Background: an optimization exercise with open tools, aiming at a short achievable clock period and few clock cycles. Do not read the settings as production practice. In this exercise RTL edits were held to simulation tests only and were not proved equivalent to the original. Some runs may be left out. An edit can pass the tests and still lose a function that they never use.

==> design.v <==
`timescale 1ns / 1ps
module ALU(R1, R2, R3, Opcode, ShouldClear);
input ShouldClear;
input [2:0] Opcode;
input [31:0] R2, R3;
output reg [31:0] R1;
always @ (*)
if (Opcode[2:0] == 3'h0) begin
	R1 = R2;
	end else if (Opcode[2:0] == 3'h1) begin
	R1 = ~R2;
	end else if (Opcode[2:0] == 3'h2) begin
	R1 = (R2 + R3);
	end else if (Opcode[2:0] == 3'h3) begin
	R1 = (R2 - R3);
	end else if (Opcode[2:0] == 3'h4) begin
	if (ShouldClear) begin
	R1 = ((R2 & 32'b0) | R3);
	end else begin
	R1 = (R2 | R3);
	end
	end else if (Opcode[2:0] == 3'h5) begin
	R1 = (R2 & R3);
	end else if (Opcode[2:0] == 3'h6) begin
	R1 = (R2^R3);
	end else begin
	R1 = (($signed(R2) < $signed(R3))? 1:0);	
end
endmodule
`timescale 1ns / 1ps
module ALUControl(Opcode, ALUOp, ALUCTLline);
input [5:0] Opcode;
input [1:0] ALUOp;
output reg [2:0] ALUCTLline;
always @ (*) begin
	if (ALUOp == 2'b00) begin
		ALUCTLline = 3'b010;
	end else if (ALUOp == 2'b01) begin
		if (Opcode[2:0] == 3'b011 || Opcode[2:0] == 3'b100) begin
		ALUCTLline = 3'b101;
		end else begin
		ALUCTLline = 3'b100;
		end
	end else if (ALUOp == 2'b10) begin  
		ALUCTLline = 3'b011;
	end else begin
		ALUCTLline = Opcode[2:0];
	end
end
endmodule
`timescale 1ns / 1ps
module ALUReg(ALUResult, ALUOut, clk, reset);
input clk, reset;
input [31:0] ALUResult;
output reg [31:0] ALUOut;
always @ (posedge clk or posedge reset) begin
	if (reset) begin
	ALUOut <= 0;
	end else begin
	ALUOut <= ALUResult;
	end
end
endmodule
`timescale 1ns / 1ps
module BranchLogic(ALUResult, OpCode, BranchCTL, BranchOut);
input BranchCTL;
input [5:0] OpCode;
input [31:0] ALUResult;
output reg BranchOut;
always @ (*) begin
	if (BranchCTL == 1'b1) begin
		if (ALUResult == 0 && OpCode == 6'b100000) begin  
			BranchOut = 1;
		end else if (ALUResult != 0 && OpCode == 6'b100001) begin  
			BranchOut = 1;
		end else if (ALUResult[31] == 1 && OpCode == 6'b100010) begin  
			BranchOut = 1;
		end else if ((ALUResult[31] == 1 || ALUResult == 0) && OpCode == 6'b100011) begin  
			BranchOut = 1;
		end else begin
			BranchOut = 0;
		end
	end else begin
		BranchOut = 0;
	end
end
endmodule
`timescale 1ns / 1ps
module BreakUpInstr(Instruction, DMemData, Instr31to26, Instr25to21, Instr20to16, Instr15to0, MemRegOut, IRWrite, clk);
input clk, IRWrite;
input [31:0] DMemData, Instruction;
output reg [31:0] MemRegOut;
output reg [4:0] Instr25to21, Instr20to16;
output reg [5:0] Instr31to26;
output reg [15:0] Instr15to0;
always @ (posedge clk) begin
MemRegOut <= DMemData;
if (IRWrite) begin
Instr31to26 <= Instruction[31:26];
Instr25to21 <= Instruction[25:21];
Instr20to16 <= Instruction[20:16];
Instr15to0 <= Instruction[15:0];
end
end
endmodule
`timescale 1ns / 1ps
module Controller(OpCode, FetchOpCode, clk, reset,
IRWrite, PCWrite, RegDst, RegWrite,
MemtoReg, PCWriteCond, MemWrite, ZeroExtendCTL, BranchCTL,
ALUSrcB, ALUOp, PCSource, ALUSrcA, ResultOrOut, ReadOther,
TypeOfMemAddress, ShouldClear, JALCTL, JCTL, Halted);
input [5:0] OpCode;        
input [5:0] FetchOpCode;   
input clk, reset;
output reg [1:0] ALUSrcB, ALUOp, PCSource;
output reg ALUSrcA, IRWrite, PCWrite, RegDst, RegWrite, MemtoReg, PCWriteCond,
MemWrite, ZeroExtendCTL, BranchCTL, ResultOrOut, ReadOther, TypeOfMemAddress,
ShouldClear, JALCTL, JCTL, Halted;
reg [4:0] state, next_state;
always @ (posedge clk or posedge reset)
	if (reset)
		state <= 5'd0;
	else
		state <= next_state;
always @ (*) begin
	ALUSrcA = 0;
	ALUSrcB = 0;
	ALUOp = 0;
	PCSource = 0;
	IRWrite = 0;
	PCWrite = 0;
	PCWriteCond = 0;
	RegDst = 0;
	RegWrite = 0;
	MemtoReg = 0;
	MemWrite = 0;
	ZeroExtendCTL = 0;
	BranchCTL = 0;
	ResultOrOut = 0;
	ReadOther = 0;
	TypeOfMemAddress = 0;
	ShouldClear = 0;
	JALCTL = 0;
	JCTL = 0;
	Halted = 0;
	next_state = state;
	case (state)
		0:  
		begin
			IRWrite = 1;
			ALUSrcB = 1;
			if (FetchOpCode == 6'b000000)  
				next_state = 22;
			else
				next_state = 1;
		end
		1:  
		begin
			ALUSrcB = 3;
			if (OpCode[5:3] == 3'b010) begin
				ReadOther = 1;
				next_state = 6;
			end else if (OpCode[5:3] == 3'b100) begin
				next_state = 8;
			end else if (OpCode == 6'b000010) begin  
				next_state = 20;
			end else if (OpCode == 6'b000001) begin  
				next_state = 9;
			end else if (OpCode[5:3] == 3'b110) begin
				ReadOther = 1;
				next_state = 13;
			end else if (OpCode == 6'b111110) begin  
				ReadOther = 1;
				next_state = 17;
			end else if (OpCode == 6'b111101) begin  
				ReadOther = 1;
				next_state = 18;
			end else if (OpCode == 6'b111001 || OpCode == 6'b111010 ||
			             OpCode == 6'b111011 || OpCode == 6'b111100) begin
				next_state = 2;
			end else begin
				next_state = 12;
			end
		end
		2:
		begin
			ALUSrcA = 1;
			ALUOp = 1;
			ALUSrcB = 3;
			if (OpCode == 6'b111011)  
				next_state = 3;
			else if (OpCode == 6'b111100)  
				next_state = 5;
			else  
				next_state = 11;
		end
		3:
		begin
			ALUSrcA = 1;
			ALUOp = 1;
			ALUSrcB = 3;
			next_state = 4;
		end
		4:
		begin
			RegWrite = 1;
			MemtoReg = 1;
			next_state = 12;
		end
		5:
		begin
			MemWrite = 1;
			next_state = 12;
		end
		6:
		begin
			ReadOther = 1;
			ALUSrcA = 1;
			ALUSrcB = 0;
			ALUOp = 3;
			next_state = 7;
		end
		7:
		begin
			ReadOther = 1;
			RegWrite = 1;
			next_state = 12;
		end
		8:
		begin
			ALUSrcA = 1;
			ALUSrcB = 0;
			ALUOp = 2;
			next_state = 15;
		end
		9:  
		begin
			PCWrite = 1;
			ALUSrcB = 3;
			JCTL = 1;
			next_state = 0;
		end
		11:  
		begin
			ALUSrcA = 1;
			ALUOp = 1;
			ALUSrcB = 3;
			ZeroExtendCTL = (OpCode == 6'b111010);
			ShouldClear = (OpCode == 6'b111001);
			RegWrite = 1;
			ResultOrOut = 1;
			next_state = 12;
		end
		12:  
		begin
			ALUSrcB = 1;
			PCWrite = 1;
			next_state = 0;
		end
		13:
		begin
			ReadOther = 1;
			ALUSrcA = 1;
			ALUSrcB = 3;
			ALUOp = 3;
			next_state = 14;
		end
		14:
		begin
			ReadOther = 1;
			RegWrite = 1;
			next_state = 12;
		end
		15:  
		begin
			ALUSrcB = 2;
			BranchCTL = 1;
			PCWriteCond = 1;
			next_state = 12;
		end
		17:  
		begin
			ReadOther = 1;
			ALUSrcA = 1;
			ALUSrcB = 3;
			TypeOfMemAddress = 1;
			MemWrite = 1;
			next_state = 12;
		end
		18:  
		begin
			ReadOther = 1;
			ALUSrcA = 1;
			ALUSrcB = 3;
			TypeOfMemAddress = 1;
			next_state = 19;
		end
		19:  
		begin
			ReadOther = 1;
			ALUSrcA = 1;
			ALUSrcB = 3;
			TypeOfMemAddress = 1;
			MemtoReg = 1;
			RegWrite = 1;
			next_state = 12;
		end
		20:  
		begin
			ALUSrcB = 1;
			next_state = 21;
		end
		21:
		begin
			ALUSrcB = 1;
			JALCTL = 1;
			RegWrite = 1;
			ResultOrOut = 1;
			next_state = 9;
		end
		22:  
		begin
			Halted = 1;
			next_state = 22;
		end
		default:
			next_state = 0;
	endcase
end
endmodule
`timescale 1ns / 1ps
module OneBitMux(Input0, Input1, Sel, Output);
parameter inputWidth = 32;
input Sel;
output reg [inputWidth-1:0] Output;
input [inputWidth-1:0] Input0, Input1;
always @ (*)
if (Sel == 1'b1) begin
	Output = Input1;
end else begin
	Output = Input0;
end
endmodule
`timescale 1ns / 1ps
module ProgramCounter(PCWriteCond, BranchOut, PCWrite, mux6out, PCAddress, clk, reset);
input [31:0] mux6out;
input PCWriteCond, BranchOut, PCWrite, clk, reset;
output reg [31:0] PCAddress;
wire and1out, or1out;
and (and1out, BranchOut, PCWriteCond);
or (or1out, and1out, PCWrite);
always @ (posedge clk or posedge reset) begin
	if (reset) begin
		PCAddress <= 0;
	end else begin
		if (or1out == 1'b1) begin
			PCAddress <= mux6out;
		end else begin
			PCAddress <= PCAddress;
		end
	end
end
endmodule
`timescale 1ns / 1ps
module RegFileOutAluInReg(A, B, Areg, Breg, clk, reset);
input clk, reset;
input [31:0] A, B;
output reg [31:0] Areg, Breg;
always @ (posedge clk or posedge reset) begin
	if (reset) begin
	Areg <= 0;
	Breg <= 0;
	end else begin
	Areg <= A;
	Breg <= B;
	end
end
endmodule
`timescale 1ns / 1ps
module SignExtendBlock(Imm16, Imm32);
input [15:0] Imm16;
output reg [31:0] Imm32;
always @ (*) begin
if (Imm16[15] == 1'b1) begin
Imm32 = {16'b1111111111111111, Imm16};
end else begin
Imm32 = {16'b0000000000000000, Imm16};
end
end
endmodule
`timescale 1ns / 1ps
module TwoBitMux(input0, input1, input2, input3, sel, out);
input [31:0] input0, input1, input2, input3;
input [1:0] sel;
output reg [31:0] out;
always @ (*) begin
	if (sel == 2'b00) begin
		out = input0;
	end else if (sel == 2'b01) begin
		out = input1;
	end else if (sel == 2'b10) begin
		out = input2;
	end else begin
		out = input3;
	end
end
endmodule
`timescale 1ns / 1ps
module ZeroExtendBlock(Imm16, Imm32, ZeroExtendCTL);
input [15:0] Imm16;
input ZeroExtendCTL;
output reg [31:0] Imm32;
always @ (*) begin
	if (ZeroExtendCTL == 1'b0) begin
		Imm32 = {16'b0000000000000000, Imm16};   
	end else begin
		Imm32 = {Imm16, 16'b0000000000000000};   
	end
end
endmodule
`timescale 1ns / 1ps
module add_one(in, out);
input [31:0] in;
output reg [31:0] out;
always @ (*) begin
out = in + 1;
end
endmodule
`timescale 1ns / 1ps
module new_nbit_register_file(write_data,
                          read_data_1, read_data_2,
                          read_sel_1, read_sel_2,
                          write_address, RegWrite, clk);
    parameter data_width = 32;
    parameter select_width = 5;
    input                                       clk, RegWrite;
    input           [data_width-1:0]            write_data;
    input           [4:0]                       read_sel_1, read_sel_2, write_address;
    output reg      [data_width-1:0]            read_data_1, read_data_2;
    reg             [data_width-1:0]            register_file [0:data_width-1];
    always @ (*) begin
        read_data_1 = register_file[read_sel_1];
        read_data_2 = register_file[read_sel_2];
    end
    always @ (posedge clk) begin
        if (RegWrite)
            register_file[write_address] <= write_data;
    end
endmodule
`timescale 1ns / 1ps
module Top(clk, reset, imem_addr, imem_data, dmem_addr, dmem_wdata, dmem_we,
dmem_rdata, halted);
input clk, reset;
output [31:0] imem_addr;
input [31:0] imem_data;
output [31:0] dmem_addr, dmem_wdata;
output dmem_we;
input [31:0] dmem_rdata;
output halted;
wire PCWriteCond, PCWrite, MemtoReg, IRWrite, ALUSrcA, MemWrite,
RegWrite, RegDst, BranchOut, ResultOrOut, ReadOther, TypeOfMemAddress, ShouldClear, JALCTL, JCTL,
ZeroExtendCTL, BranchCTL, Halted;
wire [1:0] ALUSrcB, PCSource, ALUOp;
wire [2:0] ALUCTLline;
wire [31:0] PCAddress, mux3out, mux5inZE, mux5inSE, ALUOut,
MemRegOut, A, B, Areg, Breg, ALUInA, ALUInB, ALUResult, mux6out, mux7out,
WriteMemAddress, AddOneOut, JALMuxOut;
wire [4:0] Instr25to21, Instr20to16, mux2out, mux8out, mux9out, mux_31_out;
wire [5:0] Instr31to26;
wire [15:0] Instr15to0;
assign imem_addr = PCAddress;
assign dmem_addr = WriteMemAddress;
assign dmem_wdata = Areg;
assign dmem_we = MemWrite;
assign halted = Halted;
ProgramCounter PC1(PCWriteCond, BranchOut, PCWrite, mux6out, PCAddress, clk, reset);
BreakUpInstr InstrReg(imem_data, dmem_rdata, Instr31to26, Instr25to21, Instr20to16,
								Instr15to0, MemRegOut, IRWrite, clk);  
OneBitMux mux10(mux5inZE, ALUResult, TypeOfMemAddress, WriteMemAddress);
OneBitMux #(5) mux8(Instr25to21, Instr20to16, ReadOther, mux8out);
OneBitMux #(5) mux9(Instr20to16, Instr15to0[15:11], ReadOther, mux9out);
Controller Control(Instr31to26, imem_data[31:26], clk, reset, IRWrite, PCWrite, RegDst, RegWrite,
MemtoReg, PCWriteCond, MemWrite, ZeroExtendCTL, BranchCTL, ALUSrcB, ALUOp, PCSource, ALUSrcA,
ResultOrOut, ReadOther, TypeOfMemAddress, ShouldClear, JALCTL, JCTL, Halted);
OneBitMux #(5) mux_31(Instr25to21, 5'b11111, JALCTL, mux_31_out);
OneBitMux #(5) mux2(mux_31_out, Instr15to0[15:11], RegDst, mux2out);
OneBitMux mux3(mux7out, MemRegOut, MemtoReg, mux3out);
new_nbit_register_file regFile(mux3out, A, B, mux8out, mux9out, mux2out, RegWrite, clk);
RegFileOutAluInReg regReg(A, B, Areg, Breg, clk, reset);  
ZeroExtendBlock zeroExtend(Instr15to0, mux5inZE, ZeroExtendCTL);
add_one Add0(mux5inZE, AddOneOut);
OneBitMux JALMux(mux5inZE, AddOneOut, JCTL, JALMuxOut);
SignExtendBlock signExtend(Instr15to0, mux5inSE);
OneBitMux mux4(PCAddress, Areg, ALUSrcA, ALUInA);
TwoBitMux mux5(Breg, 32'b00000000000000000000000000000001, mux5inSE, JALMuxOut, ALUSrcB, ALUInB);
ALUControl aluctl(Instr31to26, ALUOp, ALUCTLline);
ALU theALU(ALUResult, ALUInA, ALUInB, ALUCTLline, ShouldClear);
ALUReg ALUreg(ALUResult, ALUOut, clk, reset);  
OneBitMux mux7(ALUOut, ALUResult, ResultOrOut, mux7out);
TwoBitMux mux6(ALUResult, ALUOut, {Instr31to26, Instr25to21, Instr20to16, Instr15to0},
						32'b00000000000000000000000000000000, PCSource, mux6out);
BranchLogic branches(ALUOut, Instr31to26, BranchCTL, BranchOut);
endmodule
==> run.sh <==
#!/bin/bash
# synth_recipe.tcl (not shown) runs the flow's synth.tcl, then flattens the netlist and writes it again
# the make line also repeats each setting of config.mk as NAME=value (left out here)
make -C /OpenROAD-flow-scripts/flow DESIGN_CONFIG=/design/flow/config.mk WORK_HOME=/design/flow/orfs CLKGATE_MAP_FILE= SYNTH_SCRIPT=/design/flow/synth_recipe.tcl finish
==> config.mk <==
export PLATFORM = sky130hd
export DESIGN_NAME = Top
export DESIGN_NICKNAME = Top
export VERILOG_FILES = /design/flow/design.v
export SDC_FILE = /design/flow/constraint.sdc
export NUM_CORES = 4
export LEC_CHECK = 0
export CAP_MARGIN = 20
export CORE_MARGIN = 2
export CORE_UTILIZATION = 40
export PLACE_DENSITY = 0.6
export SLEW_MARGIN = 20
==> constraint.sdc <==
create_clock -name core_clock -period 8.5 [get_ports {clk}]
set_input_delay 1.7000 -clock core_clock [delete_from_list [all_inputs] [get_ports {clk}]]
set_output_delay 1.7000 -clock core_clock [all_outputs]
set_load 0.01 [all_outputs]
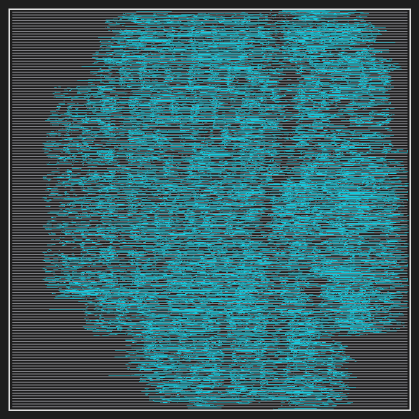
**Above:** run 1 (the metal 1 layer).
Scale: 1 px per µm. Supply wires on this layer in grey.
share of all routed wire = 38%
wire length on this layer = 97.7 mm
main direction = horizontal
longest straight run = 86.9 µm
nets with wire on the layer = 5376

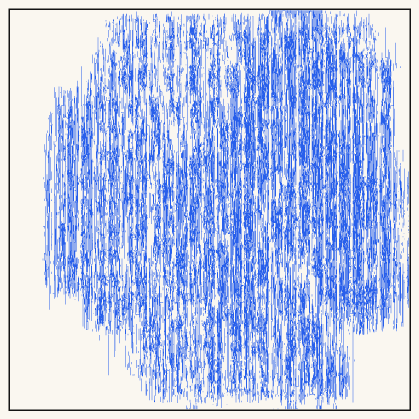
**Above:** run 1 (the metal 2 layer).
Scale: 1 px per µm.
longest straight run = 155 µm
main direction = vertical

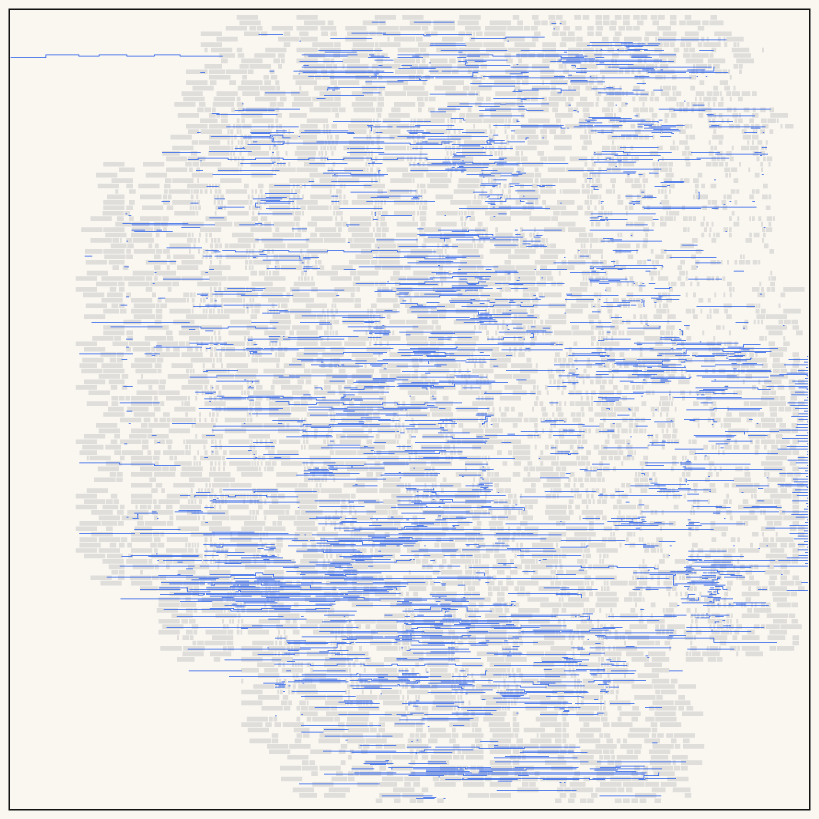
**Above:** run 1 (signal wires on met3).
Scale: 2 px per µm. Cells faint in the background.
longest straight run = 190 µm
main direction = horizontal
share of all routed wire = 11%
nets with wire on the layer = 744
via count: 50.7k
final WL: 257 mm

==> reports/results.txt, run 1 <==
Status -> complete, no violations
Type of the tightest min-delay check -> flip-flop to flip-flop
Cell with the most instances after synthesis -> edfxtp_1
DRT iter0 DRCs -> 7457
Post-Layout Cell Count -> 7789
CTS H-tree lvls -> 4
Post-CTS Hold Fix Bufs -> 0
Initial Utilization -> 40.1%
Top cell type's share of synthesized area -> 50.7%
FF-to-FF End -> regFile.register_file[7][30]
Die Height -> 399 µm
Post-Place Cells -> 7535
CTS Sinks -> 1221
Max-cap check violation count -> 0
FMAX -> 121 MHz
Share of cells above drive strength 1 -> 11.8%
Clock Latency Late Sink -> 0.80 ns
Max Buffers Root-to-Sink -> 3
Primary FF master, synth -> edfxtp_1
Hold Vio Cnt, Final -> 0
Number of I/O pins -> 164
Hold Crit Endpoint -> PC1.PCAddress[12]
Worst setup EP type -> output port
HPWL Detailed -> 163 mm
CTS Buf Count -> 135
Clock tree from TritonCTS -> built
Gpl congestion -> 1.03
Grt ovf -> 0
Worst-path clk slew -> 0.06 ns
Drt first pass iters -> 6
Avg WL per Cell -> 32.9 µm
Yosys reg bits -> 1221
Number of global-route vias before repair -> 48.1k
Top post-synthesis cells by area -> edfxtp_1, mux2i_1, nand2_1, dfrtp_1, nand3_1
Clock Root Buffer -> clkbuf_16
GRT Total Usage -> 31.3%
Die Area -> 0.160 mm²
Detail Route Antenna Nets -> 0
Row count -> 145
Synth async-reset ratio -> 10.9%
Flop2flop setup slack -> 2.26 ns
Worst EP arrival -> 6.59 ns
Startpoint Class -> flip-flop
Worst Skew -> 0.0415 ns
Worst-margin pin slew -> 1.18 ns
Testbench counts for the RTL of run 1, summed over its fixed seeds: cycles 118,489.
-- run 1: metrics by stage --
step	cell area [µm²]	TNS (ns)	setup WS (ns)	hold WS [ns]
2_1_floorplan	62600	0	1.58	0.527
3_3_place_gp	67400	0	0.479	0.520
3_5_place_dp	67600	0	0.389	0.501
4_1_cts	72000	0	0.000247	0.517
5_1_grt	72200	-0.324	-0.141	0.553
6_report	72300	0	0.210	0.518
-- run 1: registers in the layout (all words and copies together) (netlist names) --
signal                 cells
ALUreg.ALUOut             32
Control.state              5
InstrReg.Instr15to0       16
InstrReg.Instr20to16       5
InstrReg.Instr25to21       5
InstrReg.Instr31to26       6
InstrReg.MemRegOut        32
PC1.PCAddress             32
regFile.register_file   1024
regReg.Areg               32
regReg.Breg               32
-- run 1: routing by layer --
layer  GRT usage (%)  vias up  part of all wire, %
met1            40.4    25308                   38
li1                -    21188                    -
met3            7.75      812                   11
met5               0        -                0.011
met4            18.7        4                  6.8
met2            47.8     3381                   44
-- run 1: cell usage in the layout, fill, tap and decap left out, types with 19 or more instances in the layout --
| master | n |
|---|---|
| edfxtp_1 | 1056 |
| buf_4 | 202 |
| a31oi_1 | 41 |
| a22o_1 | 19 |
| mux2i_1 | 520 |
| clkbuf_1 | 34 |
| mux4_2 | 64 |
| nand2_1 | 970 |
| mux2_2 | 20 |
| o22ai_1 | 142 |
| inv_1 | 110 |
| nand4_1 | 78 |
| nand3_1 | 527 |
| a21oi_1 | 140 |
| a211oi_1 | 54 |
| o21ai_0 | 92 |
| nor4_1 | 49 |
| clkbuf_8 | 20 |
| ha_1 | 91 |
| a32oi_1 | 37 |
| clkdlybuf4s50_1 | 162 |
| nor2_1 | 142 |
| and3_1 | 45 |
| dfrtp_1 | 132 |
| a311oi_1 | 67 |
| clkbuf_16 | 139 |
| nor2_4 | 42 |
| a22oi_1 | 68 |
| nor3_1 | 30 |
| o32ai_1 | 65 |
| xnor2_1 | 40 |
| dfxtp_1 | 32 |
-- run 1: repair_timing --
action                     CTS  global route
pin swaps                    3             6
buffers inserted             5             3
setup endpoints to repair   18            19
gates resized for setup     19            37
-- run 1: critical path: stages (launching register included) --
cell             delay (ns)
dfrtp_1                0.39
buf_12                 0.24
or3b_4                 0.46
or3_1                  0.38
or4_1                  0.55
nand4_1                0.11
o211a_2                0.30
ha_1                   0.27
or4_1                  0.49
or3_1                  0.37
a21oi_4                0.18
nor3_1                 0.09
buf_4                  0.18
o221a_2                0.31
o211ai_1               0.25
o2111ai_1              0.16
o211a_1                0.22
o21ai_0                0.25
clkdlybuf4s50_1        0.59
-- run 1: cell families after synthesis --
family / Yosys count / share of synthesized area [%]
multiplexers: 608 / 11.1
adder cells (fa/ha/maj): 99 / 2.00
flip-flops: 1221 / 57.0
buffers and inverters: 520 / 3.34
XOR/XNOR: 55 / 0.770
AO/OA/AOI/OAI: 992 / 11.2
AND/OR/NAND/NOR: 2016 / 14.6
-- run 1: how the worst max path moves through the flow --
stage | start | endpoint | slack [ns] | depth (start not counted)
2_1_floorplan | Control.state[2] | dmem_addr[30] | 1.58 | 23
3_3_place_gp | InstrReg.Instr31to26[0] | dmem_addr[31] | 0.48 | 21
3_5_place_dp | InstrReg.Instr31to26[0] | dmem_addr[31] | 0.39 | 21
4_1_cts | InstrReg.Instr31to26[4] | dmem_addr[30] | 0.0002 | 22
5_1_grt | Control.state[3] | dmem_addr[31] | -0.14 | 23
6_report | Control.state[0] | dmem_addr[26] | 0.21 | 18
-- run 1: final cells by class --
| class | instances | area, µm² |
|---|---|---|
| Fill cell | 14016 | 83600 |
| Sequential cell | 1221 | 35700 |
| Multi-Input combinational cell | 3770 | 25700 |
| Clock buffer | 193 | 3880 |
| Timing Repair Buffer | 384 | 3530 |
| Tap cell | 2058 | 2570 |
| Clock inverter | 46 | 458 |
| Inverter | 112 | 425 |
| Antenna cell | 5 | 12.5 |
## Run 2: files that changed since run 1, shown whole
==> design.v <==
`timescale 1ns / 1ps
module Top(clk, reset, imem_addr, imem_data, dmem_addr, dmem_wdata, dmem_we,
dmem_rdata, halted);
input clk, reset;
output [31:0] imem_addr;
input [31:0] imem_data;
output [31:0] dmem_addr, dmem_wdata;
output dmem_we;
input [31:0] dmem_rdata;
output halted;
reg [31:0] pc;
reg        halted_q;
reg        d_v;
reg [31:0] d_ins, d_pc, d_pcp1, d_tgt;
reg        d_pred;
reg        e_v;
reg [31:0] e_A, e_B, e_base, e_imm, e_pc, e_alt;
reg        e_fwdA, e_fwdB, e_fwdBase;
reg [8:0]  e_fn;           
reg        e_br, e_pred, e_wr, e_load, e_store, e_noop;
reg [1:0]  e_bc;           
reg [4:0]  e_dst;
reg        m_wr, m_load, m_store;
reg [4:0]  m_dst;
reg [31:0] m_res, m_addr, m_wdata;
reg [31:0] rf [0:31];
assign imem_addr  = pc;
assign dmem_addr  = m_addr;
assign dmem_wdata = m_wdata;
assign dmem_we    = m_store;
assign halted     = halted_q;
wire [5:0] f_op = imem_data[31:26];
wire f_jump = (f_op == 6'b000001) | (f_op == 6'b000010);
wire f_isbr = (f_op[5:2] == 4'b1000);
wire f_pred = (f_op == 6'b100001) |
              (((f_op == 6'b100010) | (f_op == 6'b100011)) & imem_data[15]);
wire f_taken = f_jump | f_pred;
wire f_sx = f_isbr & imem_data[15];
wire [17:0] f_lo = {1'b0, pc[15:0], 1'b1} + {1'b0, imem_data[15:0], 1'b1};
wire [15:0] f_hi0 = pc[31:16];
wire [15:0] f_hip = pc[31:16] + 16'd1;
wire [15:0] f_him = pc[31:16] - 16'd1;
wire [15:0] f_hi = f_sx ? (f_lo[17] ? f_hi0 : f_him) : (f_lo[17] ? f_hip : f_hi0);
wire [31:0] f_tgt = {f_hi, f_lo[16:1]};
wire [31:0] f_pcp1 = pc + 32'd1;
wire [5:0] d_op = d_ins[31:26];
wire [4:0] d_a = d_ins[25:21];
wire [4:0] d_b = d_ins[20:16];
wire [4:0] d_c = d_ins[15:11];
wire [15:0] d_im = d_ins[15:0];
wire [31:0] d_ze = {16'h0, d_im};
wire d_alur = (d_op[5:3] == 3'b010);
wire d_alui = (d_op[5:3] == 3'b110);
wire d_br   = (d_op[5:2] == 4'b1000);
wire d_li   = (d_op == 6'b111001);
wire d_lui  = (d_op == 6'b111010);
wire d_lwi  = (d_op == 6'b111011);
wire d_swi  = (d_op == 6'b111100);
wire d_lw   = (d_op == 6'b111101);
wire d_sw   = (d_op == 6'b111110);
wire d_jal  = (d_op == 6'b000010);
wire d_noop = (d_op == 6'b000000);
wire [4:0] d_srcA = (d_lui | d_swi | d_br) ? d_a : d_b;
wire [4:0] d_srcB = d_br ? d_b : d_c;
wire d_useA = d_alur | d_alui | d_lui | d_swi | d_br | d_lw | d_sw;
wire d_useB = d_alur | d_br;
wire d_wr = d_alur | d_alui | d_li | d_lui | d_lwi | d_lw | d_jal;
wire [4:0] d_dst = d_jal ? 5'd31 : d_a;
wire [31:0] wb = m_load ? dmem_rdata : m_res;
wire [31:0] d_rA = (m_wr && m_dst == d_srcA) ? wb : rf[d_srcA];
wire [31:0] d_rB = (m_wr && m_dst == d_srcB) ? wb : rf[d_srcB];
wire d_hitA = e_v && e_wr && (e_dst == d_srcA);
wire d_hitB = e_v && e_wr && (e_dst == d_srcB);
wire stall = d_v && e_load && ((d_useA && d_hitA) || (d_useB && d_hitB));
reg [8:0] d_fn;
always @(*) begin
	d_fn = 9'b0;
	if (d_alur | d_alui)
		d_fn[d_op[2:0]] = 1'b1;
	else if (d_lui)
		d_fn[4] = 1'b1;
	else
		d_fn[8] = 1'b1;
end
wire [31:0] d_Bval = d_useB ? d_rB :
                     d_lui  ? {d_im, 16'h0} :
                     d_jal  ? d_pcp1 : d_ze;
wire [31:0] A = e_fwdA ? m_res : e_A;
wire [31:0] B = e_fwdB ? m_res : e_B;
wire [31:0] base = e_fwdBase ? m_res : e_base;
wire [31:0] sum = A + B;
wire [31:0] dif = A - B;
wire eq = (A == B);
wire lt = (A[31] ^ B[31]) ? A[31] : dif[31];
wire [31:0] res = ({32{e_fn[0]}} & A) |
                  ({32{e_fn[1]}} & ~A) |
                  ({32{e_fn[2]}} & sum) |
                  ({32{e_fn[3]}} & dif) |
                  ({32{e_fn[4]}} & (A | B)) |
                  ({32{e_fn[5]}} & (A & B)) |
                  ({32{e_fn[6]}} & (A ^ B)) |
                  ({32{e_fn[7]}} & {31'b0, lt}) |
                  ({32{e_fn[8]}} & B);
wire taken = (e_bc == 2'd0) ? eq :
             (e_bc == 2'd1) ? ~eq :
             (e_bc == 2'd2) ? dif[31] : (dif[31] | eq);
wire mispredict = e_v && e_br && (taken != e_pred);
wire halt_now = e_v && e_noop;
always @(posedge clk or posedge reset) begin
	if (reset) begin
		pc <= 32'd0;
		halted_q <= 1'b0;
		d_v <= 1'b0;
		e_v <= 1'b0;
		m_wr <= 1'b0;
		m_store <= 1'b0;
		m_load <= 1'b0;
	end else begin
		if (halted_q)
			pc <= pc;
		else if (halt_now)
			pc <= e_pc;
		else if (mispredict)
			pc <= e_alt;
		else if (stall)
			pc <= pc;
		else if (f_taken)
			pc <= f_tgt;
		else
			pc <= f_pcp1;
		if (halt_now)
			halted_q <= 1'b1;
		if (halted_q || halt_now || mispredict)
			d_v <= 1'b0;
		else if (!stall)
			d_v <= 1'b1;
		e_v <= d_v && !stall && !mispredict && !halt_now && !halted_q;
		m_wr <= e_v && e_wr;
		m_store <= e_v && e_store;
		m_load <= e_v && e_load;
	end
end
always @(posedge clk) begin
	if (!stall) begin
		d_ins <= imem_data;
		d_pc <= pc;
		d_pcp1 <= f_pcp1;
		d_tgt <= f_tgt;
		d_pred <= f_pred;
	end
	e_A <= d_rA;
	e_B <= d_Bval;
	e_base <= (d_lwi | d_swi) ? 32'd0 : d_rA;
	e_imm <= d_ze;
	e_fwdA <= d_useA && d_hitA;
	e_fwdB <= d_useB && d_hitB;
	e_fwdBase <= d_useA && d_hitA && !(d_lwi | d_swi);
	e_fn <= d_fn;
	e_br <= d_br;
	e_bc <= d_op[1:0];
	e_pred <= d_pred;
	e_wr <= d_wr;
	e_load <= d_lw | d_lwi;
	e_store <= d_sw | d_swi;
	e_noop <= d_noop;
	e_dst <= d_dst;
	e_pc <= d_pc;
	e_alt <= d_pred ? d_pcp1 : d_tgt;
	m_dst <= e_dst;
	m_res <= res;
	m_addr <= base + e_imm;
	m_wdata <= A;
	if (m_wr)
		rf[m_dst] <= wb;
end
endmodule
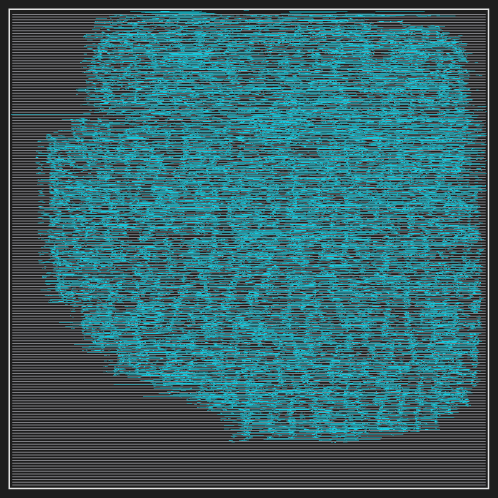
**Above:** run 2 (the metal 1 layer).
Scale: 1 px per µm. Supply wires on this layer in grey.
share of all routed wire = 39%
longest straight run = 181 µm
via count: 80.6k
met1 Usage GRT: 40.8%

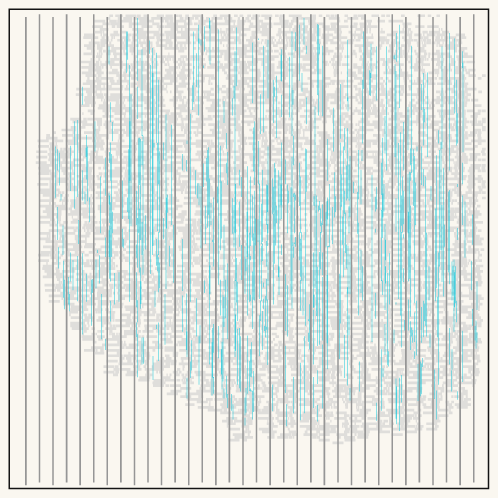
**Above:** run 2 (the metal 4 layer).
Scale: 1 px per µm. Supply wires on this layer in grey. Cells faint in the background.
nets with wire on the layer = 276
longest straight run = 255 µm
main direction = vertical
share of all routed wire = 6.4%
wire length on this layer = 23.1 mm

==> run 2 against run 1 <==
  * Still clean
  * Synthesized cell count is 61% higher
  * Register-to-register slack got worse by 1.4 ns
  * Core utilization down 1.5 points
  * First-iteration DRC count rose by 81%
  * Global-route usage is 1.3 points lower
  * Sequential share of layout area is 7.7 points lower
  * Setup slack improved by 0.69 ns
  * Wire length is 41% higher
  * Die area up 43%
  * Via count up 59%
  * Final cell count up 51%
  * Largest cell class is now multi-input gates
==> reports/results.txt, run 2 <==
Number of I/O pins -> 164 (unchanged)
CTS resizes -> 0 (-19)
Post-Place Cells -> 11.4k (+52%)
Clock Latency Late Sink -> 0.87 ns (+0.07 ns)
Gpl congestion -> 0.931 (-9.3%)
Synth async-reset ratio -> 2.55% (-8.3 points)
Row count -> 173 (+19%)
CTS H-tree lvls -> 4 (unchanged)
Number of flip-flops in the largest register -> 1024 (unchanged)
Die Height -> 478 µm (+20%)
Slowest-stage cell, CP -> dfxtp_1
Final WL -> 362 mm (+41%)
CTS Sinks -> 1493 (+22%)
Clock tree from TritonCTS -> built
Kind of cell adding the most delay to the critical path -> compound AO/OA/AOI/OAI gates
Detail Route Antenna Nets -> 0 (unchanged)
CP Cell Sequence -> mux2_2, inv_1, ha_1, nor4_1, a221o_1, a221o_1, a31oi_4, o211a_1, o41ai_1, a221oi_1, fa_1, and3_1, o22ai_1, o211ai_1, o311ai_4, buf_4, nand2_1, nor2_1, a221oi_1, o21ai_0
Avg WL per Cell -> 30.8 µm (-6.6%)
Hold Vio Cnt, Final -> 0 (unchanged)
Worst-path clk slew -> 0.06 ns (about the same)
Top cell type's share of synthesized area -> 38.6% (-12 points)
Commonest non-fill, non-tap cells in the layout -> nand2_1, edfxtp_1, mux2i_1, nand3_1, o21ai_0
Post CTS Setup Buffer Count -> 0 (-5)
Slowest stage delay, CP -> 0.70 ns (+0.11 ns)
HPWL Detailed -> 207 mm (+27%)
Worst EP arrival -> 8.36 ns (+1.77 ns)
Max Buffers Root-to-Sink -> 3 (unchanged)
Setup tns final -> 0 ns (unchanged)
Status -> complete, no violations
Testbench counts for the RTL of run 2, summed over its fixed seeds: cycles 26,695.
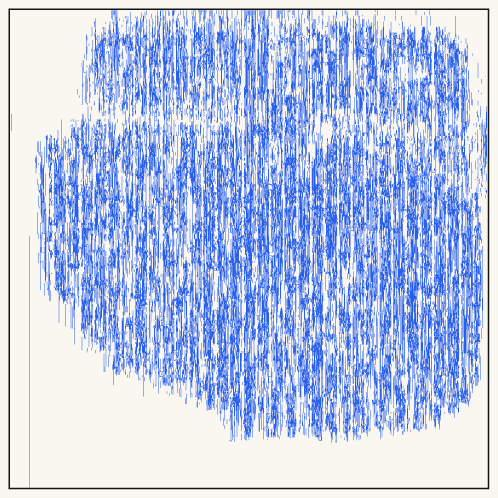
**Above:** run 2 (the metal 2 layer).
Scale: 1 px per µm.
longest straight run = 252 µm
nets with wire on the layer = 7308

==> run 2: path summary, 6_finish.rpt <==
kind / depth (start not counted) / end / startpoint / slack [ns]
min in group asynchronous: 3 / pc[2] / reset / 1.34
max in group asynchronous: 3 / m_load / reset / 6.66
max: 20 / pc[15] / e_fwdB / 0.90
min: 0 / e_pc[18] / d_pc[18] / 0.34
min reg2reg: 0 / e_pc[18] / d_pc[18] / 0.34
max reg2reg: 20 / pc[15] / e_fwdB / 0.90
==> run 2: per-stage QoR <==
stage | setup WS [ns] | area (µm²) | util [%]
6_report | 0.904 | 99900 | 44.9
2_1_floorplan | 2.10 | 89700 | -
4_1_cts | 1.08 | 99900 | 44.8
5_1_grt | 0.501 | 99900 | 44.9
3_5_place_dp | 1.12 | 94400 | 42.4
3_3_place_gp | 1.27 | 94400 | 42.4
==> run 2: logic make-up after synthesis <==
kind of cell             count (synthesis)  synth area share [%]
adder cells (fa/ha/maj)                143                  2.04
AND/OR/NAND/NOR                       2611                  12.8
flip-flops                            1493                  46.4
XOR/XNOR                               113                  1.10
buffers and inverters                  967                  4.43
AO/OA/AOI/OAI                         2202                  17.7
multiplexers                          1359                  15.5
==> run 2: final cells by class <==
class                      instances  area, µm²  share of cell area (%)
tap                             2975       3720                    3.73
clock inverter                    86        746                   0.746
inverter                         175        672                   0.672
timing repair buffer             358       3530                    3.53
multi-input combinational       6428      44900                    44.9
antenna                            3       7.51                 0.00751
clock buffer                     227       4760                    4.76
sequential                      1493      41600                    41.7
==> run 2: routing by layer <==
layer,GRT usage (%),wire [µm],vias to the layer above
met5,0,13,-
met1,40.8,141000,39805
met2,44.0,154000,5851
li1,-,-,33802
met3,6.26,43700,1117
met4,17.9,23100,2
==> run 2: worst reg2reg max path, stage by stage (launching register included) <==
cell and delay, ns:
dfxtp_1 0.70, mux2_2 0.44, inv_1 0.09, ha_1 0.35, nor4_1 0.64, a221o_1 0.39, a221o_1 0.34, a31oi_4 0.17
o211a_1 0.30, o41ai_1 0.64, a221oi_1 0.22, fa_1 0.65, and3_1 0.24, o22ai_1 0.12, o211ai_1 0.17, o311ai_4 0.56
buf_4 0.45, nand2_1 0.31, nor2_1 0.43, a221oi_1 0.14, o21ai_0 0.17
==> run 3: a larger rewrite; changed files in full <==
==> design.v <==
`timescale 1ns / 1ps
module Top(clk, reset, imem_addr, imem_data, dmem_addr, dmem_wdata, dmem_we,
dmem_rdata, halted);
input clk, reset;
output [31:0] imem_addr;
input [31:0] imem_data;
output [31:0] dmem_addr, dmem_wdata;
output dmem_we;
input [31:0] dmem_rdata;
output halted;
reg [31:0] pc;
reg        halted_q;
reg        e_v;
reg [31:0] e_A, e_B, e_base, e_imm, e_alt;
reg        e_fwdA, e_fwdB, e_fwdBase;
reg [8:0]  e_fn;           
reg        e_br, e_pred, e_wr, e_load, e_store, e_noop;
reg [1:0]  e_bc;           
reg [4:0]  e_dst;
reg        m_wr, m_load, m_store;
reg [4:0]  m_dst;
reg [31:0] m_res, m_addr, m_wdata;
reg [31:0] rf [0:31];
assign imem_addr  = pc;
assign dmem_addr  = m_addr;
assign dmem_wdata = m_wdata;
assign dmem_we    = m_store;
assign halted     = halted_q;
wire [31:0] ins = imem_data;
wire [5:0] op = ins[31:26];
wire [4:0] fa = ins[25:21];
wire [4:0] fb = ins[20:16];
wire [4:0] fc = ins[15:11];
wire [15:0] im = ins[15:0];
wire [31:0] ze = {16'h0, im};
wire f_alur = (op[5:3] == 3'b010);
wire f_alui = (op[5:3] == 3'b110);
wire f_br   = (op[5:2] == 4'b1000);
wire f_li   = (op == 6'b111001);
wire f_lui  = (op == 6'b111010);
wire f_lwi  = (op == 6'b111011);
wire f_swi  = (op == 6'b111100);
wire f_lw   = (op == 6'b111101);
wire f_sw   = (op == 6'b111110);
wire f_j    = (op == 6'b000001);
wire f_jal  = (op == 6'b000010);
wire f_noop = (op == 6'b000000);
wire f_same = (fa == fb);
wire f_pred = f_same ? ((op == 6'b100000) | (op == 6'b100011)) :
              ((op == 6'b100001) |
               (((op == 6'b100010) | (op == 6'b100011)) & im[15]));
wire f_taken = f_j | f_jal | f_pred;
wire f_sx = f_br & im[15];
wire [17:0] f_lo = {1'b0, pc[15:0], 1'b1} + {1'b0, im, 1'b1};
wire [15:0] f_hi0 = pc[31:16];
wire [15:0] f_hip = pc[31:16] + 16'd1;
wire [15:0] f_him = pc[31:16] - 16'd1;
wire [15:0] f_hi = f_sx ? (f_lo[17] ? f_hi0 : f_him) : (f_lo[17] ? f_hip : f_hi0);
wire [31:0] f_tgt = {f_hi, f_lo[16:1]};
wire [31:0] f_pcp1 = pc + 32'd1;
wire selA_a = f_lui | f_swi | f_br;
wire useA = f_alur | f_alui | f_lui | f_swi | f_br | f_lw | f_sw;
wire useB = f_alur | f_br;
wire f_wr = f_alur | f_alui | f_li | f_lui | f_lwi | f_lw | f_jal;
wire [4:0] f_dst = f_jal ? 5'd31 : fa;
wire [31:0] wb = m_load ? dmem_rdata : m_res;
wire [31:0] rA = (m_wr && m_dst == fa) ? wb : rf[fa];
wire [31:0] rB = (m_wr && m_dst == fb) ? wb : rf[fb];
wire [31:0] rC = (m_wr && m_dst == fc) ? wb : rf[fc];
wire [31:0] opA = selA_a ? rA : rB;
wire [31:0] opB = f_br ? rB : rC;
wire e_wv = e_v && e_wr;
wire hit_a = e_wv && (e_dst == fa);
wire hit_b = e_wv && (e_dst == fb);
wire hit_c = e_wv && (e_dst == fc);
wire hitA = selA_a ? hit_a : hit_b;
wire hitB = f_br ? hit_b : hit_c;
wire stall = e_load && ((useA && hitA) || (useB && hitB));
reg [8:0] f_fn;
always @(*) begin
	f_fn = 9'b0;
	if (f_alur | f_alui)
		f_fn[op[2:0]] = 1'b1;
	else if (f_lui)
		f_fn[4] = 1'b1;
	else
		f_fn[8] = 1'b1;
end
wire [31:0] Bval = useB  ? opB :
                   f_lui ? {im, 16'h0} :
                   f_jal ? f_pcp1 : ze;
wire [31:0] A = e_fwdA ? m_res : e_A;
wire [31:0] B = e_fwdB ? m_res : e_B;
wire [31:0] base = e_fwdBase ? m_res : e_base;
wire [31:0] sum = A + B;
wire [31:0] dif = A - B;
wire eq = (A == B);
wire lt = (A[31] ^ B[31]) ? A[31] : dif[31];
wire [31:0] res = ({32{e_fn[0]}} & A) |
                  ({32{e_fn[1]}} & ~A) |
                  ({32{e_fn[2]}} & sum) |
                  ({32{e_fn[3]}} & dif) |
                  ({32{e_fn[4]}} & (A | B)) |
                  ({32{e_fn[5]}} & (A & B)) |
                  ({32{e_fn[6]}} & (A ^ B)) |
                  ({32{e_fn[7]}} & {31'b0, lt}) |
                  ({32{e_fn[8]}} & B);
wire taken = (e_bc == 2'd0) ? eq :
             (e_bc == 2'd1) ? ~eq :
             (e_bc == 2'd2) ? dif[31] : (dif[31] | eq);
wire redirect = e_v && (e_noop || (e_br && (taken != e_pred)));
always @(posedge clk or posedge reset) begin
	if (reset) begin
		pc <= 32'd0;
		halted_q <= 1'b0;
		e_v <= 1'b0;
		m_wr <= 1'b0;
		m_store <= 1'b0;
		m_load <= 1'b0;
	end else begin
		if (!halted_q) begin
			if (redirect)
				pc <= e_alt;
			else if (stall)
				pc <= pc;
			else if (f_taken)
				pc <= f_tgt;
			else
				pc <= f_pcp1;
		end
		if (e_v && e_noop)
			halted_q <= 1'b1;
		e_v <= !stall && !redirect && !halted_q;
		m_wr <= e_v && e_wr;
		m_store <= e_v && e_store;
		m_load <= e_v && e_load;
	end
end
always @(posedge clk) begin
	e_A <= opA;
	e_B <= Bval;
	e_base <= (f_lwi | f_swi) ? 32'd0 : opA;
	e_imm <= ze;
	e_fwdA <= useA && hitA;
	e_fwdB <= useB && hitB;
	e_fwdBase <= useA && hitA && !(f_lwi | f_swi);
	e_fn <= f_fn;
	e_br <= f_br;
	e_bc <= op[1:0];
	e_pred <= f_pred;
	e_wr <= f_wr;
	e_load <= f_lw | f_lwi;
	e_store <= f_sw | f_swi;
	e_noop <= f_noop;
	e_dst <= f_dst;
	e_alt <= f_noop ? pc : f_pred ? f_pcp1 : f_tgt;
	m_dst <= e_dst;
	m_res <= res;
	m_addr <= base + e_imm;
	m_wdata <= A;
	if (m_wr)
		rf[m_dst] <= wb;
end
endmodule
==> config.mk <==
export PLATFORM = sky130hd
export DESIGN_NAME = Top
export DESIGN_NICKNAME = Top
export VERILOG_FILES = /design/flow/design.v
export SDC_FILE = /design/flow/constraint.sdc
export NUM_CORES = 4
export LEC_CHECK = 0
export ABC_CLOCK_PERIOD_IN_PS = 500
export CAP_MARGIN = 20
export CORE_MARGIN = 2
export CORE_UTILIZATION = 40
export PLACE_DENSITY = 0.6
export SETUP_SLACK_MARGIN = 5
export SLEW_MARGIN = 20
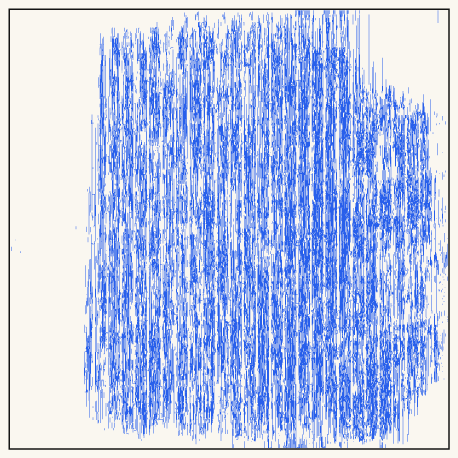
**Above:** run 3 (the metal 2 layer).
Scale: 1 px per µm.
nets with wire on the layer = 4953
share of all routed wire = 47%
main direction = vertical
longest straight run = 126 µm
wire length on this layer = 135 mm

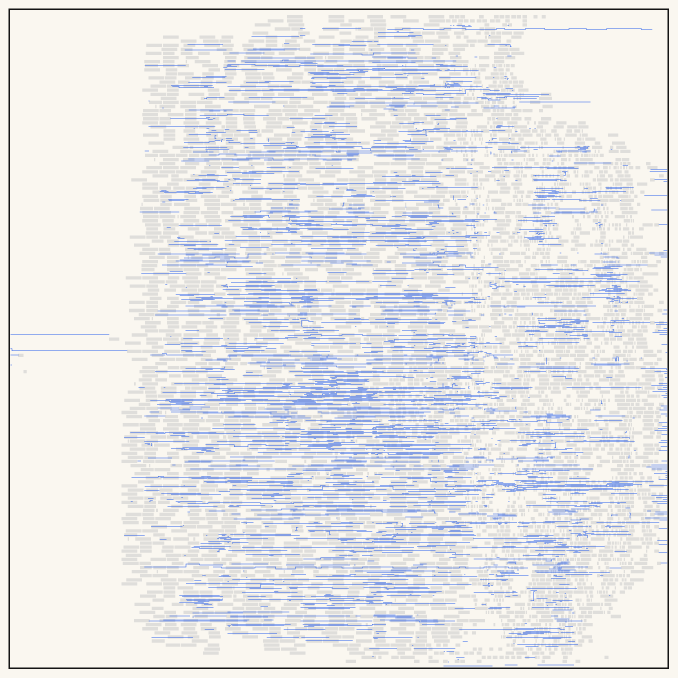
**Above:** run 3 (signal wires on met3).
Scale: 1.5 px per µm. Cells faint in the background.
share of all routed wire = 11%
wire length on this layer = 30.8 mm
main direction = horizontal
longest straight run = 179 µm
met3 usage: 6.77%
via count: 53.3k
final WL: 287 mm

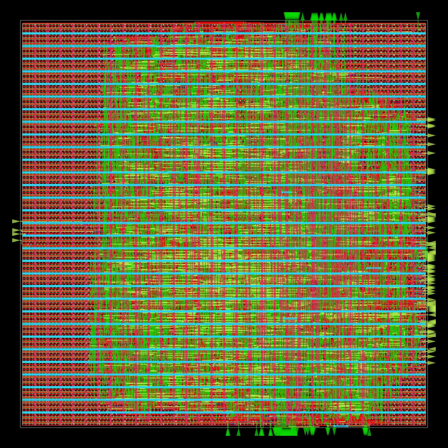
**Above:** run 3 (the whole layout, all layers).
Finished Cell Area: 0.0930 mm²
Die Area: 0.192 mm²

==> run 3 against run 2 <==
  * Non-clock buffer count grew 248
  * Synthesized area down 16%
  * Global-route usage decreased by 0.84 points
  * Synthesized cell count shrank 44%
  * Fmax increased by 35%
  * Hold slack gained 0.095 ns
  * Via count shrank 34%
  * Critical endpoint is now pc[17]
==> reports/results.txt, run 3 <==
Status -> complete, no violations
Worst EP arrival -> 6.29 ns (-2.07 ns)
Hold Crit Endpoint -> m_dst[4]
CTS Sinks -> 1331 (-11%)
Biggest register -> rf
Synth top cells by count -> edfxtp_1, mux4_2, nand2_1
Worst-path clk slew -> 0.06 ns (about the same)
First-pass GRT wire length -> 396 mm
Drt first pass iters -> 9
Min-delay src -> e_dst[4]
Post-Place Cell Area -> 0.0803 mm² (-15%)
Hold depth -> 0 (unchanged)
FF-to-FF End -> pc[17]
Number of flip-flops in the largest register -> 1024 (unchanged)
DRT iter0 DRCs -> 7347
Die Height -> 438 µm (-8.2%)
Avg WL per Cell -> 36.0 µm (+17%)
Most common cell after layout, fill and taps aside -> edfxtp_1
Drt drc -> 0
Nets -> 5568
Clock tree from TritonCTS -> built
Detail Route Antenna Nets -> 0 (unchanged)
Post-layout worst setup margin -> 2.86 ns (+1.96 ns)
Area Overhead vs Synth -> 23.2%
Avg Synthesized Cell Area -> 15.1 µm²
Worst Skew -> 0.0327 ns
PortBufs -> 163
Register area share after synthesis -> 49.1%
Synth async-reset ratio -> 2.78% (+0.23 points)
Grt ovf -> 0
Max-cap check violation count -> 0
HPWL Detailed -> 164 mm (-21%)
Slew headroom -> 21.1%
Gpl congestion -> 0.935 (+0.40%)
FF-to-FF path depth -> 27 (+35%)
Post-Layout Cell Count -> 7967
Setup tns final -> 0 ns (unchanged)
Row count -> 159 (-8.1%)
Max Buffers Root-to-Sink -> 3 (unchanged)
Chip width -> 438 µm
Post-synth top area cell -> edfxtp_1
Number of I/O pins -> 164 (unchanged)
Worst r2r src -> e_fwdA
Commonest non-fill, non-tap cells in the layout -> edfxtp_1, mux4_2, nand2_1, dfxtp_1, buf_4
CTS H-tree lvls -> 4 (unchanged)
Pre-CTS setup slack -> 1.49 ns (+0.378 ns)
Post-Place Cells -> 7359 (-36%)
Worst Hold Slack -> 0.432 ns
Worst setup EP type -> flip-flop
Clock Latency Late Sink -> 0.82 ns (-0.05 ns)
Hold Vio Cnt, Final -> 0 (unchanged)
Top post-synthesis cells by area -> edfxtp_1, mux4_2, dfxtp_1, ha_1, mux2i_1
Flop2flop setup slack -> 2.86 ns (+1.96 ns)
Top cell type's share of synthesized area -> 40.7% (+2.2 points)
Testbench counts for the RTL of run 3, summed over its fixed seeds: cycles 25,238.
## run 3: cell families (layout without fill, tap and decap cells)
| family | after synthesis | after routing | share of synthesized area [%] |
|---|---|---|---|
| adder cells (fa/ha/maj) | 143 | 143 | 2.42 |
| AO/OA/AOI/OAI | 802 | 802 | 6.83 |
| flip-flops | 1331 | 1331 | 49.1 |
| other | 0 | 4 | 0 |
| buffers and inverters | 529 | 991 | 2.77 |
| AND/OR/NAND/NOR | 856 | 866 | 5.29 |
| XOR/XNOR | 127 | 127 | 1.47 |
| multiplexers | 1208 | 1208 | 32.1 |
## run 3: layout make-up
type	instances	area (µm²)
well taps	2495	3120
inverters	131	536
repair buffers	606	7560
diodes	4	10.0
fillers	15442	94600
clock inverters	68	719
multi-input cells	3146	39900
flip-flops and latches	1331	37100
clock buffers	186	4000
## run 3: worst max-delay path: stages, from the launching register on
cell and delay, ns:
dfxtp_4 0.47, buf_12 0.15, mux2i_4 0.24, inv_2 0.08, ha_4 0.16, nand2b_4 0.14, a221oi_4 0.26, a311oi_2 0.06
buf_4 0.17, a31oi_4 0.20, o211ai_4 0.12, a21oi_2 0.17, and3_4 0.21, o31a_1 0.17, nand2_2 0.08, a311oi_4 0.35
fa_2 0.58, buf_6 0.16, nand2_4 0.06, o2111ai_4 0.11, mux2i_2 0.22, o41ai_4 0.08, buf_4 0.16, or3_4 0.44
buf_4 0.17, buf_4 0.13, o32ai_2 0.24, a221oi_1 0.08
## run 3: per-stage QoR
step	util, %
6_report	49.6
5_1_grt	49.5
4_1_cts	48.4
3_5_place_dp	42.8
3_3_place_gp	42.8
2_1_floorplan	-
## run 3: timing repair
action / CTS / global route
pin swaps: 137 / 124
resized for setup: 668 / 235
setup endpoints to repair: 245 / 516
setup buffers: 177 / 104
cloned: 55 / 14
hold buffers: 0 / 0
## run 3: how the worst max path moves through the flow
stage               slack, ns      to  cells after the start  startpoint
finish                   2.86  pc[17]                     27      e_fwdA
global route             2.76  pc[28]                     28      e_fwdA
CTS                      2.87  pc[16]                     26      e_fwdA
detailed placement       1.49  pc[18]                     22      e_fwdA
global placement         1.54  pc[29]                     22      e_fwdA
floorplan                3.43  pc[16]                     27      e_fwdB
## run 3: per-layer routing
layer | up-vias | part of all wire (%) | track usage, %
li1 | 21236 | - | -
met1 | 27783 | 35 | 36.4
met2 | 3511 | 47 | 46.7
met3 | 791 | 11 | 6.77
met4 | 8 | 7.3 | 17.3
met5 | - | 0.017 | 0
--- run 4 (changed files replaced; the others as in run 3) ---
==> design.v <==
`timescale 1ns / 1ps
module Top(clk, reset, imem_addr, imem_data, dmem_addr, dmem_wdata, dmem_we,
dmem_rdata, halted);
input clk, reset;
output [31:0] imem_addr;
input [31:0] imem_data;
output [31:0] dmem_addr, dmem_wdata;
output dmem_we;
input [31:0] dmem_rdata;
output halted;
reg [31:0] pc;
reg        halted_q;
reg        e_v;
reg [31:0] e_A, e_B, e_imm, e_alt;
reg        e_abs;
reg [8:0]  e_fn;           
reg        e_br, e_pred, e_wr, e_load, e_store, e_noop;
reg [1:0]  e_bc;           
reg [4:0]  e_dst;
reg        m_wr, m_load, m_store, m_redir;
reg [31:0] m_alt;
reg [4:0]  m_dst;
reg [31:0] m_res, m_addr, m_wdata;
reg [31:0] rf [0:31];
assign imem_addr  = pc;
assign dmem_addr  = m_addr;
assign dmem_wdata = m_wdata;
assign dmem_we    = m_store;
assign halted     = halted_q;
wire [31:0] ins = imem_data;
wire [5:0] op = ins[31:26];
wire [4:0] fa = ins[25:21];
wire [4:0] fb = ins[20:16];
wire [4:0] fc = ins[15:11];
wire [15:0] im = ins[15:0];
wire [31:0] ze = {16'h0, im};
wire f_alur = (op[5:3] == 3'b010);
wire f_alui = (op[5:3] == 3'b110);
wire f_br   = (op[5:2] == 4'b1000);
wire f_li   = (op == 6'b111001);
wire f_lui  = (op == 6'b111010);
wire f_lwi  = (op == 6'b111011);
wire f_swi  = (op == 6'b111100);
wire f_lw   = (op == 6'b111101);
wire f_sw   = (op == 6'b111110);
wire f_j    = (op == 6'b000001);
wire f_jal  = (op == 6'b000010);
wire f_noop = (op == 6'b000000);
wire f_same = (fa == fb);
wire f_pred = f_same ? ((op == 6'b100000) | (op == 6'b100011)) :
              ((op == 6'b100001) |
               (((op == 6'b100010) | (op == 6'b100011)) & im[15]));
wire f_taken = f_j | f_jal | f_pred;
wire f_sx = f_br & im[15];
wire [17:0] f_lo = {1'b0, pc[15:0], 1'b1} + {1'b0, im, 1'b1};
wire [15:0] f_hi0 = pc[31:16];
wire [15:0] f_hip = pc[31:16] + 16'd1;
wire [15:0] f_him = pc[31:16] - 16'd1;
wire [15:0] f_hi = f_sx ? (f_lo[17] ? f_hi0 : f_him) : (f_lo[17] ? f_hip : f_hi0);
wire [31:0] f_tgt = {f_hi, f_lo[16:1]};
wire [31:0] f_pcp1 = pc + 32'd1;
wire selA_a = f_lui | f_swi | f_br;
wire useA = f_alur | f_alui | f_lui | f_swi | f_br | f_lw | f_sw;
wire useB = f_alur | f_br;
wire f_wr = f_alur | f_alui | f_li | f_lui | f_lwi | f_lw | f_jal;
wire [4:0] f_dst = f_jal ? 5'd31 : fa;
wire [31:0] wb = m_load ? dmem_rdata : m_res;
wire [31:0] rA = (m_wr && m_dst == fa) ? wb : rf[fa];
wire [31:0] rB = (m_wr && m_dst == fb) ? wb : rf[fb];
wire [31:0] rC = (m_wr && m_dst == fc) ? wb : rf[fc];
wire [31:0] opA = selA_a ? rA : rB;
wire [31:0] opB = f_br ? rB : rC;
wire e_wv = e_v && e_wr;   
wire hit_a = e_wv && (e_dst == fa);
wire hit_b = e_wv && (e_dst == fb);
wire hit_c = e_wv && (e_dst == fc);
wire hitA = selA_a ? hit_a : hit_b;
wire hitB = f_br ? hit_b : hit_c;
wire stall = e_load && ((useA && hitA) || (useB && hitB));
reg [8:0] f_fn;
always @(*) begin
	f_fn = 9'b0;
	if (f_alur | f_alui)
		f_fn[op[2:0]] = 1'b1;
	else if (f_lui)
		f_fn[4] = 1'b1;
	else
		f_fn[8] = 1'b1;
end
wire [31:0] Bval = useB  ? opB :
                   f_lui ? {im, 16'h0} :
                   f_jal ? f_pcp1 : ze;
wire [31:0] A = e_A;
wire [31:0] B = e_B;
wire [31:0] sum, dif, addr;
wire dif_c31;
ks_add32 add_s(.a(A), .b(B), .cin(1'b0), .s(sum), .c31());
ks_add32 add_d(.a(A), .b(~B), .cin(1'b1), .s(dif), .c31(dif_c31));
ks_add32 add_a(.a(A), .b(e_imm), .cin(1'b0), .s(addr), .c31());
wire eq = ~|(A ^ B);
wire d31 = A[31] ^ ~B[31] ^ dif_c31;
wire lt = (A[31] ^ B[31]) ? A[31] : d31;
wire [31:0] res_early = ({32{e_fn[0]}} & A) |
                        ({32{e_fn[1]}} & ~A) |
                        ({32{e_fn[4]}} & (A | B)) |
                        ({32{e_fn[5]}} & (A & B)) |
                        ({32{e_fn[6]}} & (A ^ B)) |
                        ({32{e_fn[8]}} & B);
wire [31:0] res = ({32{e_fn[2]}} & sum) |
                  ({32{e_fn[3]}} & dif) |
                  {31'b0, e_fn[7] & lt} |
                  res_early;
wire e_ok = e_v && !m_redir;
wire e_beq = e_br && !e_bc[1];
wire redir_t = e_ok && (e_noop || (e_beq && !e_pred));
wire redir_n = e_ok && (e_noop || (e_beq && e_pred));
wire taken_eq = e_bc[0] ? ~eq : eq;
wire redirect = taken_eq ? redir_t : redir_n;
wire taken_lt = e_bc[0] ? (d31 | eq) : d31;
wire mis_lt = e_ok && e_br && e_bc[1] && (taken_lt != e_pred);
wire [31:0] f_next = stall ? pc : f_taken ? f_tgt : f_pcp1;
wire [31:0] pc_t = redir_t ? e_alt : f_next;
wire [31:0] pc_n = redir_n ? e_alt : f_next;
wire [31:0] pc_next = m_redir ? m_alt : taken_eq ? pc_t : pc_n;
always @(posedge clk or posedge reset) begin
	if (reset) begin
		pc <= 32'd0;
		halted_q <= 1'b0;
		e_v <= 1'b0;
		m_wr <= 1'b0;
		m_store <= 1'b0;
		m_load <= 1'b0;
		m_redir <= 1'b0;
	end else begin
		if (!halted_q) begin
			pc <= pc_next;
		end
		if (e_ok && e_noop)
			halted_q <= 1'b1;
		e_v <= !stall && !redirect && !m_redir && !halted_q;
		m_wr <= e_ok && e_wr;
		m_store <= e_ok && e_store;
		m_load <= e_ok && e_load;
		m_redir <= mis_lt;
	end
end
always @(posedge clk) begin
	e_A <= (useA && hitA) ? res : opA;
	e_B <= (useB && hitB) ? res : Bval;
	e_abs <= f_lwi | f_swi;
	e_imm <= ze;
	e_fn <= f_fn;
	e_br <= f_br;
	e_bc <= op[1:0];
	e_pred <= f_pred;
	e_wr <= f_wr;
	e_load <= f_lw | f_lwi;
	e_store <= f_sw | f_swi;
	e_noop <= f_noop;
	e_dst <= f_dst;
	e_alt <= f_noop ? pc : f_pred ? f_pcp1 : f_tgt;
	m_dst <= e_dst;
	m_alt <= e_alt;
	m_res <= res;
	m_addr <= e_abs ? e_imm : addr;    
	m_wdata <= A;
	if (m_wr)
		rf[m_dst] <= wb;
end
endmodule
module ks_add32(a, b, cin, s, c31);
input [31:0] a, b;
input cin;
output [31:0] s;
output c31;
wire [32:0] t = {1'b0, a} + {1'b0, b} + {32'b0, cin};
assign s = t[31:0];
assign c31 = s[31] ^ a[31] ^ b[31];
endmodule
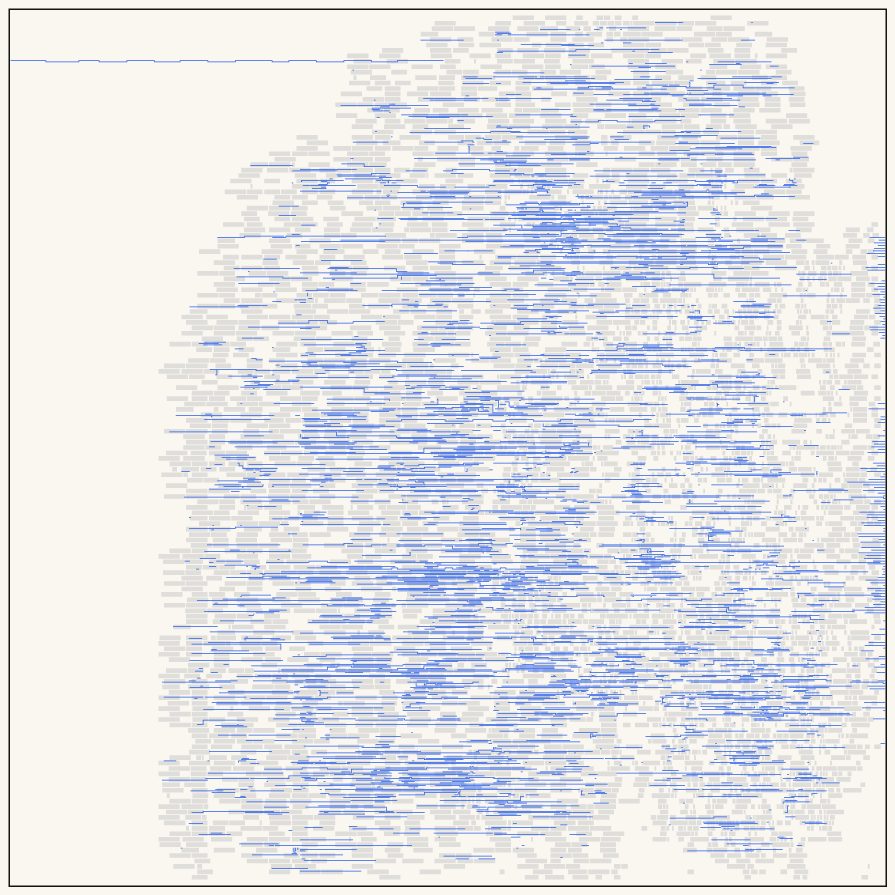
**Above:** run 4 (signal wires on met3).
Scale: 2 px per µm. Cells faint in the background.
main direction = horizontal
wire length on this layer = 37.1 mm
met3 usage: 7.48%
via count: 54.8k
final WL: 293 mm

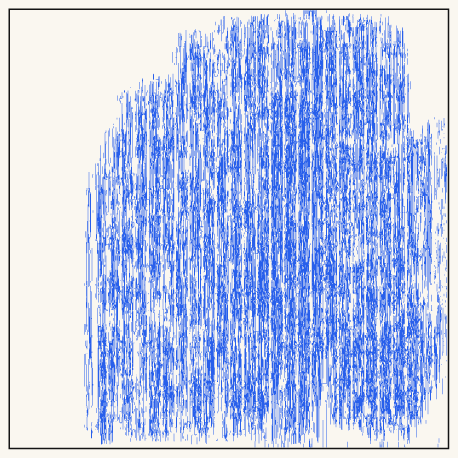
**Above:** run 4 (the metal 2 layer).
Scale: 1 px per µm.
share of all routed wire = 45%
main direction = vertical
nets with wire on the layer = 4890
longest straight run = 133 µm
wire length on this layer = 133 mm
Global Route met2 Usage: 45.2%

==> run 4 against run 3 <==
  * Register-to-register slack better by 2.0 ns
  * Critical endpoint is now pc[29]
  * Count of clock-buffer cells in the layout is 10 lower
  * Still clean on timing, DRC and antenna
  * Setup slack improved by 1.7 ns
  * Hold slack lost 0.084 ns
  * Clock skew is 0.0019 ns lower
==> reports/results.txt, run 4 <==
First-pass GRT wire length -> 400 mm (+0.88%)
Slew headroom -> 23.2% (+2.0 points)
Top post-synthesis cells by area -> edfxtp_1, mux4_2, dfxtp_1, ha_1, mux2i_1
CP Launch Point -> imem_data[0]
Min-delay src -> e_alt[11]
Synthesized-area fraction occupied by adder cells -> 2.35% (-0.070 points)
Slowest stage delay, CP -> 0.36 ns (-0.22 ns)
CP Cell Sequence -> buf_12, inv_12, ha_4, inv_2, fa_2, a211oi_4, o21ai_2, a2111oi_4, or3_1, a41oi_2, buf_12, buf_12, nand3b_1, buf_4, o21ai_4, mux2_4, a21oi_2, o21ai_1
Initial Utilization -> 40.2%
Avg Synthesized Cell Area -> 15.0 µm² (-0.96%)
Gpl congestion -> 0.944 (+0.91%)
DRT iter0 DRCs -> 8613 (+17%)
Nets -> 5549 (-0.34%)
Drt drc -> 0 (unchanged)
Initial antenna violation count -> 10
Slowest-stage cell, CP -> fa_2
Die Height -> 438 µm (-0.14%)
PortBufs -> 163 (unchanged)
Max-cap check violation count -> 0 (unchanged)
Area Overhead vs Synth -> 22.5%
CTS Sinks -> 1330 (-0.075%)
Post-synthesis compound-gate area fraction -> 7.68% (+0.84 points)
Clock tree from TritonCTS -> built
Drt first pass iters -> 7 (-2)
Grt ovf -> 0 (unchanged)
Worst Hold Slack -> 0.348 ns (-0.0835 ns)
Worst EP arrival -> 4.66 ns (-1.63 ns)
CTS H-tree lvls -> 4 (unchanged)
Most used cell, CP -> buf_12
Synth top cells by count -> edfxtp_1, mux4_2, nor2_1
Post-Place Cell Area -> 0.0799 mm² (-0.56%)
Status -> complete, no violations
Top cell type's share of synthesized area -> 40.9% (+0.12 points)
Number of I/O pins -> 164 (unchanged)
Number of flip-flops in the largest register -> 1024 (unchanged)
Row count -> 159 (unchanged)
Worst setup EP type -> flip-flop
Register area share after synthesis -> 49.3% (+0.12 points)
Synth async-reset ratio -> 2.86% (+0.077 points)
Worst Skew -> 0.0308 ns (-0.00189 ns)
Hold Vio Cnt, Final -> 0 (unchanged)
Post-synthesis mux area share -> 31.0% (-1.1 points)
Largest family of logic cells by synthesized area -> multiplexers
Setup tns final -> 0 ns (unchanged)
HPWL Detailed -> 156 mm (-5.1%)
Most common cell after layout, fill and taps aside -> edfxtp_1
Worst-path clk slew -> 0.06 ns (about the same)
Biggest register -> rf
Commonest non-fill, non-tap cells in the layout -> edfxtp_1, mux4_2, nor2_1, nand2_1, buf_4
Chip width -> 438 µm (-0.14%)
Testbench counts for the RTL of run 4, summed over its fixed seeds: cycles 25,441.
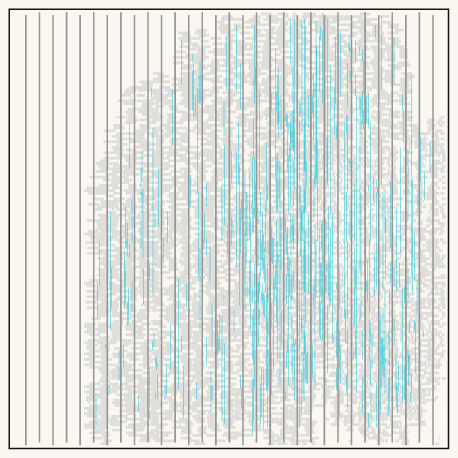
**Above:** run 4 (the metal 4 layer).
Scale: 1 px per µm. Supply wires on this layer in grey. Cells faint in the background.
nets with wire on the layer = 238
share of all routed wire = 6.2%
longest straight run = 296 µm
wire length on this layer = 18000 µm
main direction = vertical

[run 4: cell count changes in the layout (fill, tap and decap cells not counted), sizes merged, moves of 33 or more]
cell / before / now
a211oi: 42 / 87
mux2: 80 / 39
nor2: 235 / 295
buf: 430 / 394
a221oi: 29 / 62
nand2: 309 / 255
inv: 132 / 165
[run 4: repair_timing]
action	CTS	global route
pin swaps	53	101
setup endpoints to repair	191	305
endpoints found under the hold margin	0	0
hold buffers	0	0
gates resized for setup	505	281
buffers inserted	104	130
gates cloned	65	27
[run 4: layer usage]
layer	part of all wire, %	vias to the layer above	global-route usage, %
li1	-	21298	-
met1	36	28204	38.5
met2	45	4385	45.2
met3	13	877	7.48
met4	6.2	10	16.2
met5	0.023	-	0
[run 4: kinds of logic after synthesis]
kind of cell,Yosys count
buf+inv,577
mux,1130
fa+ha+maj,139
xor+xnor,149
compound gates,880
flops,1330
simple gates,825
[run 4: worst paths after layout]
check | cells past startpoint | to | slack (ns)
min reg2reg | 0 | m_alt[11] | 0.35
max | 18 | pc[29] | 4.53
max in group asynchronous | 2 | pc[17] | 6.40
min | 0 | m_alt[11] | 0.35
min in group asynchronous | 2 | pc[30] | 1.44
max reg2reg | 3 | rf[4][30] | 4.88
[run 4: per-stage QoR]
| step | cells | utilization, % | setup WS (ns) |
|---|---|---|---|
| global placement | 7366 | 42.6 | 2.85 |
| floorplan | 5030 | - | 4.14 |
| finish | 7959 | 49.2 | 4.53 |
| global route | 7953 | 49.2 | 4.42 |
| CTS | 7796 | 47.6 | 4.67 |
| detailed placement | 7367 | 42.6 | 2.79 |
[run 4: critical path: cells and delay by family]
kind	cells	cell delay, ns
mux	1	0.32
simple gates	2	0.38
compound gates	7	1.11
buf+inv	6	0.66
fa+ha+maj	2	0.48
[run 4: cell type report]
class,instances,area [µm²]
flip-flops and latches,1330,37200
inverters,159,656
diodes,6,15.0
repair inverters,3,22.5
fillers,15529,95300
well taps,2495,3120
clock inverters,84,1110
clock buffers,176,3910
repair buffers,574,7510
multi-input cells,3132,38600
## Run 5: what changed since run 4
--- a/design.v
+++ b/design.v
@@ -52,13 +52,17 @@
                (((op == 6'b100010) | (op == 6'b100011)) & im[15]));
 wire f_taken = f_j | f_jal | f_pred;
 wire f_sx = f_br & im[15];
-wire [17:0] f_lo = {1'b0, pc[15:0], 1'b1} + {1'b0, im, 1'b1};
+wire [15:0] f_lo;
+wire f_c16;
+ks_add #(16) add_t(.a(pc[15:0]), .b(im), .cin(1'b1), .s(f_lo), .cout(f_c16));
 wire [15:0] f_hi0 = pc[31:16];
-wire [15:0] f_hip = pc[31:16] + 16'd1;
-wire [15:0] f_him = pc[31:16] - 16'd1;
-wire [15:0] f_hi = f_sx ? (f_lo[17] ? f_hi0 : f_him) : (f_lo[17] ? f_hip : f_hi0);
-wire [31:0] f_tgt = {f_hi, f_lo[16:1]};
-wire [31:0] f_pcp1 = pc + 32'd1;
+wire [15:0] f_hip, f_him;
+inc16 inc_h(.a(pc[31:16]), .y(f_hip));
+dec16 dec_h(.a(pc[31:16]), .y(f_him));
+wire [15:0] f_hi = f_sx ? (f_c16 ? f_hi0 : f_him) : (f_c16 ? f_hip : f_hi0);
+wire [31:0] f_tgt = {f_hi, f_lo};
+wire [31:0] f_pcp1;
+inc32 inc_p(.a(pc), .y(f_pcp1));
 wire selA_a = f_lui | f_swi | f_br;
 wire useA = f_alur | f_alui | f_lui | f_swi | f_br | f_lw | f_sw;
 wire useB = f_alur | f_br;
@@ -94,10 +98,11 @@
 wire [31:0] B = e_B;
 wire [31:0] sum, dif, addr;
 wire dif_c31;
-ks_add32 add_s(.a(A), .b(B), .cin(1'b0), .s(sum), .c31());
-ks_add32 add_d(.a(A), .b(~B), .cin(1'b1), .s(dif), .c31(dif_c31));
-ks_add32 add_a(.a(A), .b(e_imm), .cin(1'b0), .s(addr), .c31());
-wire eq = ~|(A ^ B);
+ks_add #(32) add_s(.a(A), .b(B), .cin(1'b0), .s(sum), .c31(), .cout());
+ks_add #(32) add_d(.a(A), .b(~B), .cin(1'b1), .s(dif), .c31(dif_c31), .cout());
+ks_add #(32) add_a(.a(A), .b(e_imm), .cin(1'b0), .s(addr), .c31(), .cout());
+wire eq;
+eq32 cmp(.a(A), .b(B), .eq(eq));
 wire d31 = A[31] ^ ~B[31] ^ dif_c31;
 wire lt = (A[31] ^ B[31]) ? A[31] : d31;
 wire [31:0] res_early = ({32{e_fn[0]}} & A) |
@@ -168,12 +173,69 @@
 		rf[m_dst] <= wb;
 end
 endmodule
-module ks_add32(a, b, cin, s, c31);
+module ks_add(a, b, cin, s, c31, cout);
+parameter W = 32;
+input [W-1:0] a, b;
+input cin;
+output [W-1:0] s;
+output c31, cout;
+wire [W-1:0] p0, g0, g1, p1, g2, p2, g3, p3, g4, p4, g5, p5;
+ks_pg #(W) pg(.a(a), .b(b), .cin(cin), .p(p0), .g(g0));
+ks_lvl #(W, 1) l1(.gi(g0), .pi(p0), .go(g1), .po(p1));
+ks_lvl #(W, 2) l2(.gi(g1), .pi(p1), .go(g2), .po(p2));
+ks_lvl #(W, 4) l3(.gi(g2), .pi(p2), .go(g3), .po(p3));
+ks_lvl #(W, 8) l4(.gi(g3), .pi(p3), .go(g4), .po(p4));
+generate
+	if (W > 16) begin : top
+		ks_lvl #(W, 16) l5(.gi(g4), .pi(p4), .go(g5), .po(p5));
+	end else begin : notop
+		assign g5 = g4;
+		assign p5 = p4;
+	end
+endgenerate
+ks_sum #(W) sm(.p(p0), .c({g5[W-2:0], cin}), .s(s));
+assign c31 = g5[W-2];
+assign cout = g5[W-1];
+endmodule
+module ks_pg(a, b, cin, p, g);
+parameter W = 32;
+input [W-1:0] a, b;
+input cin;
+output [W-1:0] p, g;
+assign p = a ^ b;
+assign g = (a & b) | {{(W-1){1'b0}}, (a[0] ^ b[0]) & cin};
+endmodule
+module ks_lvl(gi, pi, go, po);
+parameter W = 32;
+parameter D = 1;
+input [W-1:0] gi, pi;
+output [W-1:0] go, po;
+assign go = gi | (pi & {gi[W-1-D:0], {D{1'b0}}});
+assign po = pi & {pi[W-1-D:0], {D{1'b1}}};
+endmodule
+module ks_sum(p, c, s);
+parameter W = 32;
+input [W-1:0] p, c;
+output [W-1:0] s;
+assign s = p ^ c;
+endmodule
+module inc32(a, y);
+input [31:0] a;
+output [31:0] y;
+assign y = a + 32'd1;
+endmodule
+module inc16(a, y);
+input [15:0] a;
+output [15:0] y;
+assign y = a + 16'd1;
+endmodule
+module dec16(a, y);
+input [15:0] a;
+output [15:0] y;
+assign y = a - 16'd1;
+endmodule
+module eq32(a, b, eq);
 input [31:0] a, b;
-input cin;
-output [31:0] s;
-output c31;
-wire [32:0] t = {1'b0, a} + {1'b0, b} + {32'b0, cin};
-assign s = t[31:0];
-assign c31 = s[31] ^ a[31] ^ b[31];
-endmodule
+output eq;
+assign eq = (a == b);
+endmodule
==> config.mk (replaced) <==
export PLATFORM = sky130hd
export DESIGN_NAME = Top
export DESIGN_NICKNAME = Top
export VERILOG_FILES = /design/flow/design.v
export SDC_FILE = /design/flow/constraint.sdc
export NUM_CORES = 4
export LEC_CHECK = 0
export CAP_MARGIN = 20
export CORE_MARGIN = 2
export CORE_UTILIZATION = 55
export PLACE_DENSITY = 0.7
export SETUP_SLACK_MARGIN = 5
export SLEW_MARGIN = 20
export SYNTH_HIERARCHICAL = 1
==> run 5 against run 4 <==
  * Non-clock buffer count fell by 190
  * Synthesized cell count rose by 11%
  * Design area fell by 1.2%
  * Fmax rose by 12%
  * Die area fell by 22%
  * Register-to-register slack improved by 0.13 ns
  * Setup slack improved by 0.42 ns
==> reports/results.txt, run 5 <==
Status -> complete, no violations
Setup tns final -> 0 ns (unchanged)
Worst-path clk slew -> 0.06 ns (about the same)
Nets -> 5890 (+6.1%)
Worst setup EP type -> flip-flop
Post-Place Cell Area -> 0.0838 mm² (+5.0%)
Most common cell after layout, fill and taps aside -> edfxtp_1
Kind of cell adding the most delay to the critical path -> simple AND/OR/NAND/NOR gates
Worst Skew -> 0.0256 ns (-0.00519 ns)
Worst Hold Slack -> 0.350 ns (+0.00193 ns)
CTS Sinks -> 1330 (unchanged)
Post-layout worst setup margin -> 4.95 ns (+0.423 ns)
Post-Place Cells -> 7295 (-0.98%)
PortBufs -> 163 (unchanged)
Drt drc -> 0 (unchanged)
Worst Path Buf+Inv -> 2 (-4)
Post-CTS Hold Fix Bufs -> 0 (unchanged)
Clock tree from TritonCTS -> built
Biggest register -> rf
DRT iter0 DRCs -> 10.2k (+18%)
Initial antenna violation count -> 18 (+8)
Avg Synthesized Cell Area -> 14.4 µm² (-3.5%)
Pre-CTS setup slack -> 3.04 ns (+0.248 ns)
Gpl congestion -> 1.05 (+11%)
Slowest stage delay, CP -> 0.49 ns (+0.13 ns)
CTS H-tree lvls -> 4 (unchanged)
Slew headroom -> 19.0% (-4.2 points)
Testbench counts for the RTL of run 5, summed over its fixed seeds: cycles 25,441.
## run 5: cell types whose count changed in the layout (fill, tap and decap cells not counted), moves of 63 or more
cell / change
nor2_1: -82
and2_1: +312
ha_1: +63
buf_4: -95
xor2_1: +148
a21o_1: +409
a21oi_1: -160
mux2i_1: +118
## run 5: layer usage
layer | track usage [%] | share of wire, %
met1 | 49.6 | 34
met2 | 56.9 | 44
met3 | 13.7 | 15
met4 | 23.5 | 7.6
met5 | 0.0325 | 0.022
## run 5: cell type report
class	count	area, µm²	area share [%]
repair buffers	384	4510	4.95
flip-flops and latches	1330	37200	40.8
multi-input cells	3673	42000	46.2
clock buffers	172	3730	4.09
well taps	1917	2400	2.64
clock inverters	79	757	0.832
diodes	6	15.0	0.0165
inverters	111	427	0.469
## run 5: final timing paths
path | startpoint | end | slack [ns] | depth (start not counted)
worst min-delay path | e_alt[23] | m_alt[23] | 0.35 | 0
max in group asynchronous | reset | pc[26] | 6.57 | 3
worst max register to register | e_B[17] | e_A[22] | 5.01 | 12
min in group asynchronous | reset | pc[19] | 1.40 | 3
worst max-delay path | imem_data[27] | e_A[15] | 4.95 | 9
worst min register to register | e_alt[23] | m_alt[23] | 0.35 | 0
## run 5: repair_timing
item                       CTS  global route
setup endpoints to repair  167           122
gates cloned                25            10
pin swaps                   21            22
buffers inserted            68            16
resized for setup          264            98
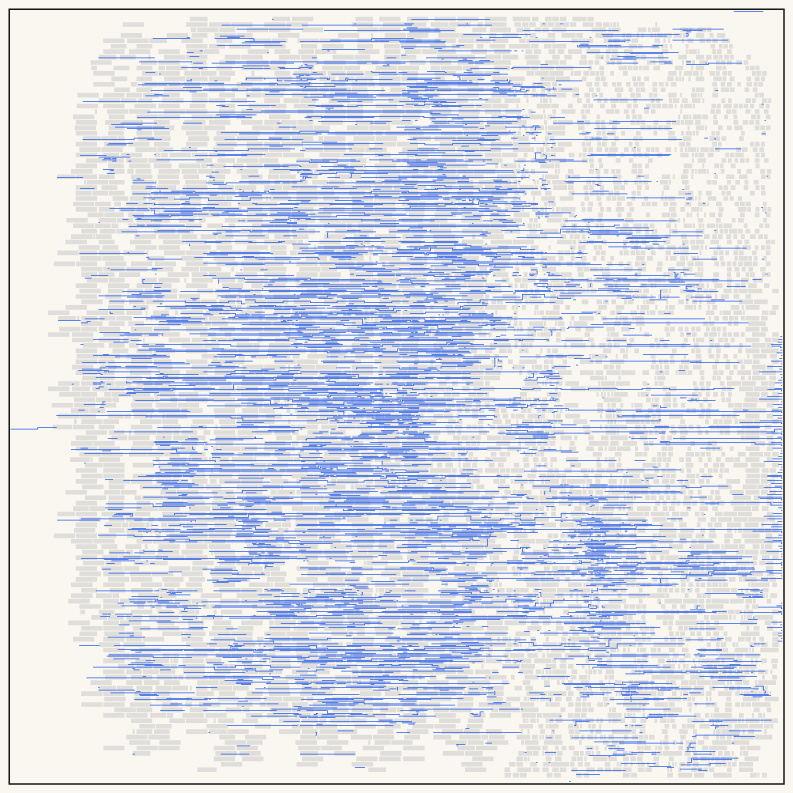
**Above:** run 5 (signal wires on met3).
Scale: 2 px per µm. Cells faint in the background.
nets with wire on the layer = 1181
wire length on this layer = 45.2 mm
main direction = horizontal
longest straight run = 211 µm

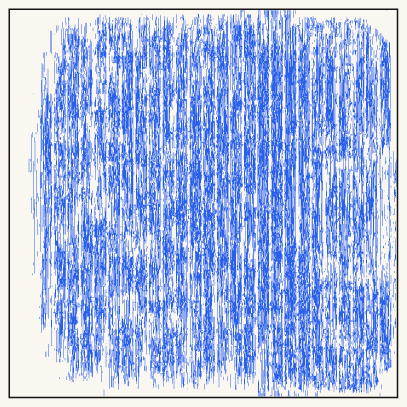
**Above:** run 5 (the metal 2 layer).
Scale: 1 px per µm.
nets with wire on the layer = 5194
share of all routed wire = 44%
longest straight run = 192 µm
wire length on this layer = 129 mm
Global Route met2 Usage: 56.9%
via count: 57.6k
final WL: 296 mm

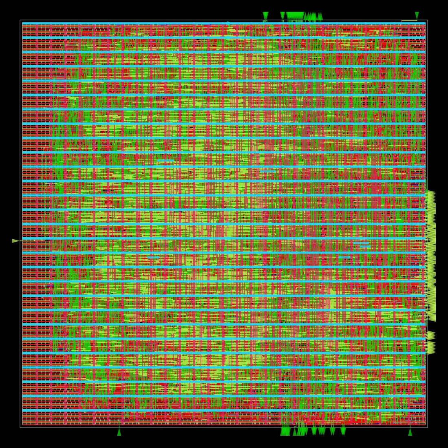
**Above:** run 5 (the whole layout, all layers).
Finished Cell Area: 0.0910 mm²
chip width: 387 µm
number of I/O pins: 164
Post-Layout Cell Count: 7672
row count: 140

--- run 6 (changed files replaced; the others as in run 5) ---
==> design.v <==
`timescale 1ns / 1ps
module Top(clk, reset, imem_addr, imem_data, dmem_addr, dmem_wdata, dmem_we,
dmem_rdata, halted);
input clk, reset;
output [31:0] imem_addr;
input [31:0] imem_data;
output [31:0] dmem_addr, dmem_wdata;
output dmem_we;
input [31:0] dmem_rdata;
output halted;
reg [31:0] pc;
reg        halted_q;
reg        e_v;
reg [31:0] e_A, e_B, e_imm, e_alt;
reg        e_abs;
reg [8:0]  e_fn;           
reg        e_br, e_pred, e_wr, e_load, e_store, e_noop;
reg [1:0]  e_bc;           
reg [4:0]  e_dst;
reg        m_wr, m_load, m_store, m_redir;
reg [31:0] m_alt;
reg [4:0]  m_dst;
reg [31:0] m_res, m_addr, m_wdata;
reg [31:0] rf [0:31];
assign imem_addr  = pc;
assign dmem_addr  = m_addr;
assign dmem_wdata = m_wdata;
assign dmem_we    = m_store;
assign halted     = halted_q;
wire [31:0] ins = imem_data;
wire [5:0] op = ins[31:26];
wire [4:0] fa = ins[25:21];
wire [4:0] fb = ins[20:16];
wire [4:0] fc = ins[15:11];
wire [15:0] im = ins[15:0];
wire [31:0] ze = {16'h0, im};
wire f_alur = (op[5:3] == 3'b010);
wire f_alui = (op[5:3] == 3'b110);
wire f_br   = (op[5:2] == 4'b1000);
wire f_li   = (op == 6'b111001);
wire f_lui  = (op == 6'b111010);
wire f_lwi  = (op == 6'b111011);
wire f_swi  = (op == 6'b111100);
wire f_lw   = (op == 6'b111101);
wire f_sw   = (op == 6'b111110);
wire f_j    = (op == 6'b000001);
wire f_jal  = (op == 6'b000010);
wire f_noop = (op == 6'b000000);
wire f_same = (fa == fb);
wire f_pred = f_same ? ((op == 6'b100000) | (op == 6'b100011)) :
              ((op == 6'b100001) |
               (((op == 6'b100010) | (op == 6'b100011)) & im[15]));
wire f_taken = f_j | f_jal | f_pred;
wire f_sx = f_br & im[15];
wire [15:0] f_lo;
wire f_c16;
ks_add #(16) add_t(.a(pc[15:0]), .b(im), .cin(1'b1), .s(f_lo), .cout(f_c16));
wire [15:0] f_hi0 = pc[31:16];
wire [15:0] f_hip, f_him;
inc16 inc_h(.a(pc[31:16]), .y(f_hip));
dec16 dec_h(.a(pc[31:16]), .y(f_him));
wire [15:0] f_hi_c1 = f_sx ? f_hi0 : f_hip;
wire [15:0] f_hi_c0 = f_sx ? f_him : f_hi0;
wire [15:0] f_hi;
mux #(16) mx_hi(.s(f_c16), .a(f_hi_c1), .b(f_hi_c0), .y(f_hi));
wire [31:0] f_tgt = {f_hi, f_lo};
wire [31:0] f_pcp1;
inc32 inc_p(.a(pc), .y(f_pcp1));
wire selA_a = f_lui | f_swi | f_br;
wire useA = f_alur | f_alui | f_lui | f_swi | f_br | f_lw | f_sw;
wire useB = f_alur | f_br;
wire f_wr = f_alur | f_alui | f_li | f_lui | f_lwi | f_lw | f_jal;
wire [4:0] f_dst = f_jal ? 5'd31 : fa;
wire [31:0] wb = m_load ? dmem_rdata : m_res;
wire [1023:0] rf_all;
genvar gi;
generate
	for (gi = 0; gi < 32; gi = gi + 1) begin : rfa
		assign rf_all[32*gi +: 32] = rf[gi];
	end
endgenerate
wire [31:0] rfA, rfB, rfC;
rf_mux rd_a(.d(rf_all), .sel(fa), .q(rfA));
rf_mux rd_b(.d(rf_all), .sel(fb), .q(rfB));
rf_mux rd_c(.d(rf_all), .sel(fc), .q(rfC));
wire [31:0] rA = (m_wr && m_dst == fa) ? wb : rfA;
wire [31:0] rB = (m_wr && m_dst == fb) ? wb : rfB;
wire [31:0] rC = (m_wr && m_dst == fc) ? wb : rfC;
wire [31:0] opA = selA_a ? rA : rB;
wire [31:0] opB = f_br ? rB : rC;
wire e_wv = e_v && e_wr;   
wire hit_a = e_wv && (e_dst == fa);
wire hit_b = e_wv && (e_dst == fb);
wire hit_c = e_wv && (e_dst == fc);
wire hitA = selA_a ? hit_a : hit_b;
wire hitB = f_br ? hit_b : hit_c;
wire stall;
load_use lu(.op(op), .fa(fa), .fb(fb), .fc(fc), .dst(e_dst), .lv(e_v && e_wr && e_load), .stall(stall));
reg [8:0] f_fn;
always @(*) begin
	f_fn = 9'b0;
	if (f_alur | f_alui)
		f_fn[op[2:0]] = 1'b1;
	else if (f_lui)
		f_fn[4] = 1'b1;
	else
		f_fn[8] = 1'b1;
end
wire [31:0] Bval = useB  ? opB :
                   f_lui ? {im, 16'h0} :
                   f_jal ? f_pcp1 : ze;
wire [31:0] A = e_A;
wire [31:0] B = e_B;
wire [31:0] sum, dif, addr;
wire dif_c31;
ks_add #(32) add_s(.a(A), .b(B), .cin(1'b0), .s(sum), .c31(), .cout());
ks_add #(32) add_d(.a(A), .b(~B), .cin(1'b1), .s(dif), .c31(dif_c31), .cout());
ks_add #(32) add_a(.a(A), .b(e_imm), .cin(1'b0), .s(addr), .c31(), .cout());
wire eq;
eq32 cmp(.a(A), .b(B), .eq(eq));
wire d31 = A[31] ^ ~B[31] ^ dif_c31;
wire lt = (A[31] ^ B[31]) ? A[31] : d31;
wire [31:0] res_early = ({32{e_fn[0]}} & A) |
                        ({32{e_fn[1]}} & ~A) |
                        ({32{e_fn[4]}} & (A | B)) |
                        ({32{e_fn[5]}} & (A & B)) |
                        ({32{e_fn[6]}} & (A ^ B)) |
                        ({32{e_fn[8]}} & B);
wire [31:0] res = ({32{e_fn[2]}} & sum) |
                  ({32{e_fn[3]}} & dif) |
                  {31'b0, e_fn[7] & lt} |
                  res_early;
wire e_ok = e_v && !m_redir;
wire e_beq = e_br && !e_bc[1];
wire r_eq1 = m_redir || (e_ok && (e_noop || (e_beq && (e_bc[0] ? e_pred : !e_pred))));
wire r_eq0 = m_redir || (e_ok && (e_noop || (e_beq && (e_bc[0] ? !e_pred : e_pred))));
wire redir_any;
mux #(1) mx_red(.s(eq), .a(r_eq1), .b(r_eq0), .y(redir_any));
wire taken_lt = e_bc[0] ? (d31 | eq) : d31;
wire mis_lt = e_ok && e_br && e_bc[1] && (taken_lt != e_pred);
wire [31:0] e_target = m_redir ? m_alt : e_alt;
wire [31:0] o_s, o_ns, oth;
mux #(32) mx_os(.s(redir_any), .a(e_target), .b(pc), .y(o_s));
mux #(32) mx_ons(.s(redir_any), .a(e_target), .b(f_pcp1), .y(o_ns));
wire hold = stall || halted_q;
mux #(32) mx_oth(.s(hold), .a(o_s), .b(o_ns), .y(oth));
wire go_tgt = !redir_any && !hold && f_taken;
wire [31:0] pc_next;
mux #(32) mx_pc(.s(go_tgt), .a(f_tgt), .b(oth), .y(pc_next));
wire [31:0] e_alt_next;
mux #(32) mx_alt(.s(!f_noop && !f_pred), .a(f_tgt), .b(f_noop ? pc : f_pcp1), .y(e_alt_next));
always @(posedge clk or posedge reset) begin
	if (reset) begin
		pc <= 32'd0;
		halted_q <= 1'b0;
		e_v <= 1'b0;
		m_wr <= 1'b0;
		m_store <= 1'b0;
		m_load <= 1'b0;
		m_redir <= 1'b0;
	end else begin
		pc <= pc_next;    
		if (e_ok && e_noop)
			halted_q <= 1'b1;
		e_v <= !stall && !redir_any && !halted_q;
		m_wr <= e_ok && e_wr;
		m_store <= e_ok && e_store;
		m_load <= e_ok && e_load;
		m_redir <= mis_lt;
	end
end
always @(posedge clk) begin
	e_A <= (useA && hitA) ? res : opA;
	e_B <= (useB && hitB) ? res : Bval;
	e_abs <= f_lwi | f_swi;
	e_imm <= ze;
	e_fn <= f_fn;
	e_br <= f_br;
	e_bc <= op[1:0];
	e_pred <= f_pred;
	e_wr <= f_wr;
	e_load <= f_lw | f_lwi;
	e_store <= f_sw | f_swi;
	e_noop <= f_noop;
	e_dst <= f_dst;
	e_alt <= e_alt_next;
	m_dst <= e_dst;
	m_alt <= e_alt;
	m_res <= res;
	m_addr <= e_abs ? e_imm : addr;    
	m_wdata <= A;
	if (m_wr)
		rf[m_dst] <= wb;
end
endmodule
module ks_add(a, b, cin, s, c31, cout);
parameter W = 32;
input [W-1:0] a, b;
input cin;
output [W-1:0] s;
output c31, cout;
wire [W-1:0] p0, g0, g1, p1, g2, p2, g3, p3, g4, p4, g5, p5;
ks_pg #(W) pg(.a(a), .b(b), .cin(cin), .p(p0), .g(g0));
ks_lvl #(W, 1, 0) l1(.gi(g0), .pi(p0), .go(g1), .po(p1));    
ks_lvl #(W, 2, 1) l2(.gi(g1), .pi(p1), .go(g2), .po(p2));    
ks_lvl #(W, 4, 0) l3(.gi(g2), .pi(p2), .go(g3), .po(p3));    
ks_lvl #(W, 8, 1) l4(.gi(g3), .pi(p3), .go(g4), .po(p4));    
wire [W-1:0] gc;    
generate
	if (W > 16) begin : top
		ks_lvl #(W, 16, 0) l5(.gi(g4), .pi(p4), .go(g5), .po(p5));    
		ks_sum #(W, 1) sm(.p(p0), .c({g5[W-2:0], ~cin}), .s(s));
		assign gc = ~g5;
	end else begin : notop
		ks_sum #(W, 0) sm(.p(p0), .c({g4[W-2:0], cin}), .s(s));
		assign gc = g4;
	end
endgenerate
assign c31 = gc[W-2];
assign cout = gc[W-1];
endmodule
module ks_pg(a, b, cin, p, g);
parameter W = 32;
input [W-1:0] a, b;
input cin;
output [W-1:0] p, g;
assign p = a ^ b;
assign g = (a & b) | {{(W-1){1'b0}}, (a[0] ^ b[0]) & cin};
endmodule
module ks_lvl(gi, pi, go, po);
parameter W = 32;
parameter D = 1;
parameter NEG = 0;
input [W-1:0] gi, pi;
output [W-1:0] go, po;
generate
	if (NEG == 0) begin : t
		wire [W-1:0] gj = {gi[W-1-D:0], {D{1'b0}}};
		wire [W-1:0] pj = {pi[W-1-D:0], {D{1'b1}}};
		assign go = ~(gi | (pi & gj));
		assign po = ~(pi & pj);
	end else begin : n
		wire [W-1:0] gj = {gi[W-1-D:0], {D{1'b1}}};
		wire [W-1:0] pj = {pi[W-1-D:0], {D{1'b0}}};
		assign go = ~(gi & (pi | gj));
		assign po = ~(pi | pj);
	end
endgenerate
endmodule
module ks_sum(p, c, s);
parameter W = 32;
parameter NEG = 0;
input [W-1:0] p, c;
output [W-1:0] s;
generate
	if (NEG == 0) begin : t
		assign s = p ^ c;
	end else begin : n
		assign s = ~(p ^ c);
	end
endgenerate
endmodule
module inc32(a, y);
input [31:0] a;
output [31:0] y;
assign y = a + 32'd1;
endmodule
module inc16(a, y);
input [15:0] a;
output [15:0] y;
assign y = a + 16'd1;
endmodule
module dec16(a, y);
input [15:0] a;
output [15:0] y;
assign y = a - 16'd1;
endmodule
module eq32(a, b, eq);
input [31:0] a, b;
output eq;
assign eq = (a == b);
endmodule
module rf_mux(d, sel, q);
input [1023:0] d;
input [4:0] sel;
output [31:0] q;
assign q = d[32*sel +: 32];
endmodule
module mux(s, a, b, y);
parameter W = 32;
input s;
input [W-1:0] a, b;
output [W-1:0] y;
assign y = s ? a : b;
endmodule
module load_use(op, fa, fb, fc, dst, lv, stall);
input [5:0] op;
input [4:0] fa, fb, fc, dst;
input lv;
output stall;
wire alur = (op[5:3] == 3'b010);
wire alui = (op[5:3] == 3'b110);
wire br   = (op[5:2] == 4'b1000);
wire lui  = (op == 6'b111010);
wire swi  = (op == 6'b111100);
wire lw   = (op == 6'b111101);
wire sw   = (op == 6'b111110);
wire use_a = lui | swi | br;
wire use_b = alur | alui | lw | sw | br;
wire use_c = alur;
assign stall = lv & ((use_a & (fa == dst)) | (use_b & (fb == dst)) | (use_c & (fc == dst)));
endmodule
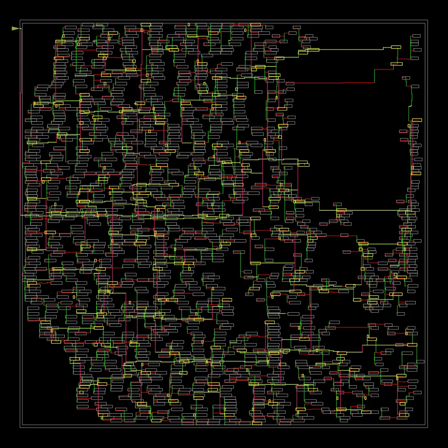
**Above:** run 6 (the clock network).
CTS Sinks: 1330
Clock Latency Late Sink: 0.85 ns
# clk buffers: 190
CTS Buf Count: 151

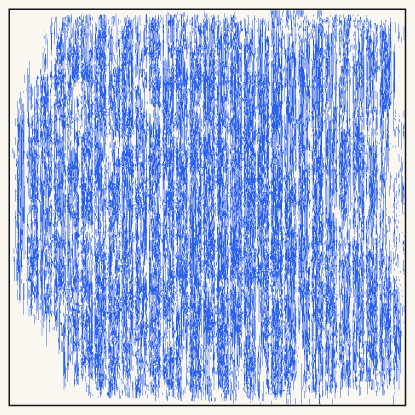
**Above:** run 6 (the metal 2 layer).
Scale: 1 px per µm.
share of all routed wire = 43%
wire length on this layer = 147 mm
main direction = vertical
longest straight run = 108 µm
nets with wire on the layer = 6813

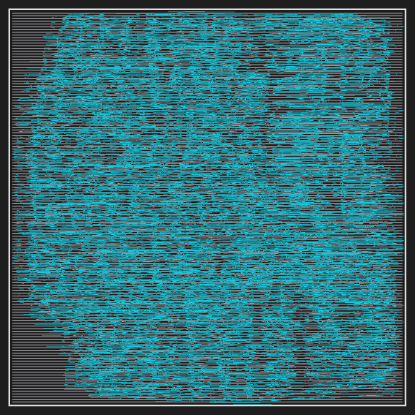
**Above:** run 6 (the metal 1 layer).
Scale: 1 px per µm. Supply wires on this layer in grey.
main direction = horizontal
share of all routed wire = 36%
nets with wire on the layer = 7523
final WL: 342 mm
via count: 70.7k

==> run 6 against run 5 <==
  * Design area is 4.4% higher
  * Die area is 4.3% higher
  * Sequential share of layout area is 1.7 points lower
  * Critical path type unchanged
  * Global-route usage is 2.9 points higher
  * Still clean on timing, DRC and antenna
  * Count of clock-buffer cells in the layout is 18 higher
==> reports/results.txt, run 6 <==
Initial antenna violation count -> 23 (+5)
Post-CTS Hold Fix Bufs -> 0 (unchanged)
Post-Place Cells -> 9494 (+30%)
Worst Skew -> 0.0472 ns (+0.0216 ns)
Row count -> 143 (+2.1%)
Finished Cell Area -> 0.0950 mm² (+4.4%)
Worst-margin pin slew -> 1.13 ns
Nets -> 8008 (+36%)
Chip width -> 395 µm (+2.1%)
Worst-path clk slew -> 0.07 ns (about the same)
Storage element area -> 0.0372 mm² (about the same)
Worst setup EP type -> flip-flop
Hold Vio Cnt, Final -> 0
Number of I/O pins -> 164 (unchanged)
Status -> complete, no violations
Drt drc -> 0 (unchanged)
Avg Synthesized Cell Area -> 11.0 µm² (-24%)
DRT iter0 DRCs -> 10.7k (+5.5%)
PortBufs -> 163 (unchanged)
Setup tns final -> 0 ns (unchanged)
Number of flip-flops in the largest register -> 1024
Post-Layout Cell Count -> 9922 (+29%)
Number of global-route vias before repair -> 67.9k
CTS H-tree lvls -> 4 (unchanged)
Hold depth -> 0 (unchanged)
Post-Place Cell Area -> 0.0869 mm² (+3.6%)
Syn Inst Count -> 7660
Most common cell after layout, fill and taps aside -> mux2i_1
Max Buffers Root-to-Sink -> 3
GRT Total Usage -> 41.7%
FF-to-FF path depth -> 12 (unchanged)
Biggest register -> rf
Clock tree from TritonCTS -> built
Core Area -> 0.152 mm²
Avg WL per Cell -> 34.5 µm
Multi-input logic area -> 0.0440 mm² (+4.8%)
Gpl congestion -> 1.00 (-4.4%)
Slew headroom -> 24.3% (+5.4 points)
Testbench counts for the RTL of run 6, summed over its fixed seeds: cycles 25,441.
## run 6: final cells by class
class,instances,area share (%)
multi-input cells,5614,46.4
flip-flops and latches,1330,39.2
repair buffers,450,5.77
clock buffers,190,4.22
well taps,2030,2.67
clock inverters,88,0.941
inverters,209,0.851
diodes,9,0.0237
repair inverters,2,0.0105
## run 6: final timing paths
path / slack [ns] / to / from
max: 4.85 / e_B[12] / imem_data[15]
min in group asynchronous: 1.34 / pc[18] / reset
max reg2reg: 5.04 / pc[16] / e_A[18]
max in group asynchronous: 6.53 / pc[23] / reset
min: 0.35 / m_alt[8] / e_alt[8]
min reg2reg: 0.35 / m_alt[8] / e_alt[8]
## run 6: metal layers
metal / GRT usage [%] / up-vias / share of wire [%]
met4: 25.6 / 24 / 7.2
met2: 62.0 / 5600 / 43
li1: - / 29284 / -
met5: 0 / - / 0.067
met3: 13.2 / 1349 / 14
met1: 52.8 / 34434 / 36
## run 6: critical path: stages
cell	delay (ns)
clkdlybuf4s50_1	0.51
buf_12	0.14
buf_4	0.19
or2_2	0.54
nor3_1	0.17
a31oi_1	0.22
nand3_1	0.22
nand2_1	0.15
a21oi_1	0.05
a311oi_1	0.29
a31oi_1	0.13
## run 6: repair_timing
item,in CTS,in global routing
setup endpoints to repair,197,130
gates cloned,28,13
gates resized for setup,300,125
pin swaps,20,18
setup buffers,74,26
## run 6: through the flow
step	hold WS [ns]	setup WS [ns]	utilization, %
6_report	0.347	4.85	62.6
5_1_grt	0.351	4.96	62.6
4_1_cts	0.349	5.00	61.9
3_5_place_dp	0.335	3.08	57.2
3_3_place_gp	0.329	3.09	57.2
2_1_floorplan	0.327	4.83	-
## Run 7: what changed since run 6
--- a/design.v
+++ b/design.v
@@ -9,6 +9,7 @@
 input [31:0] dmem_rdata;
 output halted;
 reg [31:0] pc;
+reg [31:0] pc_o;    
 reg        halted_q;
 reg        e_v;
 reg [31:0] e_A, e_B, e_imm, e_alt;
@@ -22,7 +23,7 @@
 reg [4:0]  m_dst;
 reg [31:0] m_res, m_addr, m_wdata;
 reg [31:0] rf [0:31];
-assign imem_addr  = pc;
+assign imem_addr  = pc_o;
 assign dmem_addr  = m_addr;
 assign dmem_wdata = m_wdata;
 assign dmem_we    = m_store;
@@ -144,14 +145,19 @@
 mux #(32) mx_ons(.s(redir_any), .a(e_target), .b(f_pcp1), .y(o_ns));
 wire hold = stall || halted_q;
 mux #(32) mx_oth(.s(hold), .a(o_s), .b(o_ns), .y(oth));
-wire go_tgt = !redir_any && !hold && f_taken;
-wire [31:0] pc_next;
+wire go1 = !r_eq1 && !hold && f_taken;
+wire go0 = !r_eq0 && !hold && f_taken;
+wire go_tgt;
+mux #(1) mx_go(.s(eq), .a(go1), .b(go0), .y(go_tgt));
+wire [31:0] pc_next, pc_o_next;
 mux #(32) mx_pc(.s(go_tgt), .a(f_tgt), .b(oth), .y(pc_next));
+mux #(32) mx_pco(.s(go_tgt), .a(f_tgt), .b(oth), .y(pc_o_next));
 wire [31:0] e_alt_next;
 mux #(32) mx_alt(.s(!f_noop && !f_pred), .a(f_tgt), .b(f_noop ? pc : f_pcp1), .y(e_alt_next));
 always @(posedge clk or posedge reset) begin
 	if (reset) begin
 		pc <= 32'd0;
+		pc_o <= 32'd0;
 		halted_q <= 1'b0;
 		e_v <= 1'b0;
 		m_wr <= 1'b0;
@@ -160,6 +166,7 @@
 		m_redir <= 1'b0;
 	end else begin
 		pc <= pc_next;    
+		pc_o <= pc_o_next;
 		if (e_ok && e_noop)
 			halted_q <= 1'b1;
 		e_v <= !stall && !redir_any && !halted_q;
==> flow/run.sh (new file) <==
#!/bin/bash
set -euo pipefail
cd "$(dirname "$0")/.."
bash standard.sh SETUP_SLACK_MARGIN=6.5 finish > standard_make.log 2>&1
==> standard.sh (new file) <==
#!/bin/bash
# synth_recipe.tcl (not shown) runs the flow's synth.tcl, then flattens the netlist and writes it again
# the make line also repeats each setting of config.mk as NAME=value (left out here)
make -C /OpenROAD-flow-scripts/flow DESIGN_CONFIG=/design/flow/config.mk WORK_HOME=/design/flow/orfs CLKGATE_MAP_FILE= SYNTH_SCRIPT=/design/flow/synth_recipe.tcl "${@:-finish}"
removed: run.sh
==> run 7 against run 6 <==
  * Core utilization is 12 points higher
  * Register-to-register slack better by 0.32 ns
  * Via count is 17% higher
  * Still clean on timing, DRC and antenna
  * Critical endpoint is now e_B[0]
  * Global-route usage is 7.6 points higher
  * Die area is 1.3% higher
  * Wire length is 25% higher
  * Synthesized cell count is 0.46% higher
  * Sequential share of layout area is 5.9 points lower
  * Non-clock buffer count is 705 higher
  * Largest cell class unchanged
  * Hold slack better by 0.0017 ns
==> reports/results.txt, run 7 <==
Hold depth -> 0 (unchanged)
Min-delay src -> e_alt[31]
Clock Latency Late Sink -> 0.87 ns (+0.02 ns)
Slew headroom -> 17.6% (-6.8 points)
DRT iter0 DRCs -> 16.7k (+56%)
Worst Path Buf+Inv -> 5 (+2)
Slowest stage delay, CP -> 0.57 ns (+0.03 ns)
Drt drc -> 0 (unchanged)
Slowest-stage cell, CP -> a311oi_4
Kind of cell adding the most delay to the critical path -> compound AO/OA/AOI/OAI gates
Initial antenna violation count -> 56 (+140%)
Max Buffers Root-to-Sink -> 3 (unchanged)
FF-to-FF path depth -> 8 (-4)
Hold Vio Cnt, Final -> 0 (unchanged)
Status -> complete, no violations
CTS Sinks -> 1362 (+2.4%)
Nets -> 8761 (+9.4%)
Hold Crit Endpoint -> m_alt[31]
Fin util -> 74.7% (+12 points)
Setup tns final -> 0 ns (unchanged)
Worst Skew -> 0.0562 ns (+0.00898 ns)
Avg WL per Cell -> 40.0 µm (+16%)
GRT Total Usage -> 49.3% (+7.6 points)
Most common cell after layout, fill and taps aside -> mux2i_1
Biggest register -> rf
Number of global-route vias before repair -> 75.6k (+11%)
Core Area -> 0.154 mm² (+1.4%)
CTS Buf Count -> 149 (-1.3%)
Chip width -> 397 µm (+0.63%)
Number of flip-flops in the largest register -> 1024 (unchanged)
Flop2flop setup slack -> 5.36 ns (+0.32 ns)
Gpl congestion -> 1.03 (+3.1%)
Clock tree from TritonCTS -> built
Worst-path clk slew -> 0.07 ns (about the same)
Most used cell, CP -> buf_12
CTS H-tree lvls -> 4 (unchanged)
Post-CTS Hold Fix Bufs -> 0 (unchanged)
Avg Synthesized Cell Area -> 11.1 µm² (+0.81%)
Testbench counts for the RTL of run 7, summed over its fixed seeds: cycles 25,441.
## run 7: cell type report
cell class,count,area (µm²)
fillers,9196,38900
flip-flops and latches,1362,38200
multi-input cells,5605,51000
well taps,2044,2560
diodes,57,143
repair inverters,7,46.3
inverters,231,1190
repair buffers,1155,16900
clock inverters,82,893
clock buffers,191,3960
## run 7: worst max path at each step
stage / startpoint / cells past startpoint / to
after CTS: pc_o[31] / 1 / imem_addr[31]
after global placement: imem_data[27] / 8 / e_A[29]
after floorplan: imem_data[28] / 10 / pc[0]
final: imem_data[11] / 12 / e_B[0]
after global routing: imem_data[11] / 12 / e_B[0]
after detailed placement: imem_data[27] / 8 / e_A[16]
## run 7: stage by stage
step	hold WS (ns)	instances	setup WS, ns	area, µm²
2_1_floorplan	0.327	7717	4.86	87500
3_3_place_gp	0.330	9517	2.30	89200
3_5_place_dp	0.334	9517	2.63	89200
4_1_cts	0.346	10433	5.38	109000
5_1_grt	0.356	10689	5.21	115000
6_report	0.348	10734	5.14	115000
## run 7: routing by layer
metal / share of wire (%) / vias up / global-route usage (%)
met5: 0.46 / - / 2.48
met4: 12 / 61 / 41.8
met3: 18 / 3351 / 25.0
met2: 39 / 9040 / 68.4
met1: 32 / 39230 / 55.8
li1: - / 31022 / -
## run 7: repair_timing
item / in CTS / in global routing
buffers inserted: 478 / 207
pin swaps: 511 / 475
gates cloned: 165 / 34
setup endpoints to repair: 2437 / 1215
endpoints found under the hold margin: 0 / 0
gates resized for setup: 2133 / 582
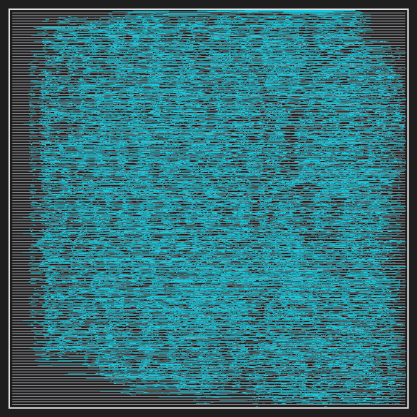
**Above:** run 7 (the metal 1 layer).
Scale: 1 px per µm. Supply wires on this layer in grey.
share of all routed wire = 32%
wire length on this layer = 135 mm
longest straight run = 147 µm
main direction = horizontal
nets with wire on the layer = 8300
via count: 82.7k
met1 Usage GRT: 55.8%

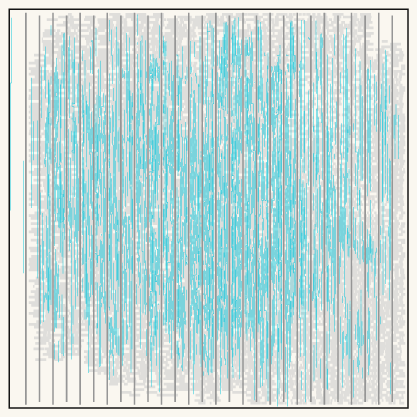
**Above:** run 7 (the metal 4 layer).
Scale: 1 px per µm. Supply wires on this layer in grey. Cells faint in the background.
longest straight run = 231 µm
share of all routed wire = 12%

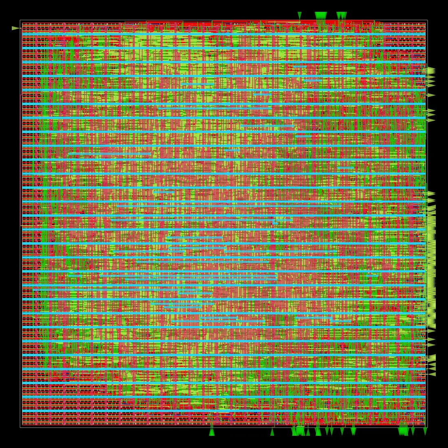
**Above:** run 7 (the whole layout, all layers).
Die Height: 397 µm
final WL: 429 mm
Die Area: 0.158 mm²
row count: 144
Post-Layout Cell Count: 10.7k

## Run 8: what changed since run 7
--- a/design.v
+++ b/design.v
@@ -84,11 +84,11 @@
 rf_mux rd_a(.d(rf_all), .sel(fa), .q(rfA));
 rf_mux rd_b(.d(rf_all), .sel(fb), .q(rfB));
 rf_mux rd_c(.d(rf_all), .sel(fc), .q(rfC));
-wire [31:0] rA = (m_wr && m_dst == fa) ? wb : rfA;
-wire [31:0] rB = (m_wr && m_dst == fb) ? wb : rfB;
-wire [31:0] rC = (m_wr && m_dst == fc) ? wb : rfC;
-wire [31:0] opA = selA_a ? rA : rB;
-wire [31:0] opB = f_br ? rB : rC;
+wire by_a = m_wr && (m_dst == fa);
+wire by_b = m_wr && (m_dst == fb);
+wire by_c = m_wr && (m_dst == fc);
+wire byA = selA_a ? by_a : by_b;
+wire byB = f_br ? by_b : by_c;
 wire e_wv = e_v && e_wr;   
 wire hit_a = e_wv && (e_dst == fa);
 wire hit_b = e_wv && (e_dst == fb);
@@ -107,9 +107,16 @@
 	else
 		f_fn[8] = 1'b1;
 end
-wire [31:0] Bval = useB  ? opB :
-                   f_lui ? {im, 16'h0} :
-                   f_jal ? f_pcp1 : ze;
+wire sA_res = useA && hitA;
+wire sA_wb = !sA_res && byA;
+wire sA_ra = !sA_res && !byA && selA_a;
+wire sA_rb = !sA_res && !byA && !selA_a;
+wire sB_res = useB && hitB;
+wire sB_wb = useB && !hitB && byB;
+wire sB_rb = useB && !hitB && !byB && f_br;
+wire sB_rc = useB && !hitB && !byB && !f_br;
+wire sB_k = !useB;
+wire [31:0] kB = f_lui ? {im, 16'h0} : f_jal ? f_pcp1 : ze;
 wire [31:0] A = e_A;
 wire [31:0] B = e_B;
 wire [31:0] sum, dif, addr;
@@ -145,15 +152,18 @@
 mux #(32) mx_ons(.s(redir_any), .a(e_target), .b(f_pcp1), .y(o_ns));
 wire hold = stall || halted_q;
 mux #(32) mx_oth(.s(hold), .a(o_s), .b(o_ns), .y(oth));
-wire go1 = !r_eq1 && !hold && f_taken;
-wire go0 = !r_eq0 && !hold && f_taken;
+wire nored;
+mux #(1) mx_go(.s(eq), .a(!r_eq1), .b(!r_eq0), .y(nored));
 wire go_tgt;
-mux #(1) mx_go(.s(eq), .a(go1), .b(go0), .y(go_tgt));
+and3 a_go(.a(f_taken), .b(!hold), .c(nored), .y(go_tgt));
 wire [31:0] pc_next, pc_o_next;
 mux #(32) mx_pc(.s(go_tgt), .a(f_tgt), .b(oth), .y(pc_next));
 mux #(32) mx_pco(.s(go_tgt), .a(f_tgt), .b(oth), .y(pc_o_next));
 wire [31:0] e_alt_next;
 mux #(32) mx_alt(.s(!f_noop && !f_pred), .a(f_tgt), .b(f_noop ? pc : f_pcp1), .y(e_alt_next));
+wire [31:0] e_A_next, e_B_next;
+opsel sel_a(.s({1'b0, sA_rb, sA_ra, sA_wb, sA_res}), .d0(res), .d1(wb), .d2(rfA), .d3(rfB), .d4(32'b0), .y(e_A_next));
+opsel sel_b(.s({sB_k, sB_rc, sB_rb, sB_wb, sB_res}), .d0(res), .d1(wb), .d2(rfB), .d3(rfC), .d4(kB), .y(e_B_next));
 always @(posedge clk or posedge reset) begin
 	if (reset) begin
 		pc <= 32'd0;
@@ -177,8 +187,8 @@
 	end
 end
 always @(posedge clk) begin
-	e_A <= (useA && hitA) ? res : opA;
-	e_B <= (useB && hitB) ? res : Bval;
+	e_A <= e_A_next;
+	e_B <= e_B_next;
 	e_abs <= f_lwi | f_swi;
 	e_imm <= ze;
 	e_fn <= f_fn;
@@ -317,3 +327,15 @@
 wire use_c = alur;
 assign stall = lv & ((use_a & (fa == dst)) | (use_b & (fb == dst)) | (use_c & (fc == dst)));
 endmodule
+module opsel(s, d0, d1, d2, d3, d4, y);
+input [4:0] s;
+input [31:0] d0, d1, d2, d3, d4;
+output [31:0] y;
+assign y = ({32{s[0]}} & d0) | ({32{s[1]}} & d1) | ({32{s[2]}} & d2) |
+           ({32{s[3]}} & d3) | ({32{s[4]}} & d4);
+endmodule
+module and3(a, b, c, y);
+input a, b, c;
+output y;
+assign y = a & b & c;
+endmodule
==> flow/run.sh (replaced) <==
#!/bin/bash
set -euo pipefail
cd "$(dirname "$0")/.."
bash standard.sh SETUP_SLACK_MARGIN=5.8 finish > standard_make.log 2>&1
--- a/config.mk
+++ b/config.mk
@@ -7,8 +7,8 @@
 export LEC_CHECK = 0
 export CAP_MARGIN = 20
 export CORE_MARGIN = 2
-export CORE_UTILIZATION = 55
-export PLACE_DENSITY = 0.7
+export CORE_UTILIZATION = 45
+export PLACE_DENSITY = 0.65
 export SETUP_SLACK_MARGIN = 5
 export SLEW_MARGIN = 20
 export SYNTH_HIERARCHICAL = 1
==> run 8 against run 7 <==
  * Clock skew barely moved
  * Setup slack better by 0.16 ns
  * Still clean
  * Critical path type is now flip-flop to flip-flop
  * Register-to-register slack got worse by 0.07 ns
  * Global-route usage shrank 8.0 points
  * Final cell count rose by 0.26%
  * Fmax is 4.9% higher
==> reports/results.txt, run 8 <==
Status -> complete, no violations
Storage element area -> 0.0381 mm² (-0.26%)
Drt drc -> 0 (unchanged)
Clock tree from TritonCTS -> built
Core Area -> 0.185 mm² (+21%)
GRT Total Usage -> 41.3% (-8.0 points)
Post-Place Cell Area -> 0.0879 mm² (-1.5%)
CTS Sinks -> 1362 (unchanged)
Die Height -> 436 µm (+9.7%)
Fin util -> 58.8% (-16 points)
CTS Buf Count -> 149 (unchanged)
Worst Hold Slack -> 0.332 ns (-0.0165 ns)
Avg WL per Cell -> 38.4 µm (-4.0%)
Hold depth -> 0 (unchanged)
Row count -> 158 (+9.7%)
Number of global-route vias before repair -> 72.3k (-4.3%)
DRT iter0 DRCs -> 14.5k (-13%)
Flop2flop setup slack -> 5.29 ns (-0.07 ns)
Chip width -> 436 µm (+9.7%)
Slew headroom -> 16.4% (-1.2 points)
Nets -> 8370 (-4.5%)
FF-to-FF End -> pc[8]
Layout fillers -> 14.3k (+56%)
Hold Vio Cnt, Final -> 0 (unchanged)
Worst-path clk slew -> 0.07 ns (about the same)
FF-to-FF path depth -> 11 (+3)
Most common cell after layout, fill and taps aside -> mux2i_1
Finished Cell Area -> 0.109 mm² (-5.1%)
CTS H-tree lvls -> 4 (unchanged)
Initial antenna violation count -> 27 (-52%)
Number of flip-flops in the largest register -> 1024 (unchanged)
Testbench counts for the RTL of run 8, summed over its fixed seeds: cycles 25,441.
[run 8: worst max-delay path, stage by stage (launching register included)]
cell and delay, ns:
dfxtp_4 0.42, xor2_2 0.21, nor4_4 0.32, nand4_1 0.19, nor2_4 0.16, buf_12 0.14, mux2_4 0.43, buf_12 0.18
buf_16 0.14, mux2_4 0.30, mux2_4 0.28, mux2_4 0.27
[run 8: area by class of cell]
class                      instances  share of cell area, %
inverter                         199                  0.737
multi-input combinational       5455                   43.8
timing repair buffer             953                   13.0
clock buffer                     198                   3.92
clock inverter                    79                  0.753
tap                             2480                   2.84
sequential                      1362                   34.9
antenna                           36                 0.0826
[run 8: worst max path at each step]
stage                     slack, ns             to          start
after floorplan                5.05          pc[0]  imem_data[25]
after global placement         2.85        pc_o[5]  imem_data[28]
after detailed placement       2.78         pc[21]  imem_data[28]
after CTS                      5.33  imem_addr[13]       pc_o[13]
after global routing           5.27        e_A[20]         e_B[5]
final                          5.29          pc[8]        e_B[12]
[run 8: timing repair]
item                       4_1_cts  5_1_grt
cloned                         171        7
setup endpoints to repair      773      602
buffers inserted               401       94
gates resized for setup       1781      276
pin swaps                      355      253
[run 8: metal layers]
metal,up-vias,global-route usage [%],part of all wire (%),wire (µm)
li1,29736,-,-,-
met1,36975,48.3,34,139000
met4,26,34.0,10,43300
met3,2487,19.5,16,66400
met5,-,2.07,0.13,524
met2,7311,56.9,40,164000
[run 8: stage by stage]
stage	cells	setup slack [ns]
after floorplan	7500	5.05
after global placement	9776	2.85
after detailed placement	9776	2.78
after CTS	10625	5.33
after global routing	10732	5.27
final	10762	5.29
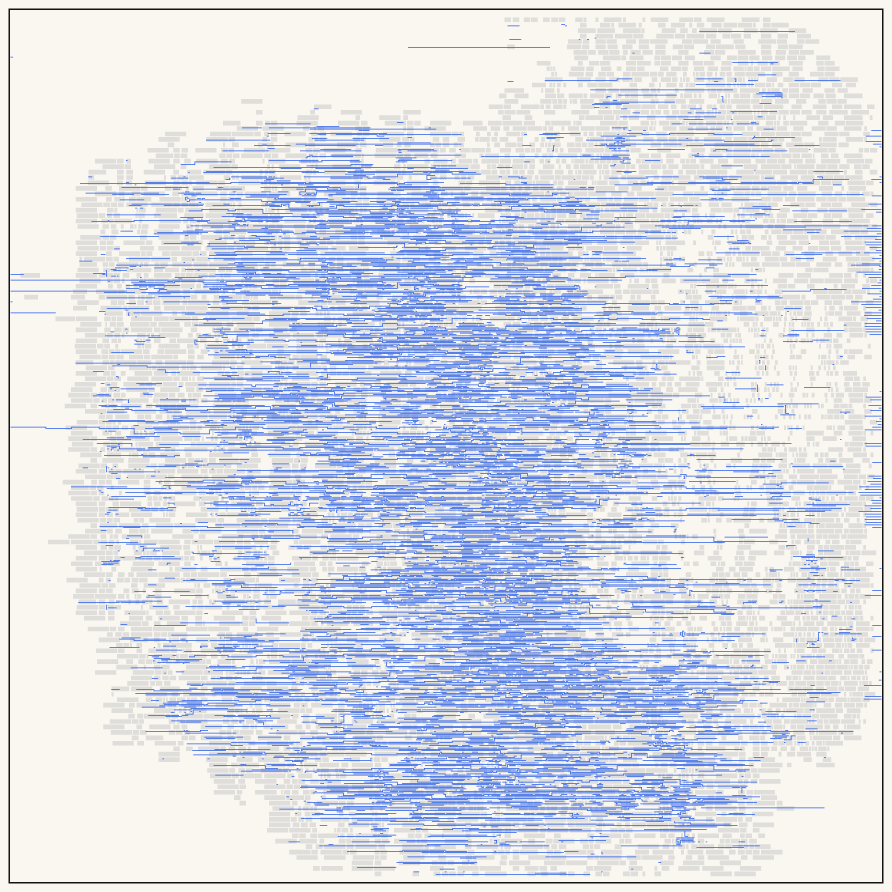
**Above:** run 8 (signal wires on met3).
Scale: 2 px per µm. Cells faint in the background.
share of all routed wire = 16%
nets with wire on the layer = 1475
longest straight run = 170 µm
main direction = horizontal
via count: 76.5k
final WL: 413 mm
met3 usage: 19.5%

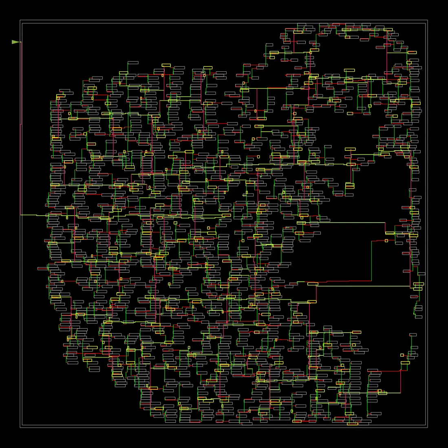
**Above:** run 8 (the clock network).
Clock Latency Late Sink: 0.87 ns
Worst Skew: 0.0564 ns

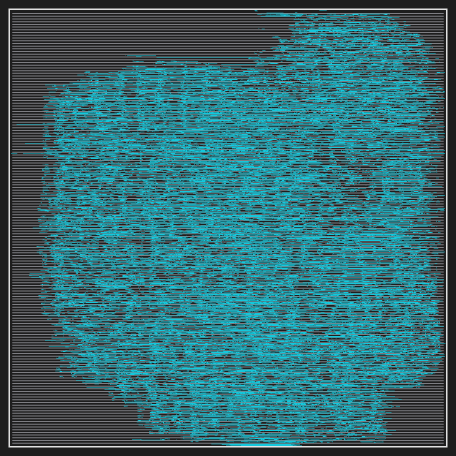
**Above:** run 8 (the metal 1 layer).
Scale: 1 px per µm. Supply wires on this layer in grey.
longest straight run = 155 µm
wire length on this layer = 139 mm

-- re-timing with driven ports --
The results above use ideal ports. As a check the final layouts listed here were re-extracted and re-timed, cells and wires unchanged. Step 1 (the two cells are an assumption about what drives the block):
set clk [get_ports {clk}]
set_driving_cell -lib_cell sky130_fd_sc_hd__clkbuf_16 $clk
set_driving_cell -lib_cell sky130_fd_sc_hd__buf_2 [delete_from_list [all_inputs] $clk]
Step 2 adds t to the input delays and takes it off the output delays; t is the mean of the earliest and latest rising clock arrival at the registers after step 1. Input paths then give back, and output paths get back, about the clock's delay inside the block. Three values: no drivers, after step 1, after step 2; two values: the first two.
| run | t (ns) | setup WS [ns] | latest minus earliest clock arrival (ns) |
|---|---|---|---|
| run 1 | 0.862 | 0.210 / 0.124 / 0.986 | 0.042 / 0.042 |
| run 2 | 0.935 | 0.904 / 0.904 / 0.904 | 0.042 / 0.043 |
| run 3 | 0.890 | 2.864 / 2.864 / 2.589 | 0.038 / 0.038 |
| run 4 | 0.895 | 4.525 / 4.530 / 3.636 | 0.034 / 0.033 |
| run 5 | 0.890 | 4.949 / 4.647 / 3.757 | 0.034 / 0.034 |
| run 6 | 0.903 | 4.854 / 4.810 / 3.907 | 0.051 / 0.052 |
| run 7 | 0.927 | 5.136 / 4.903 / 3.976 | 0.061 / 0.061 |
| run 8 | 0.932 | 5.295 / 5.207 / 4.274 | 0.059 / 0.059 |
After both steps every run listed still meets setup and hold. The setup slack of run 5, which loses most, moves by -0.302 ns with the drivers and by -1.192 ns with both steps.
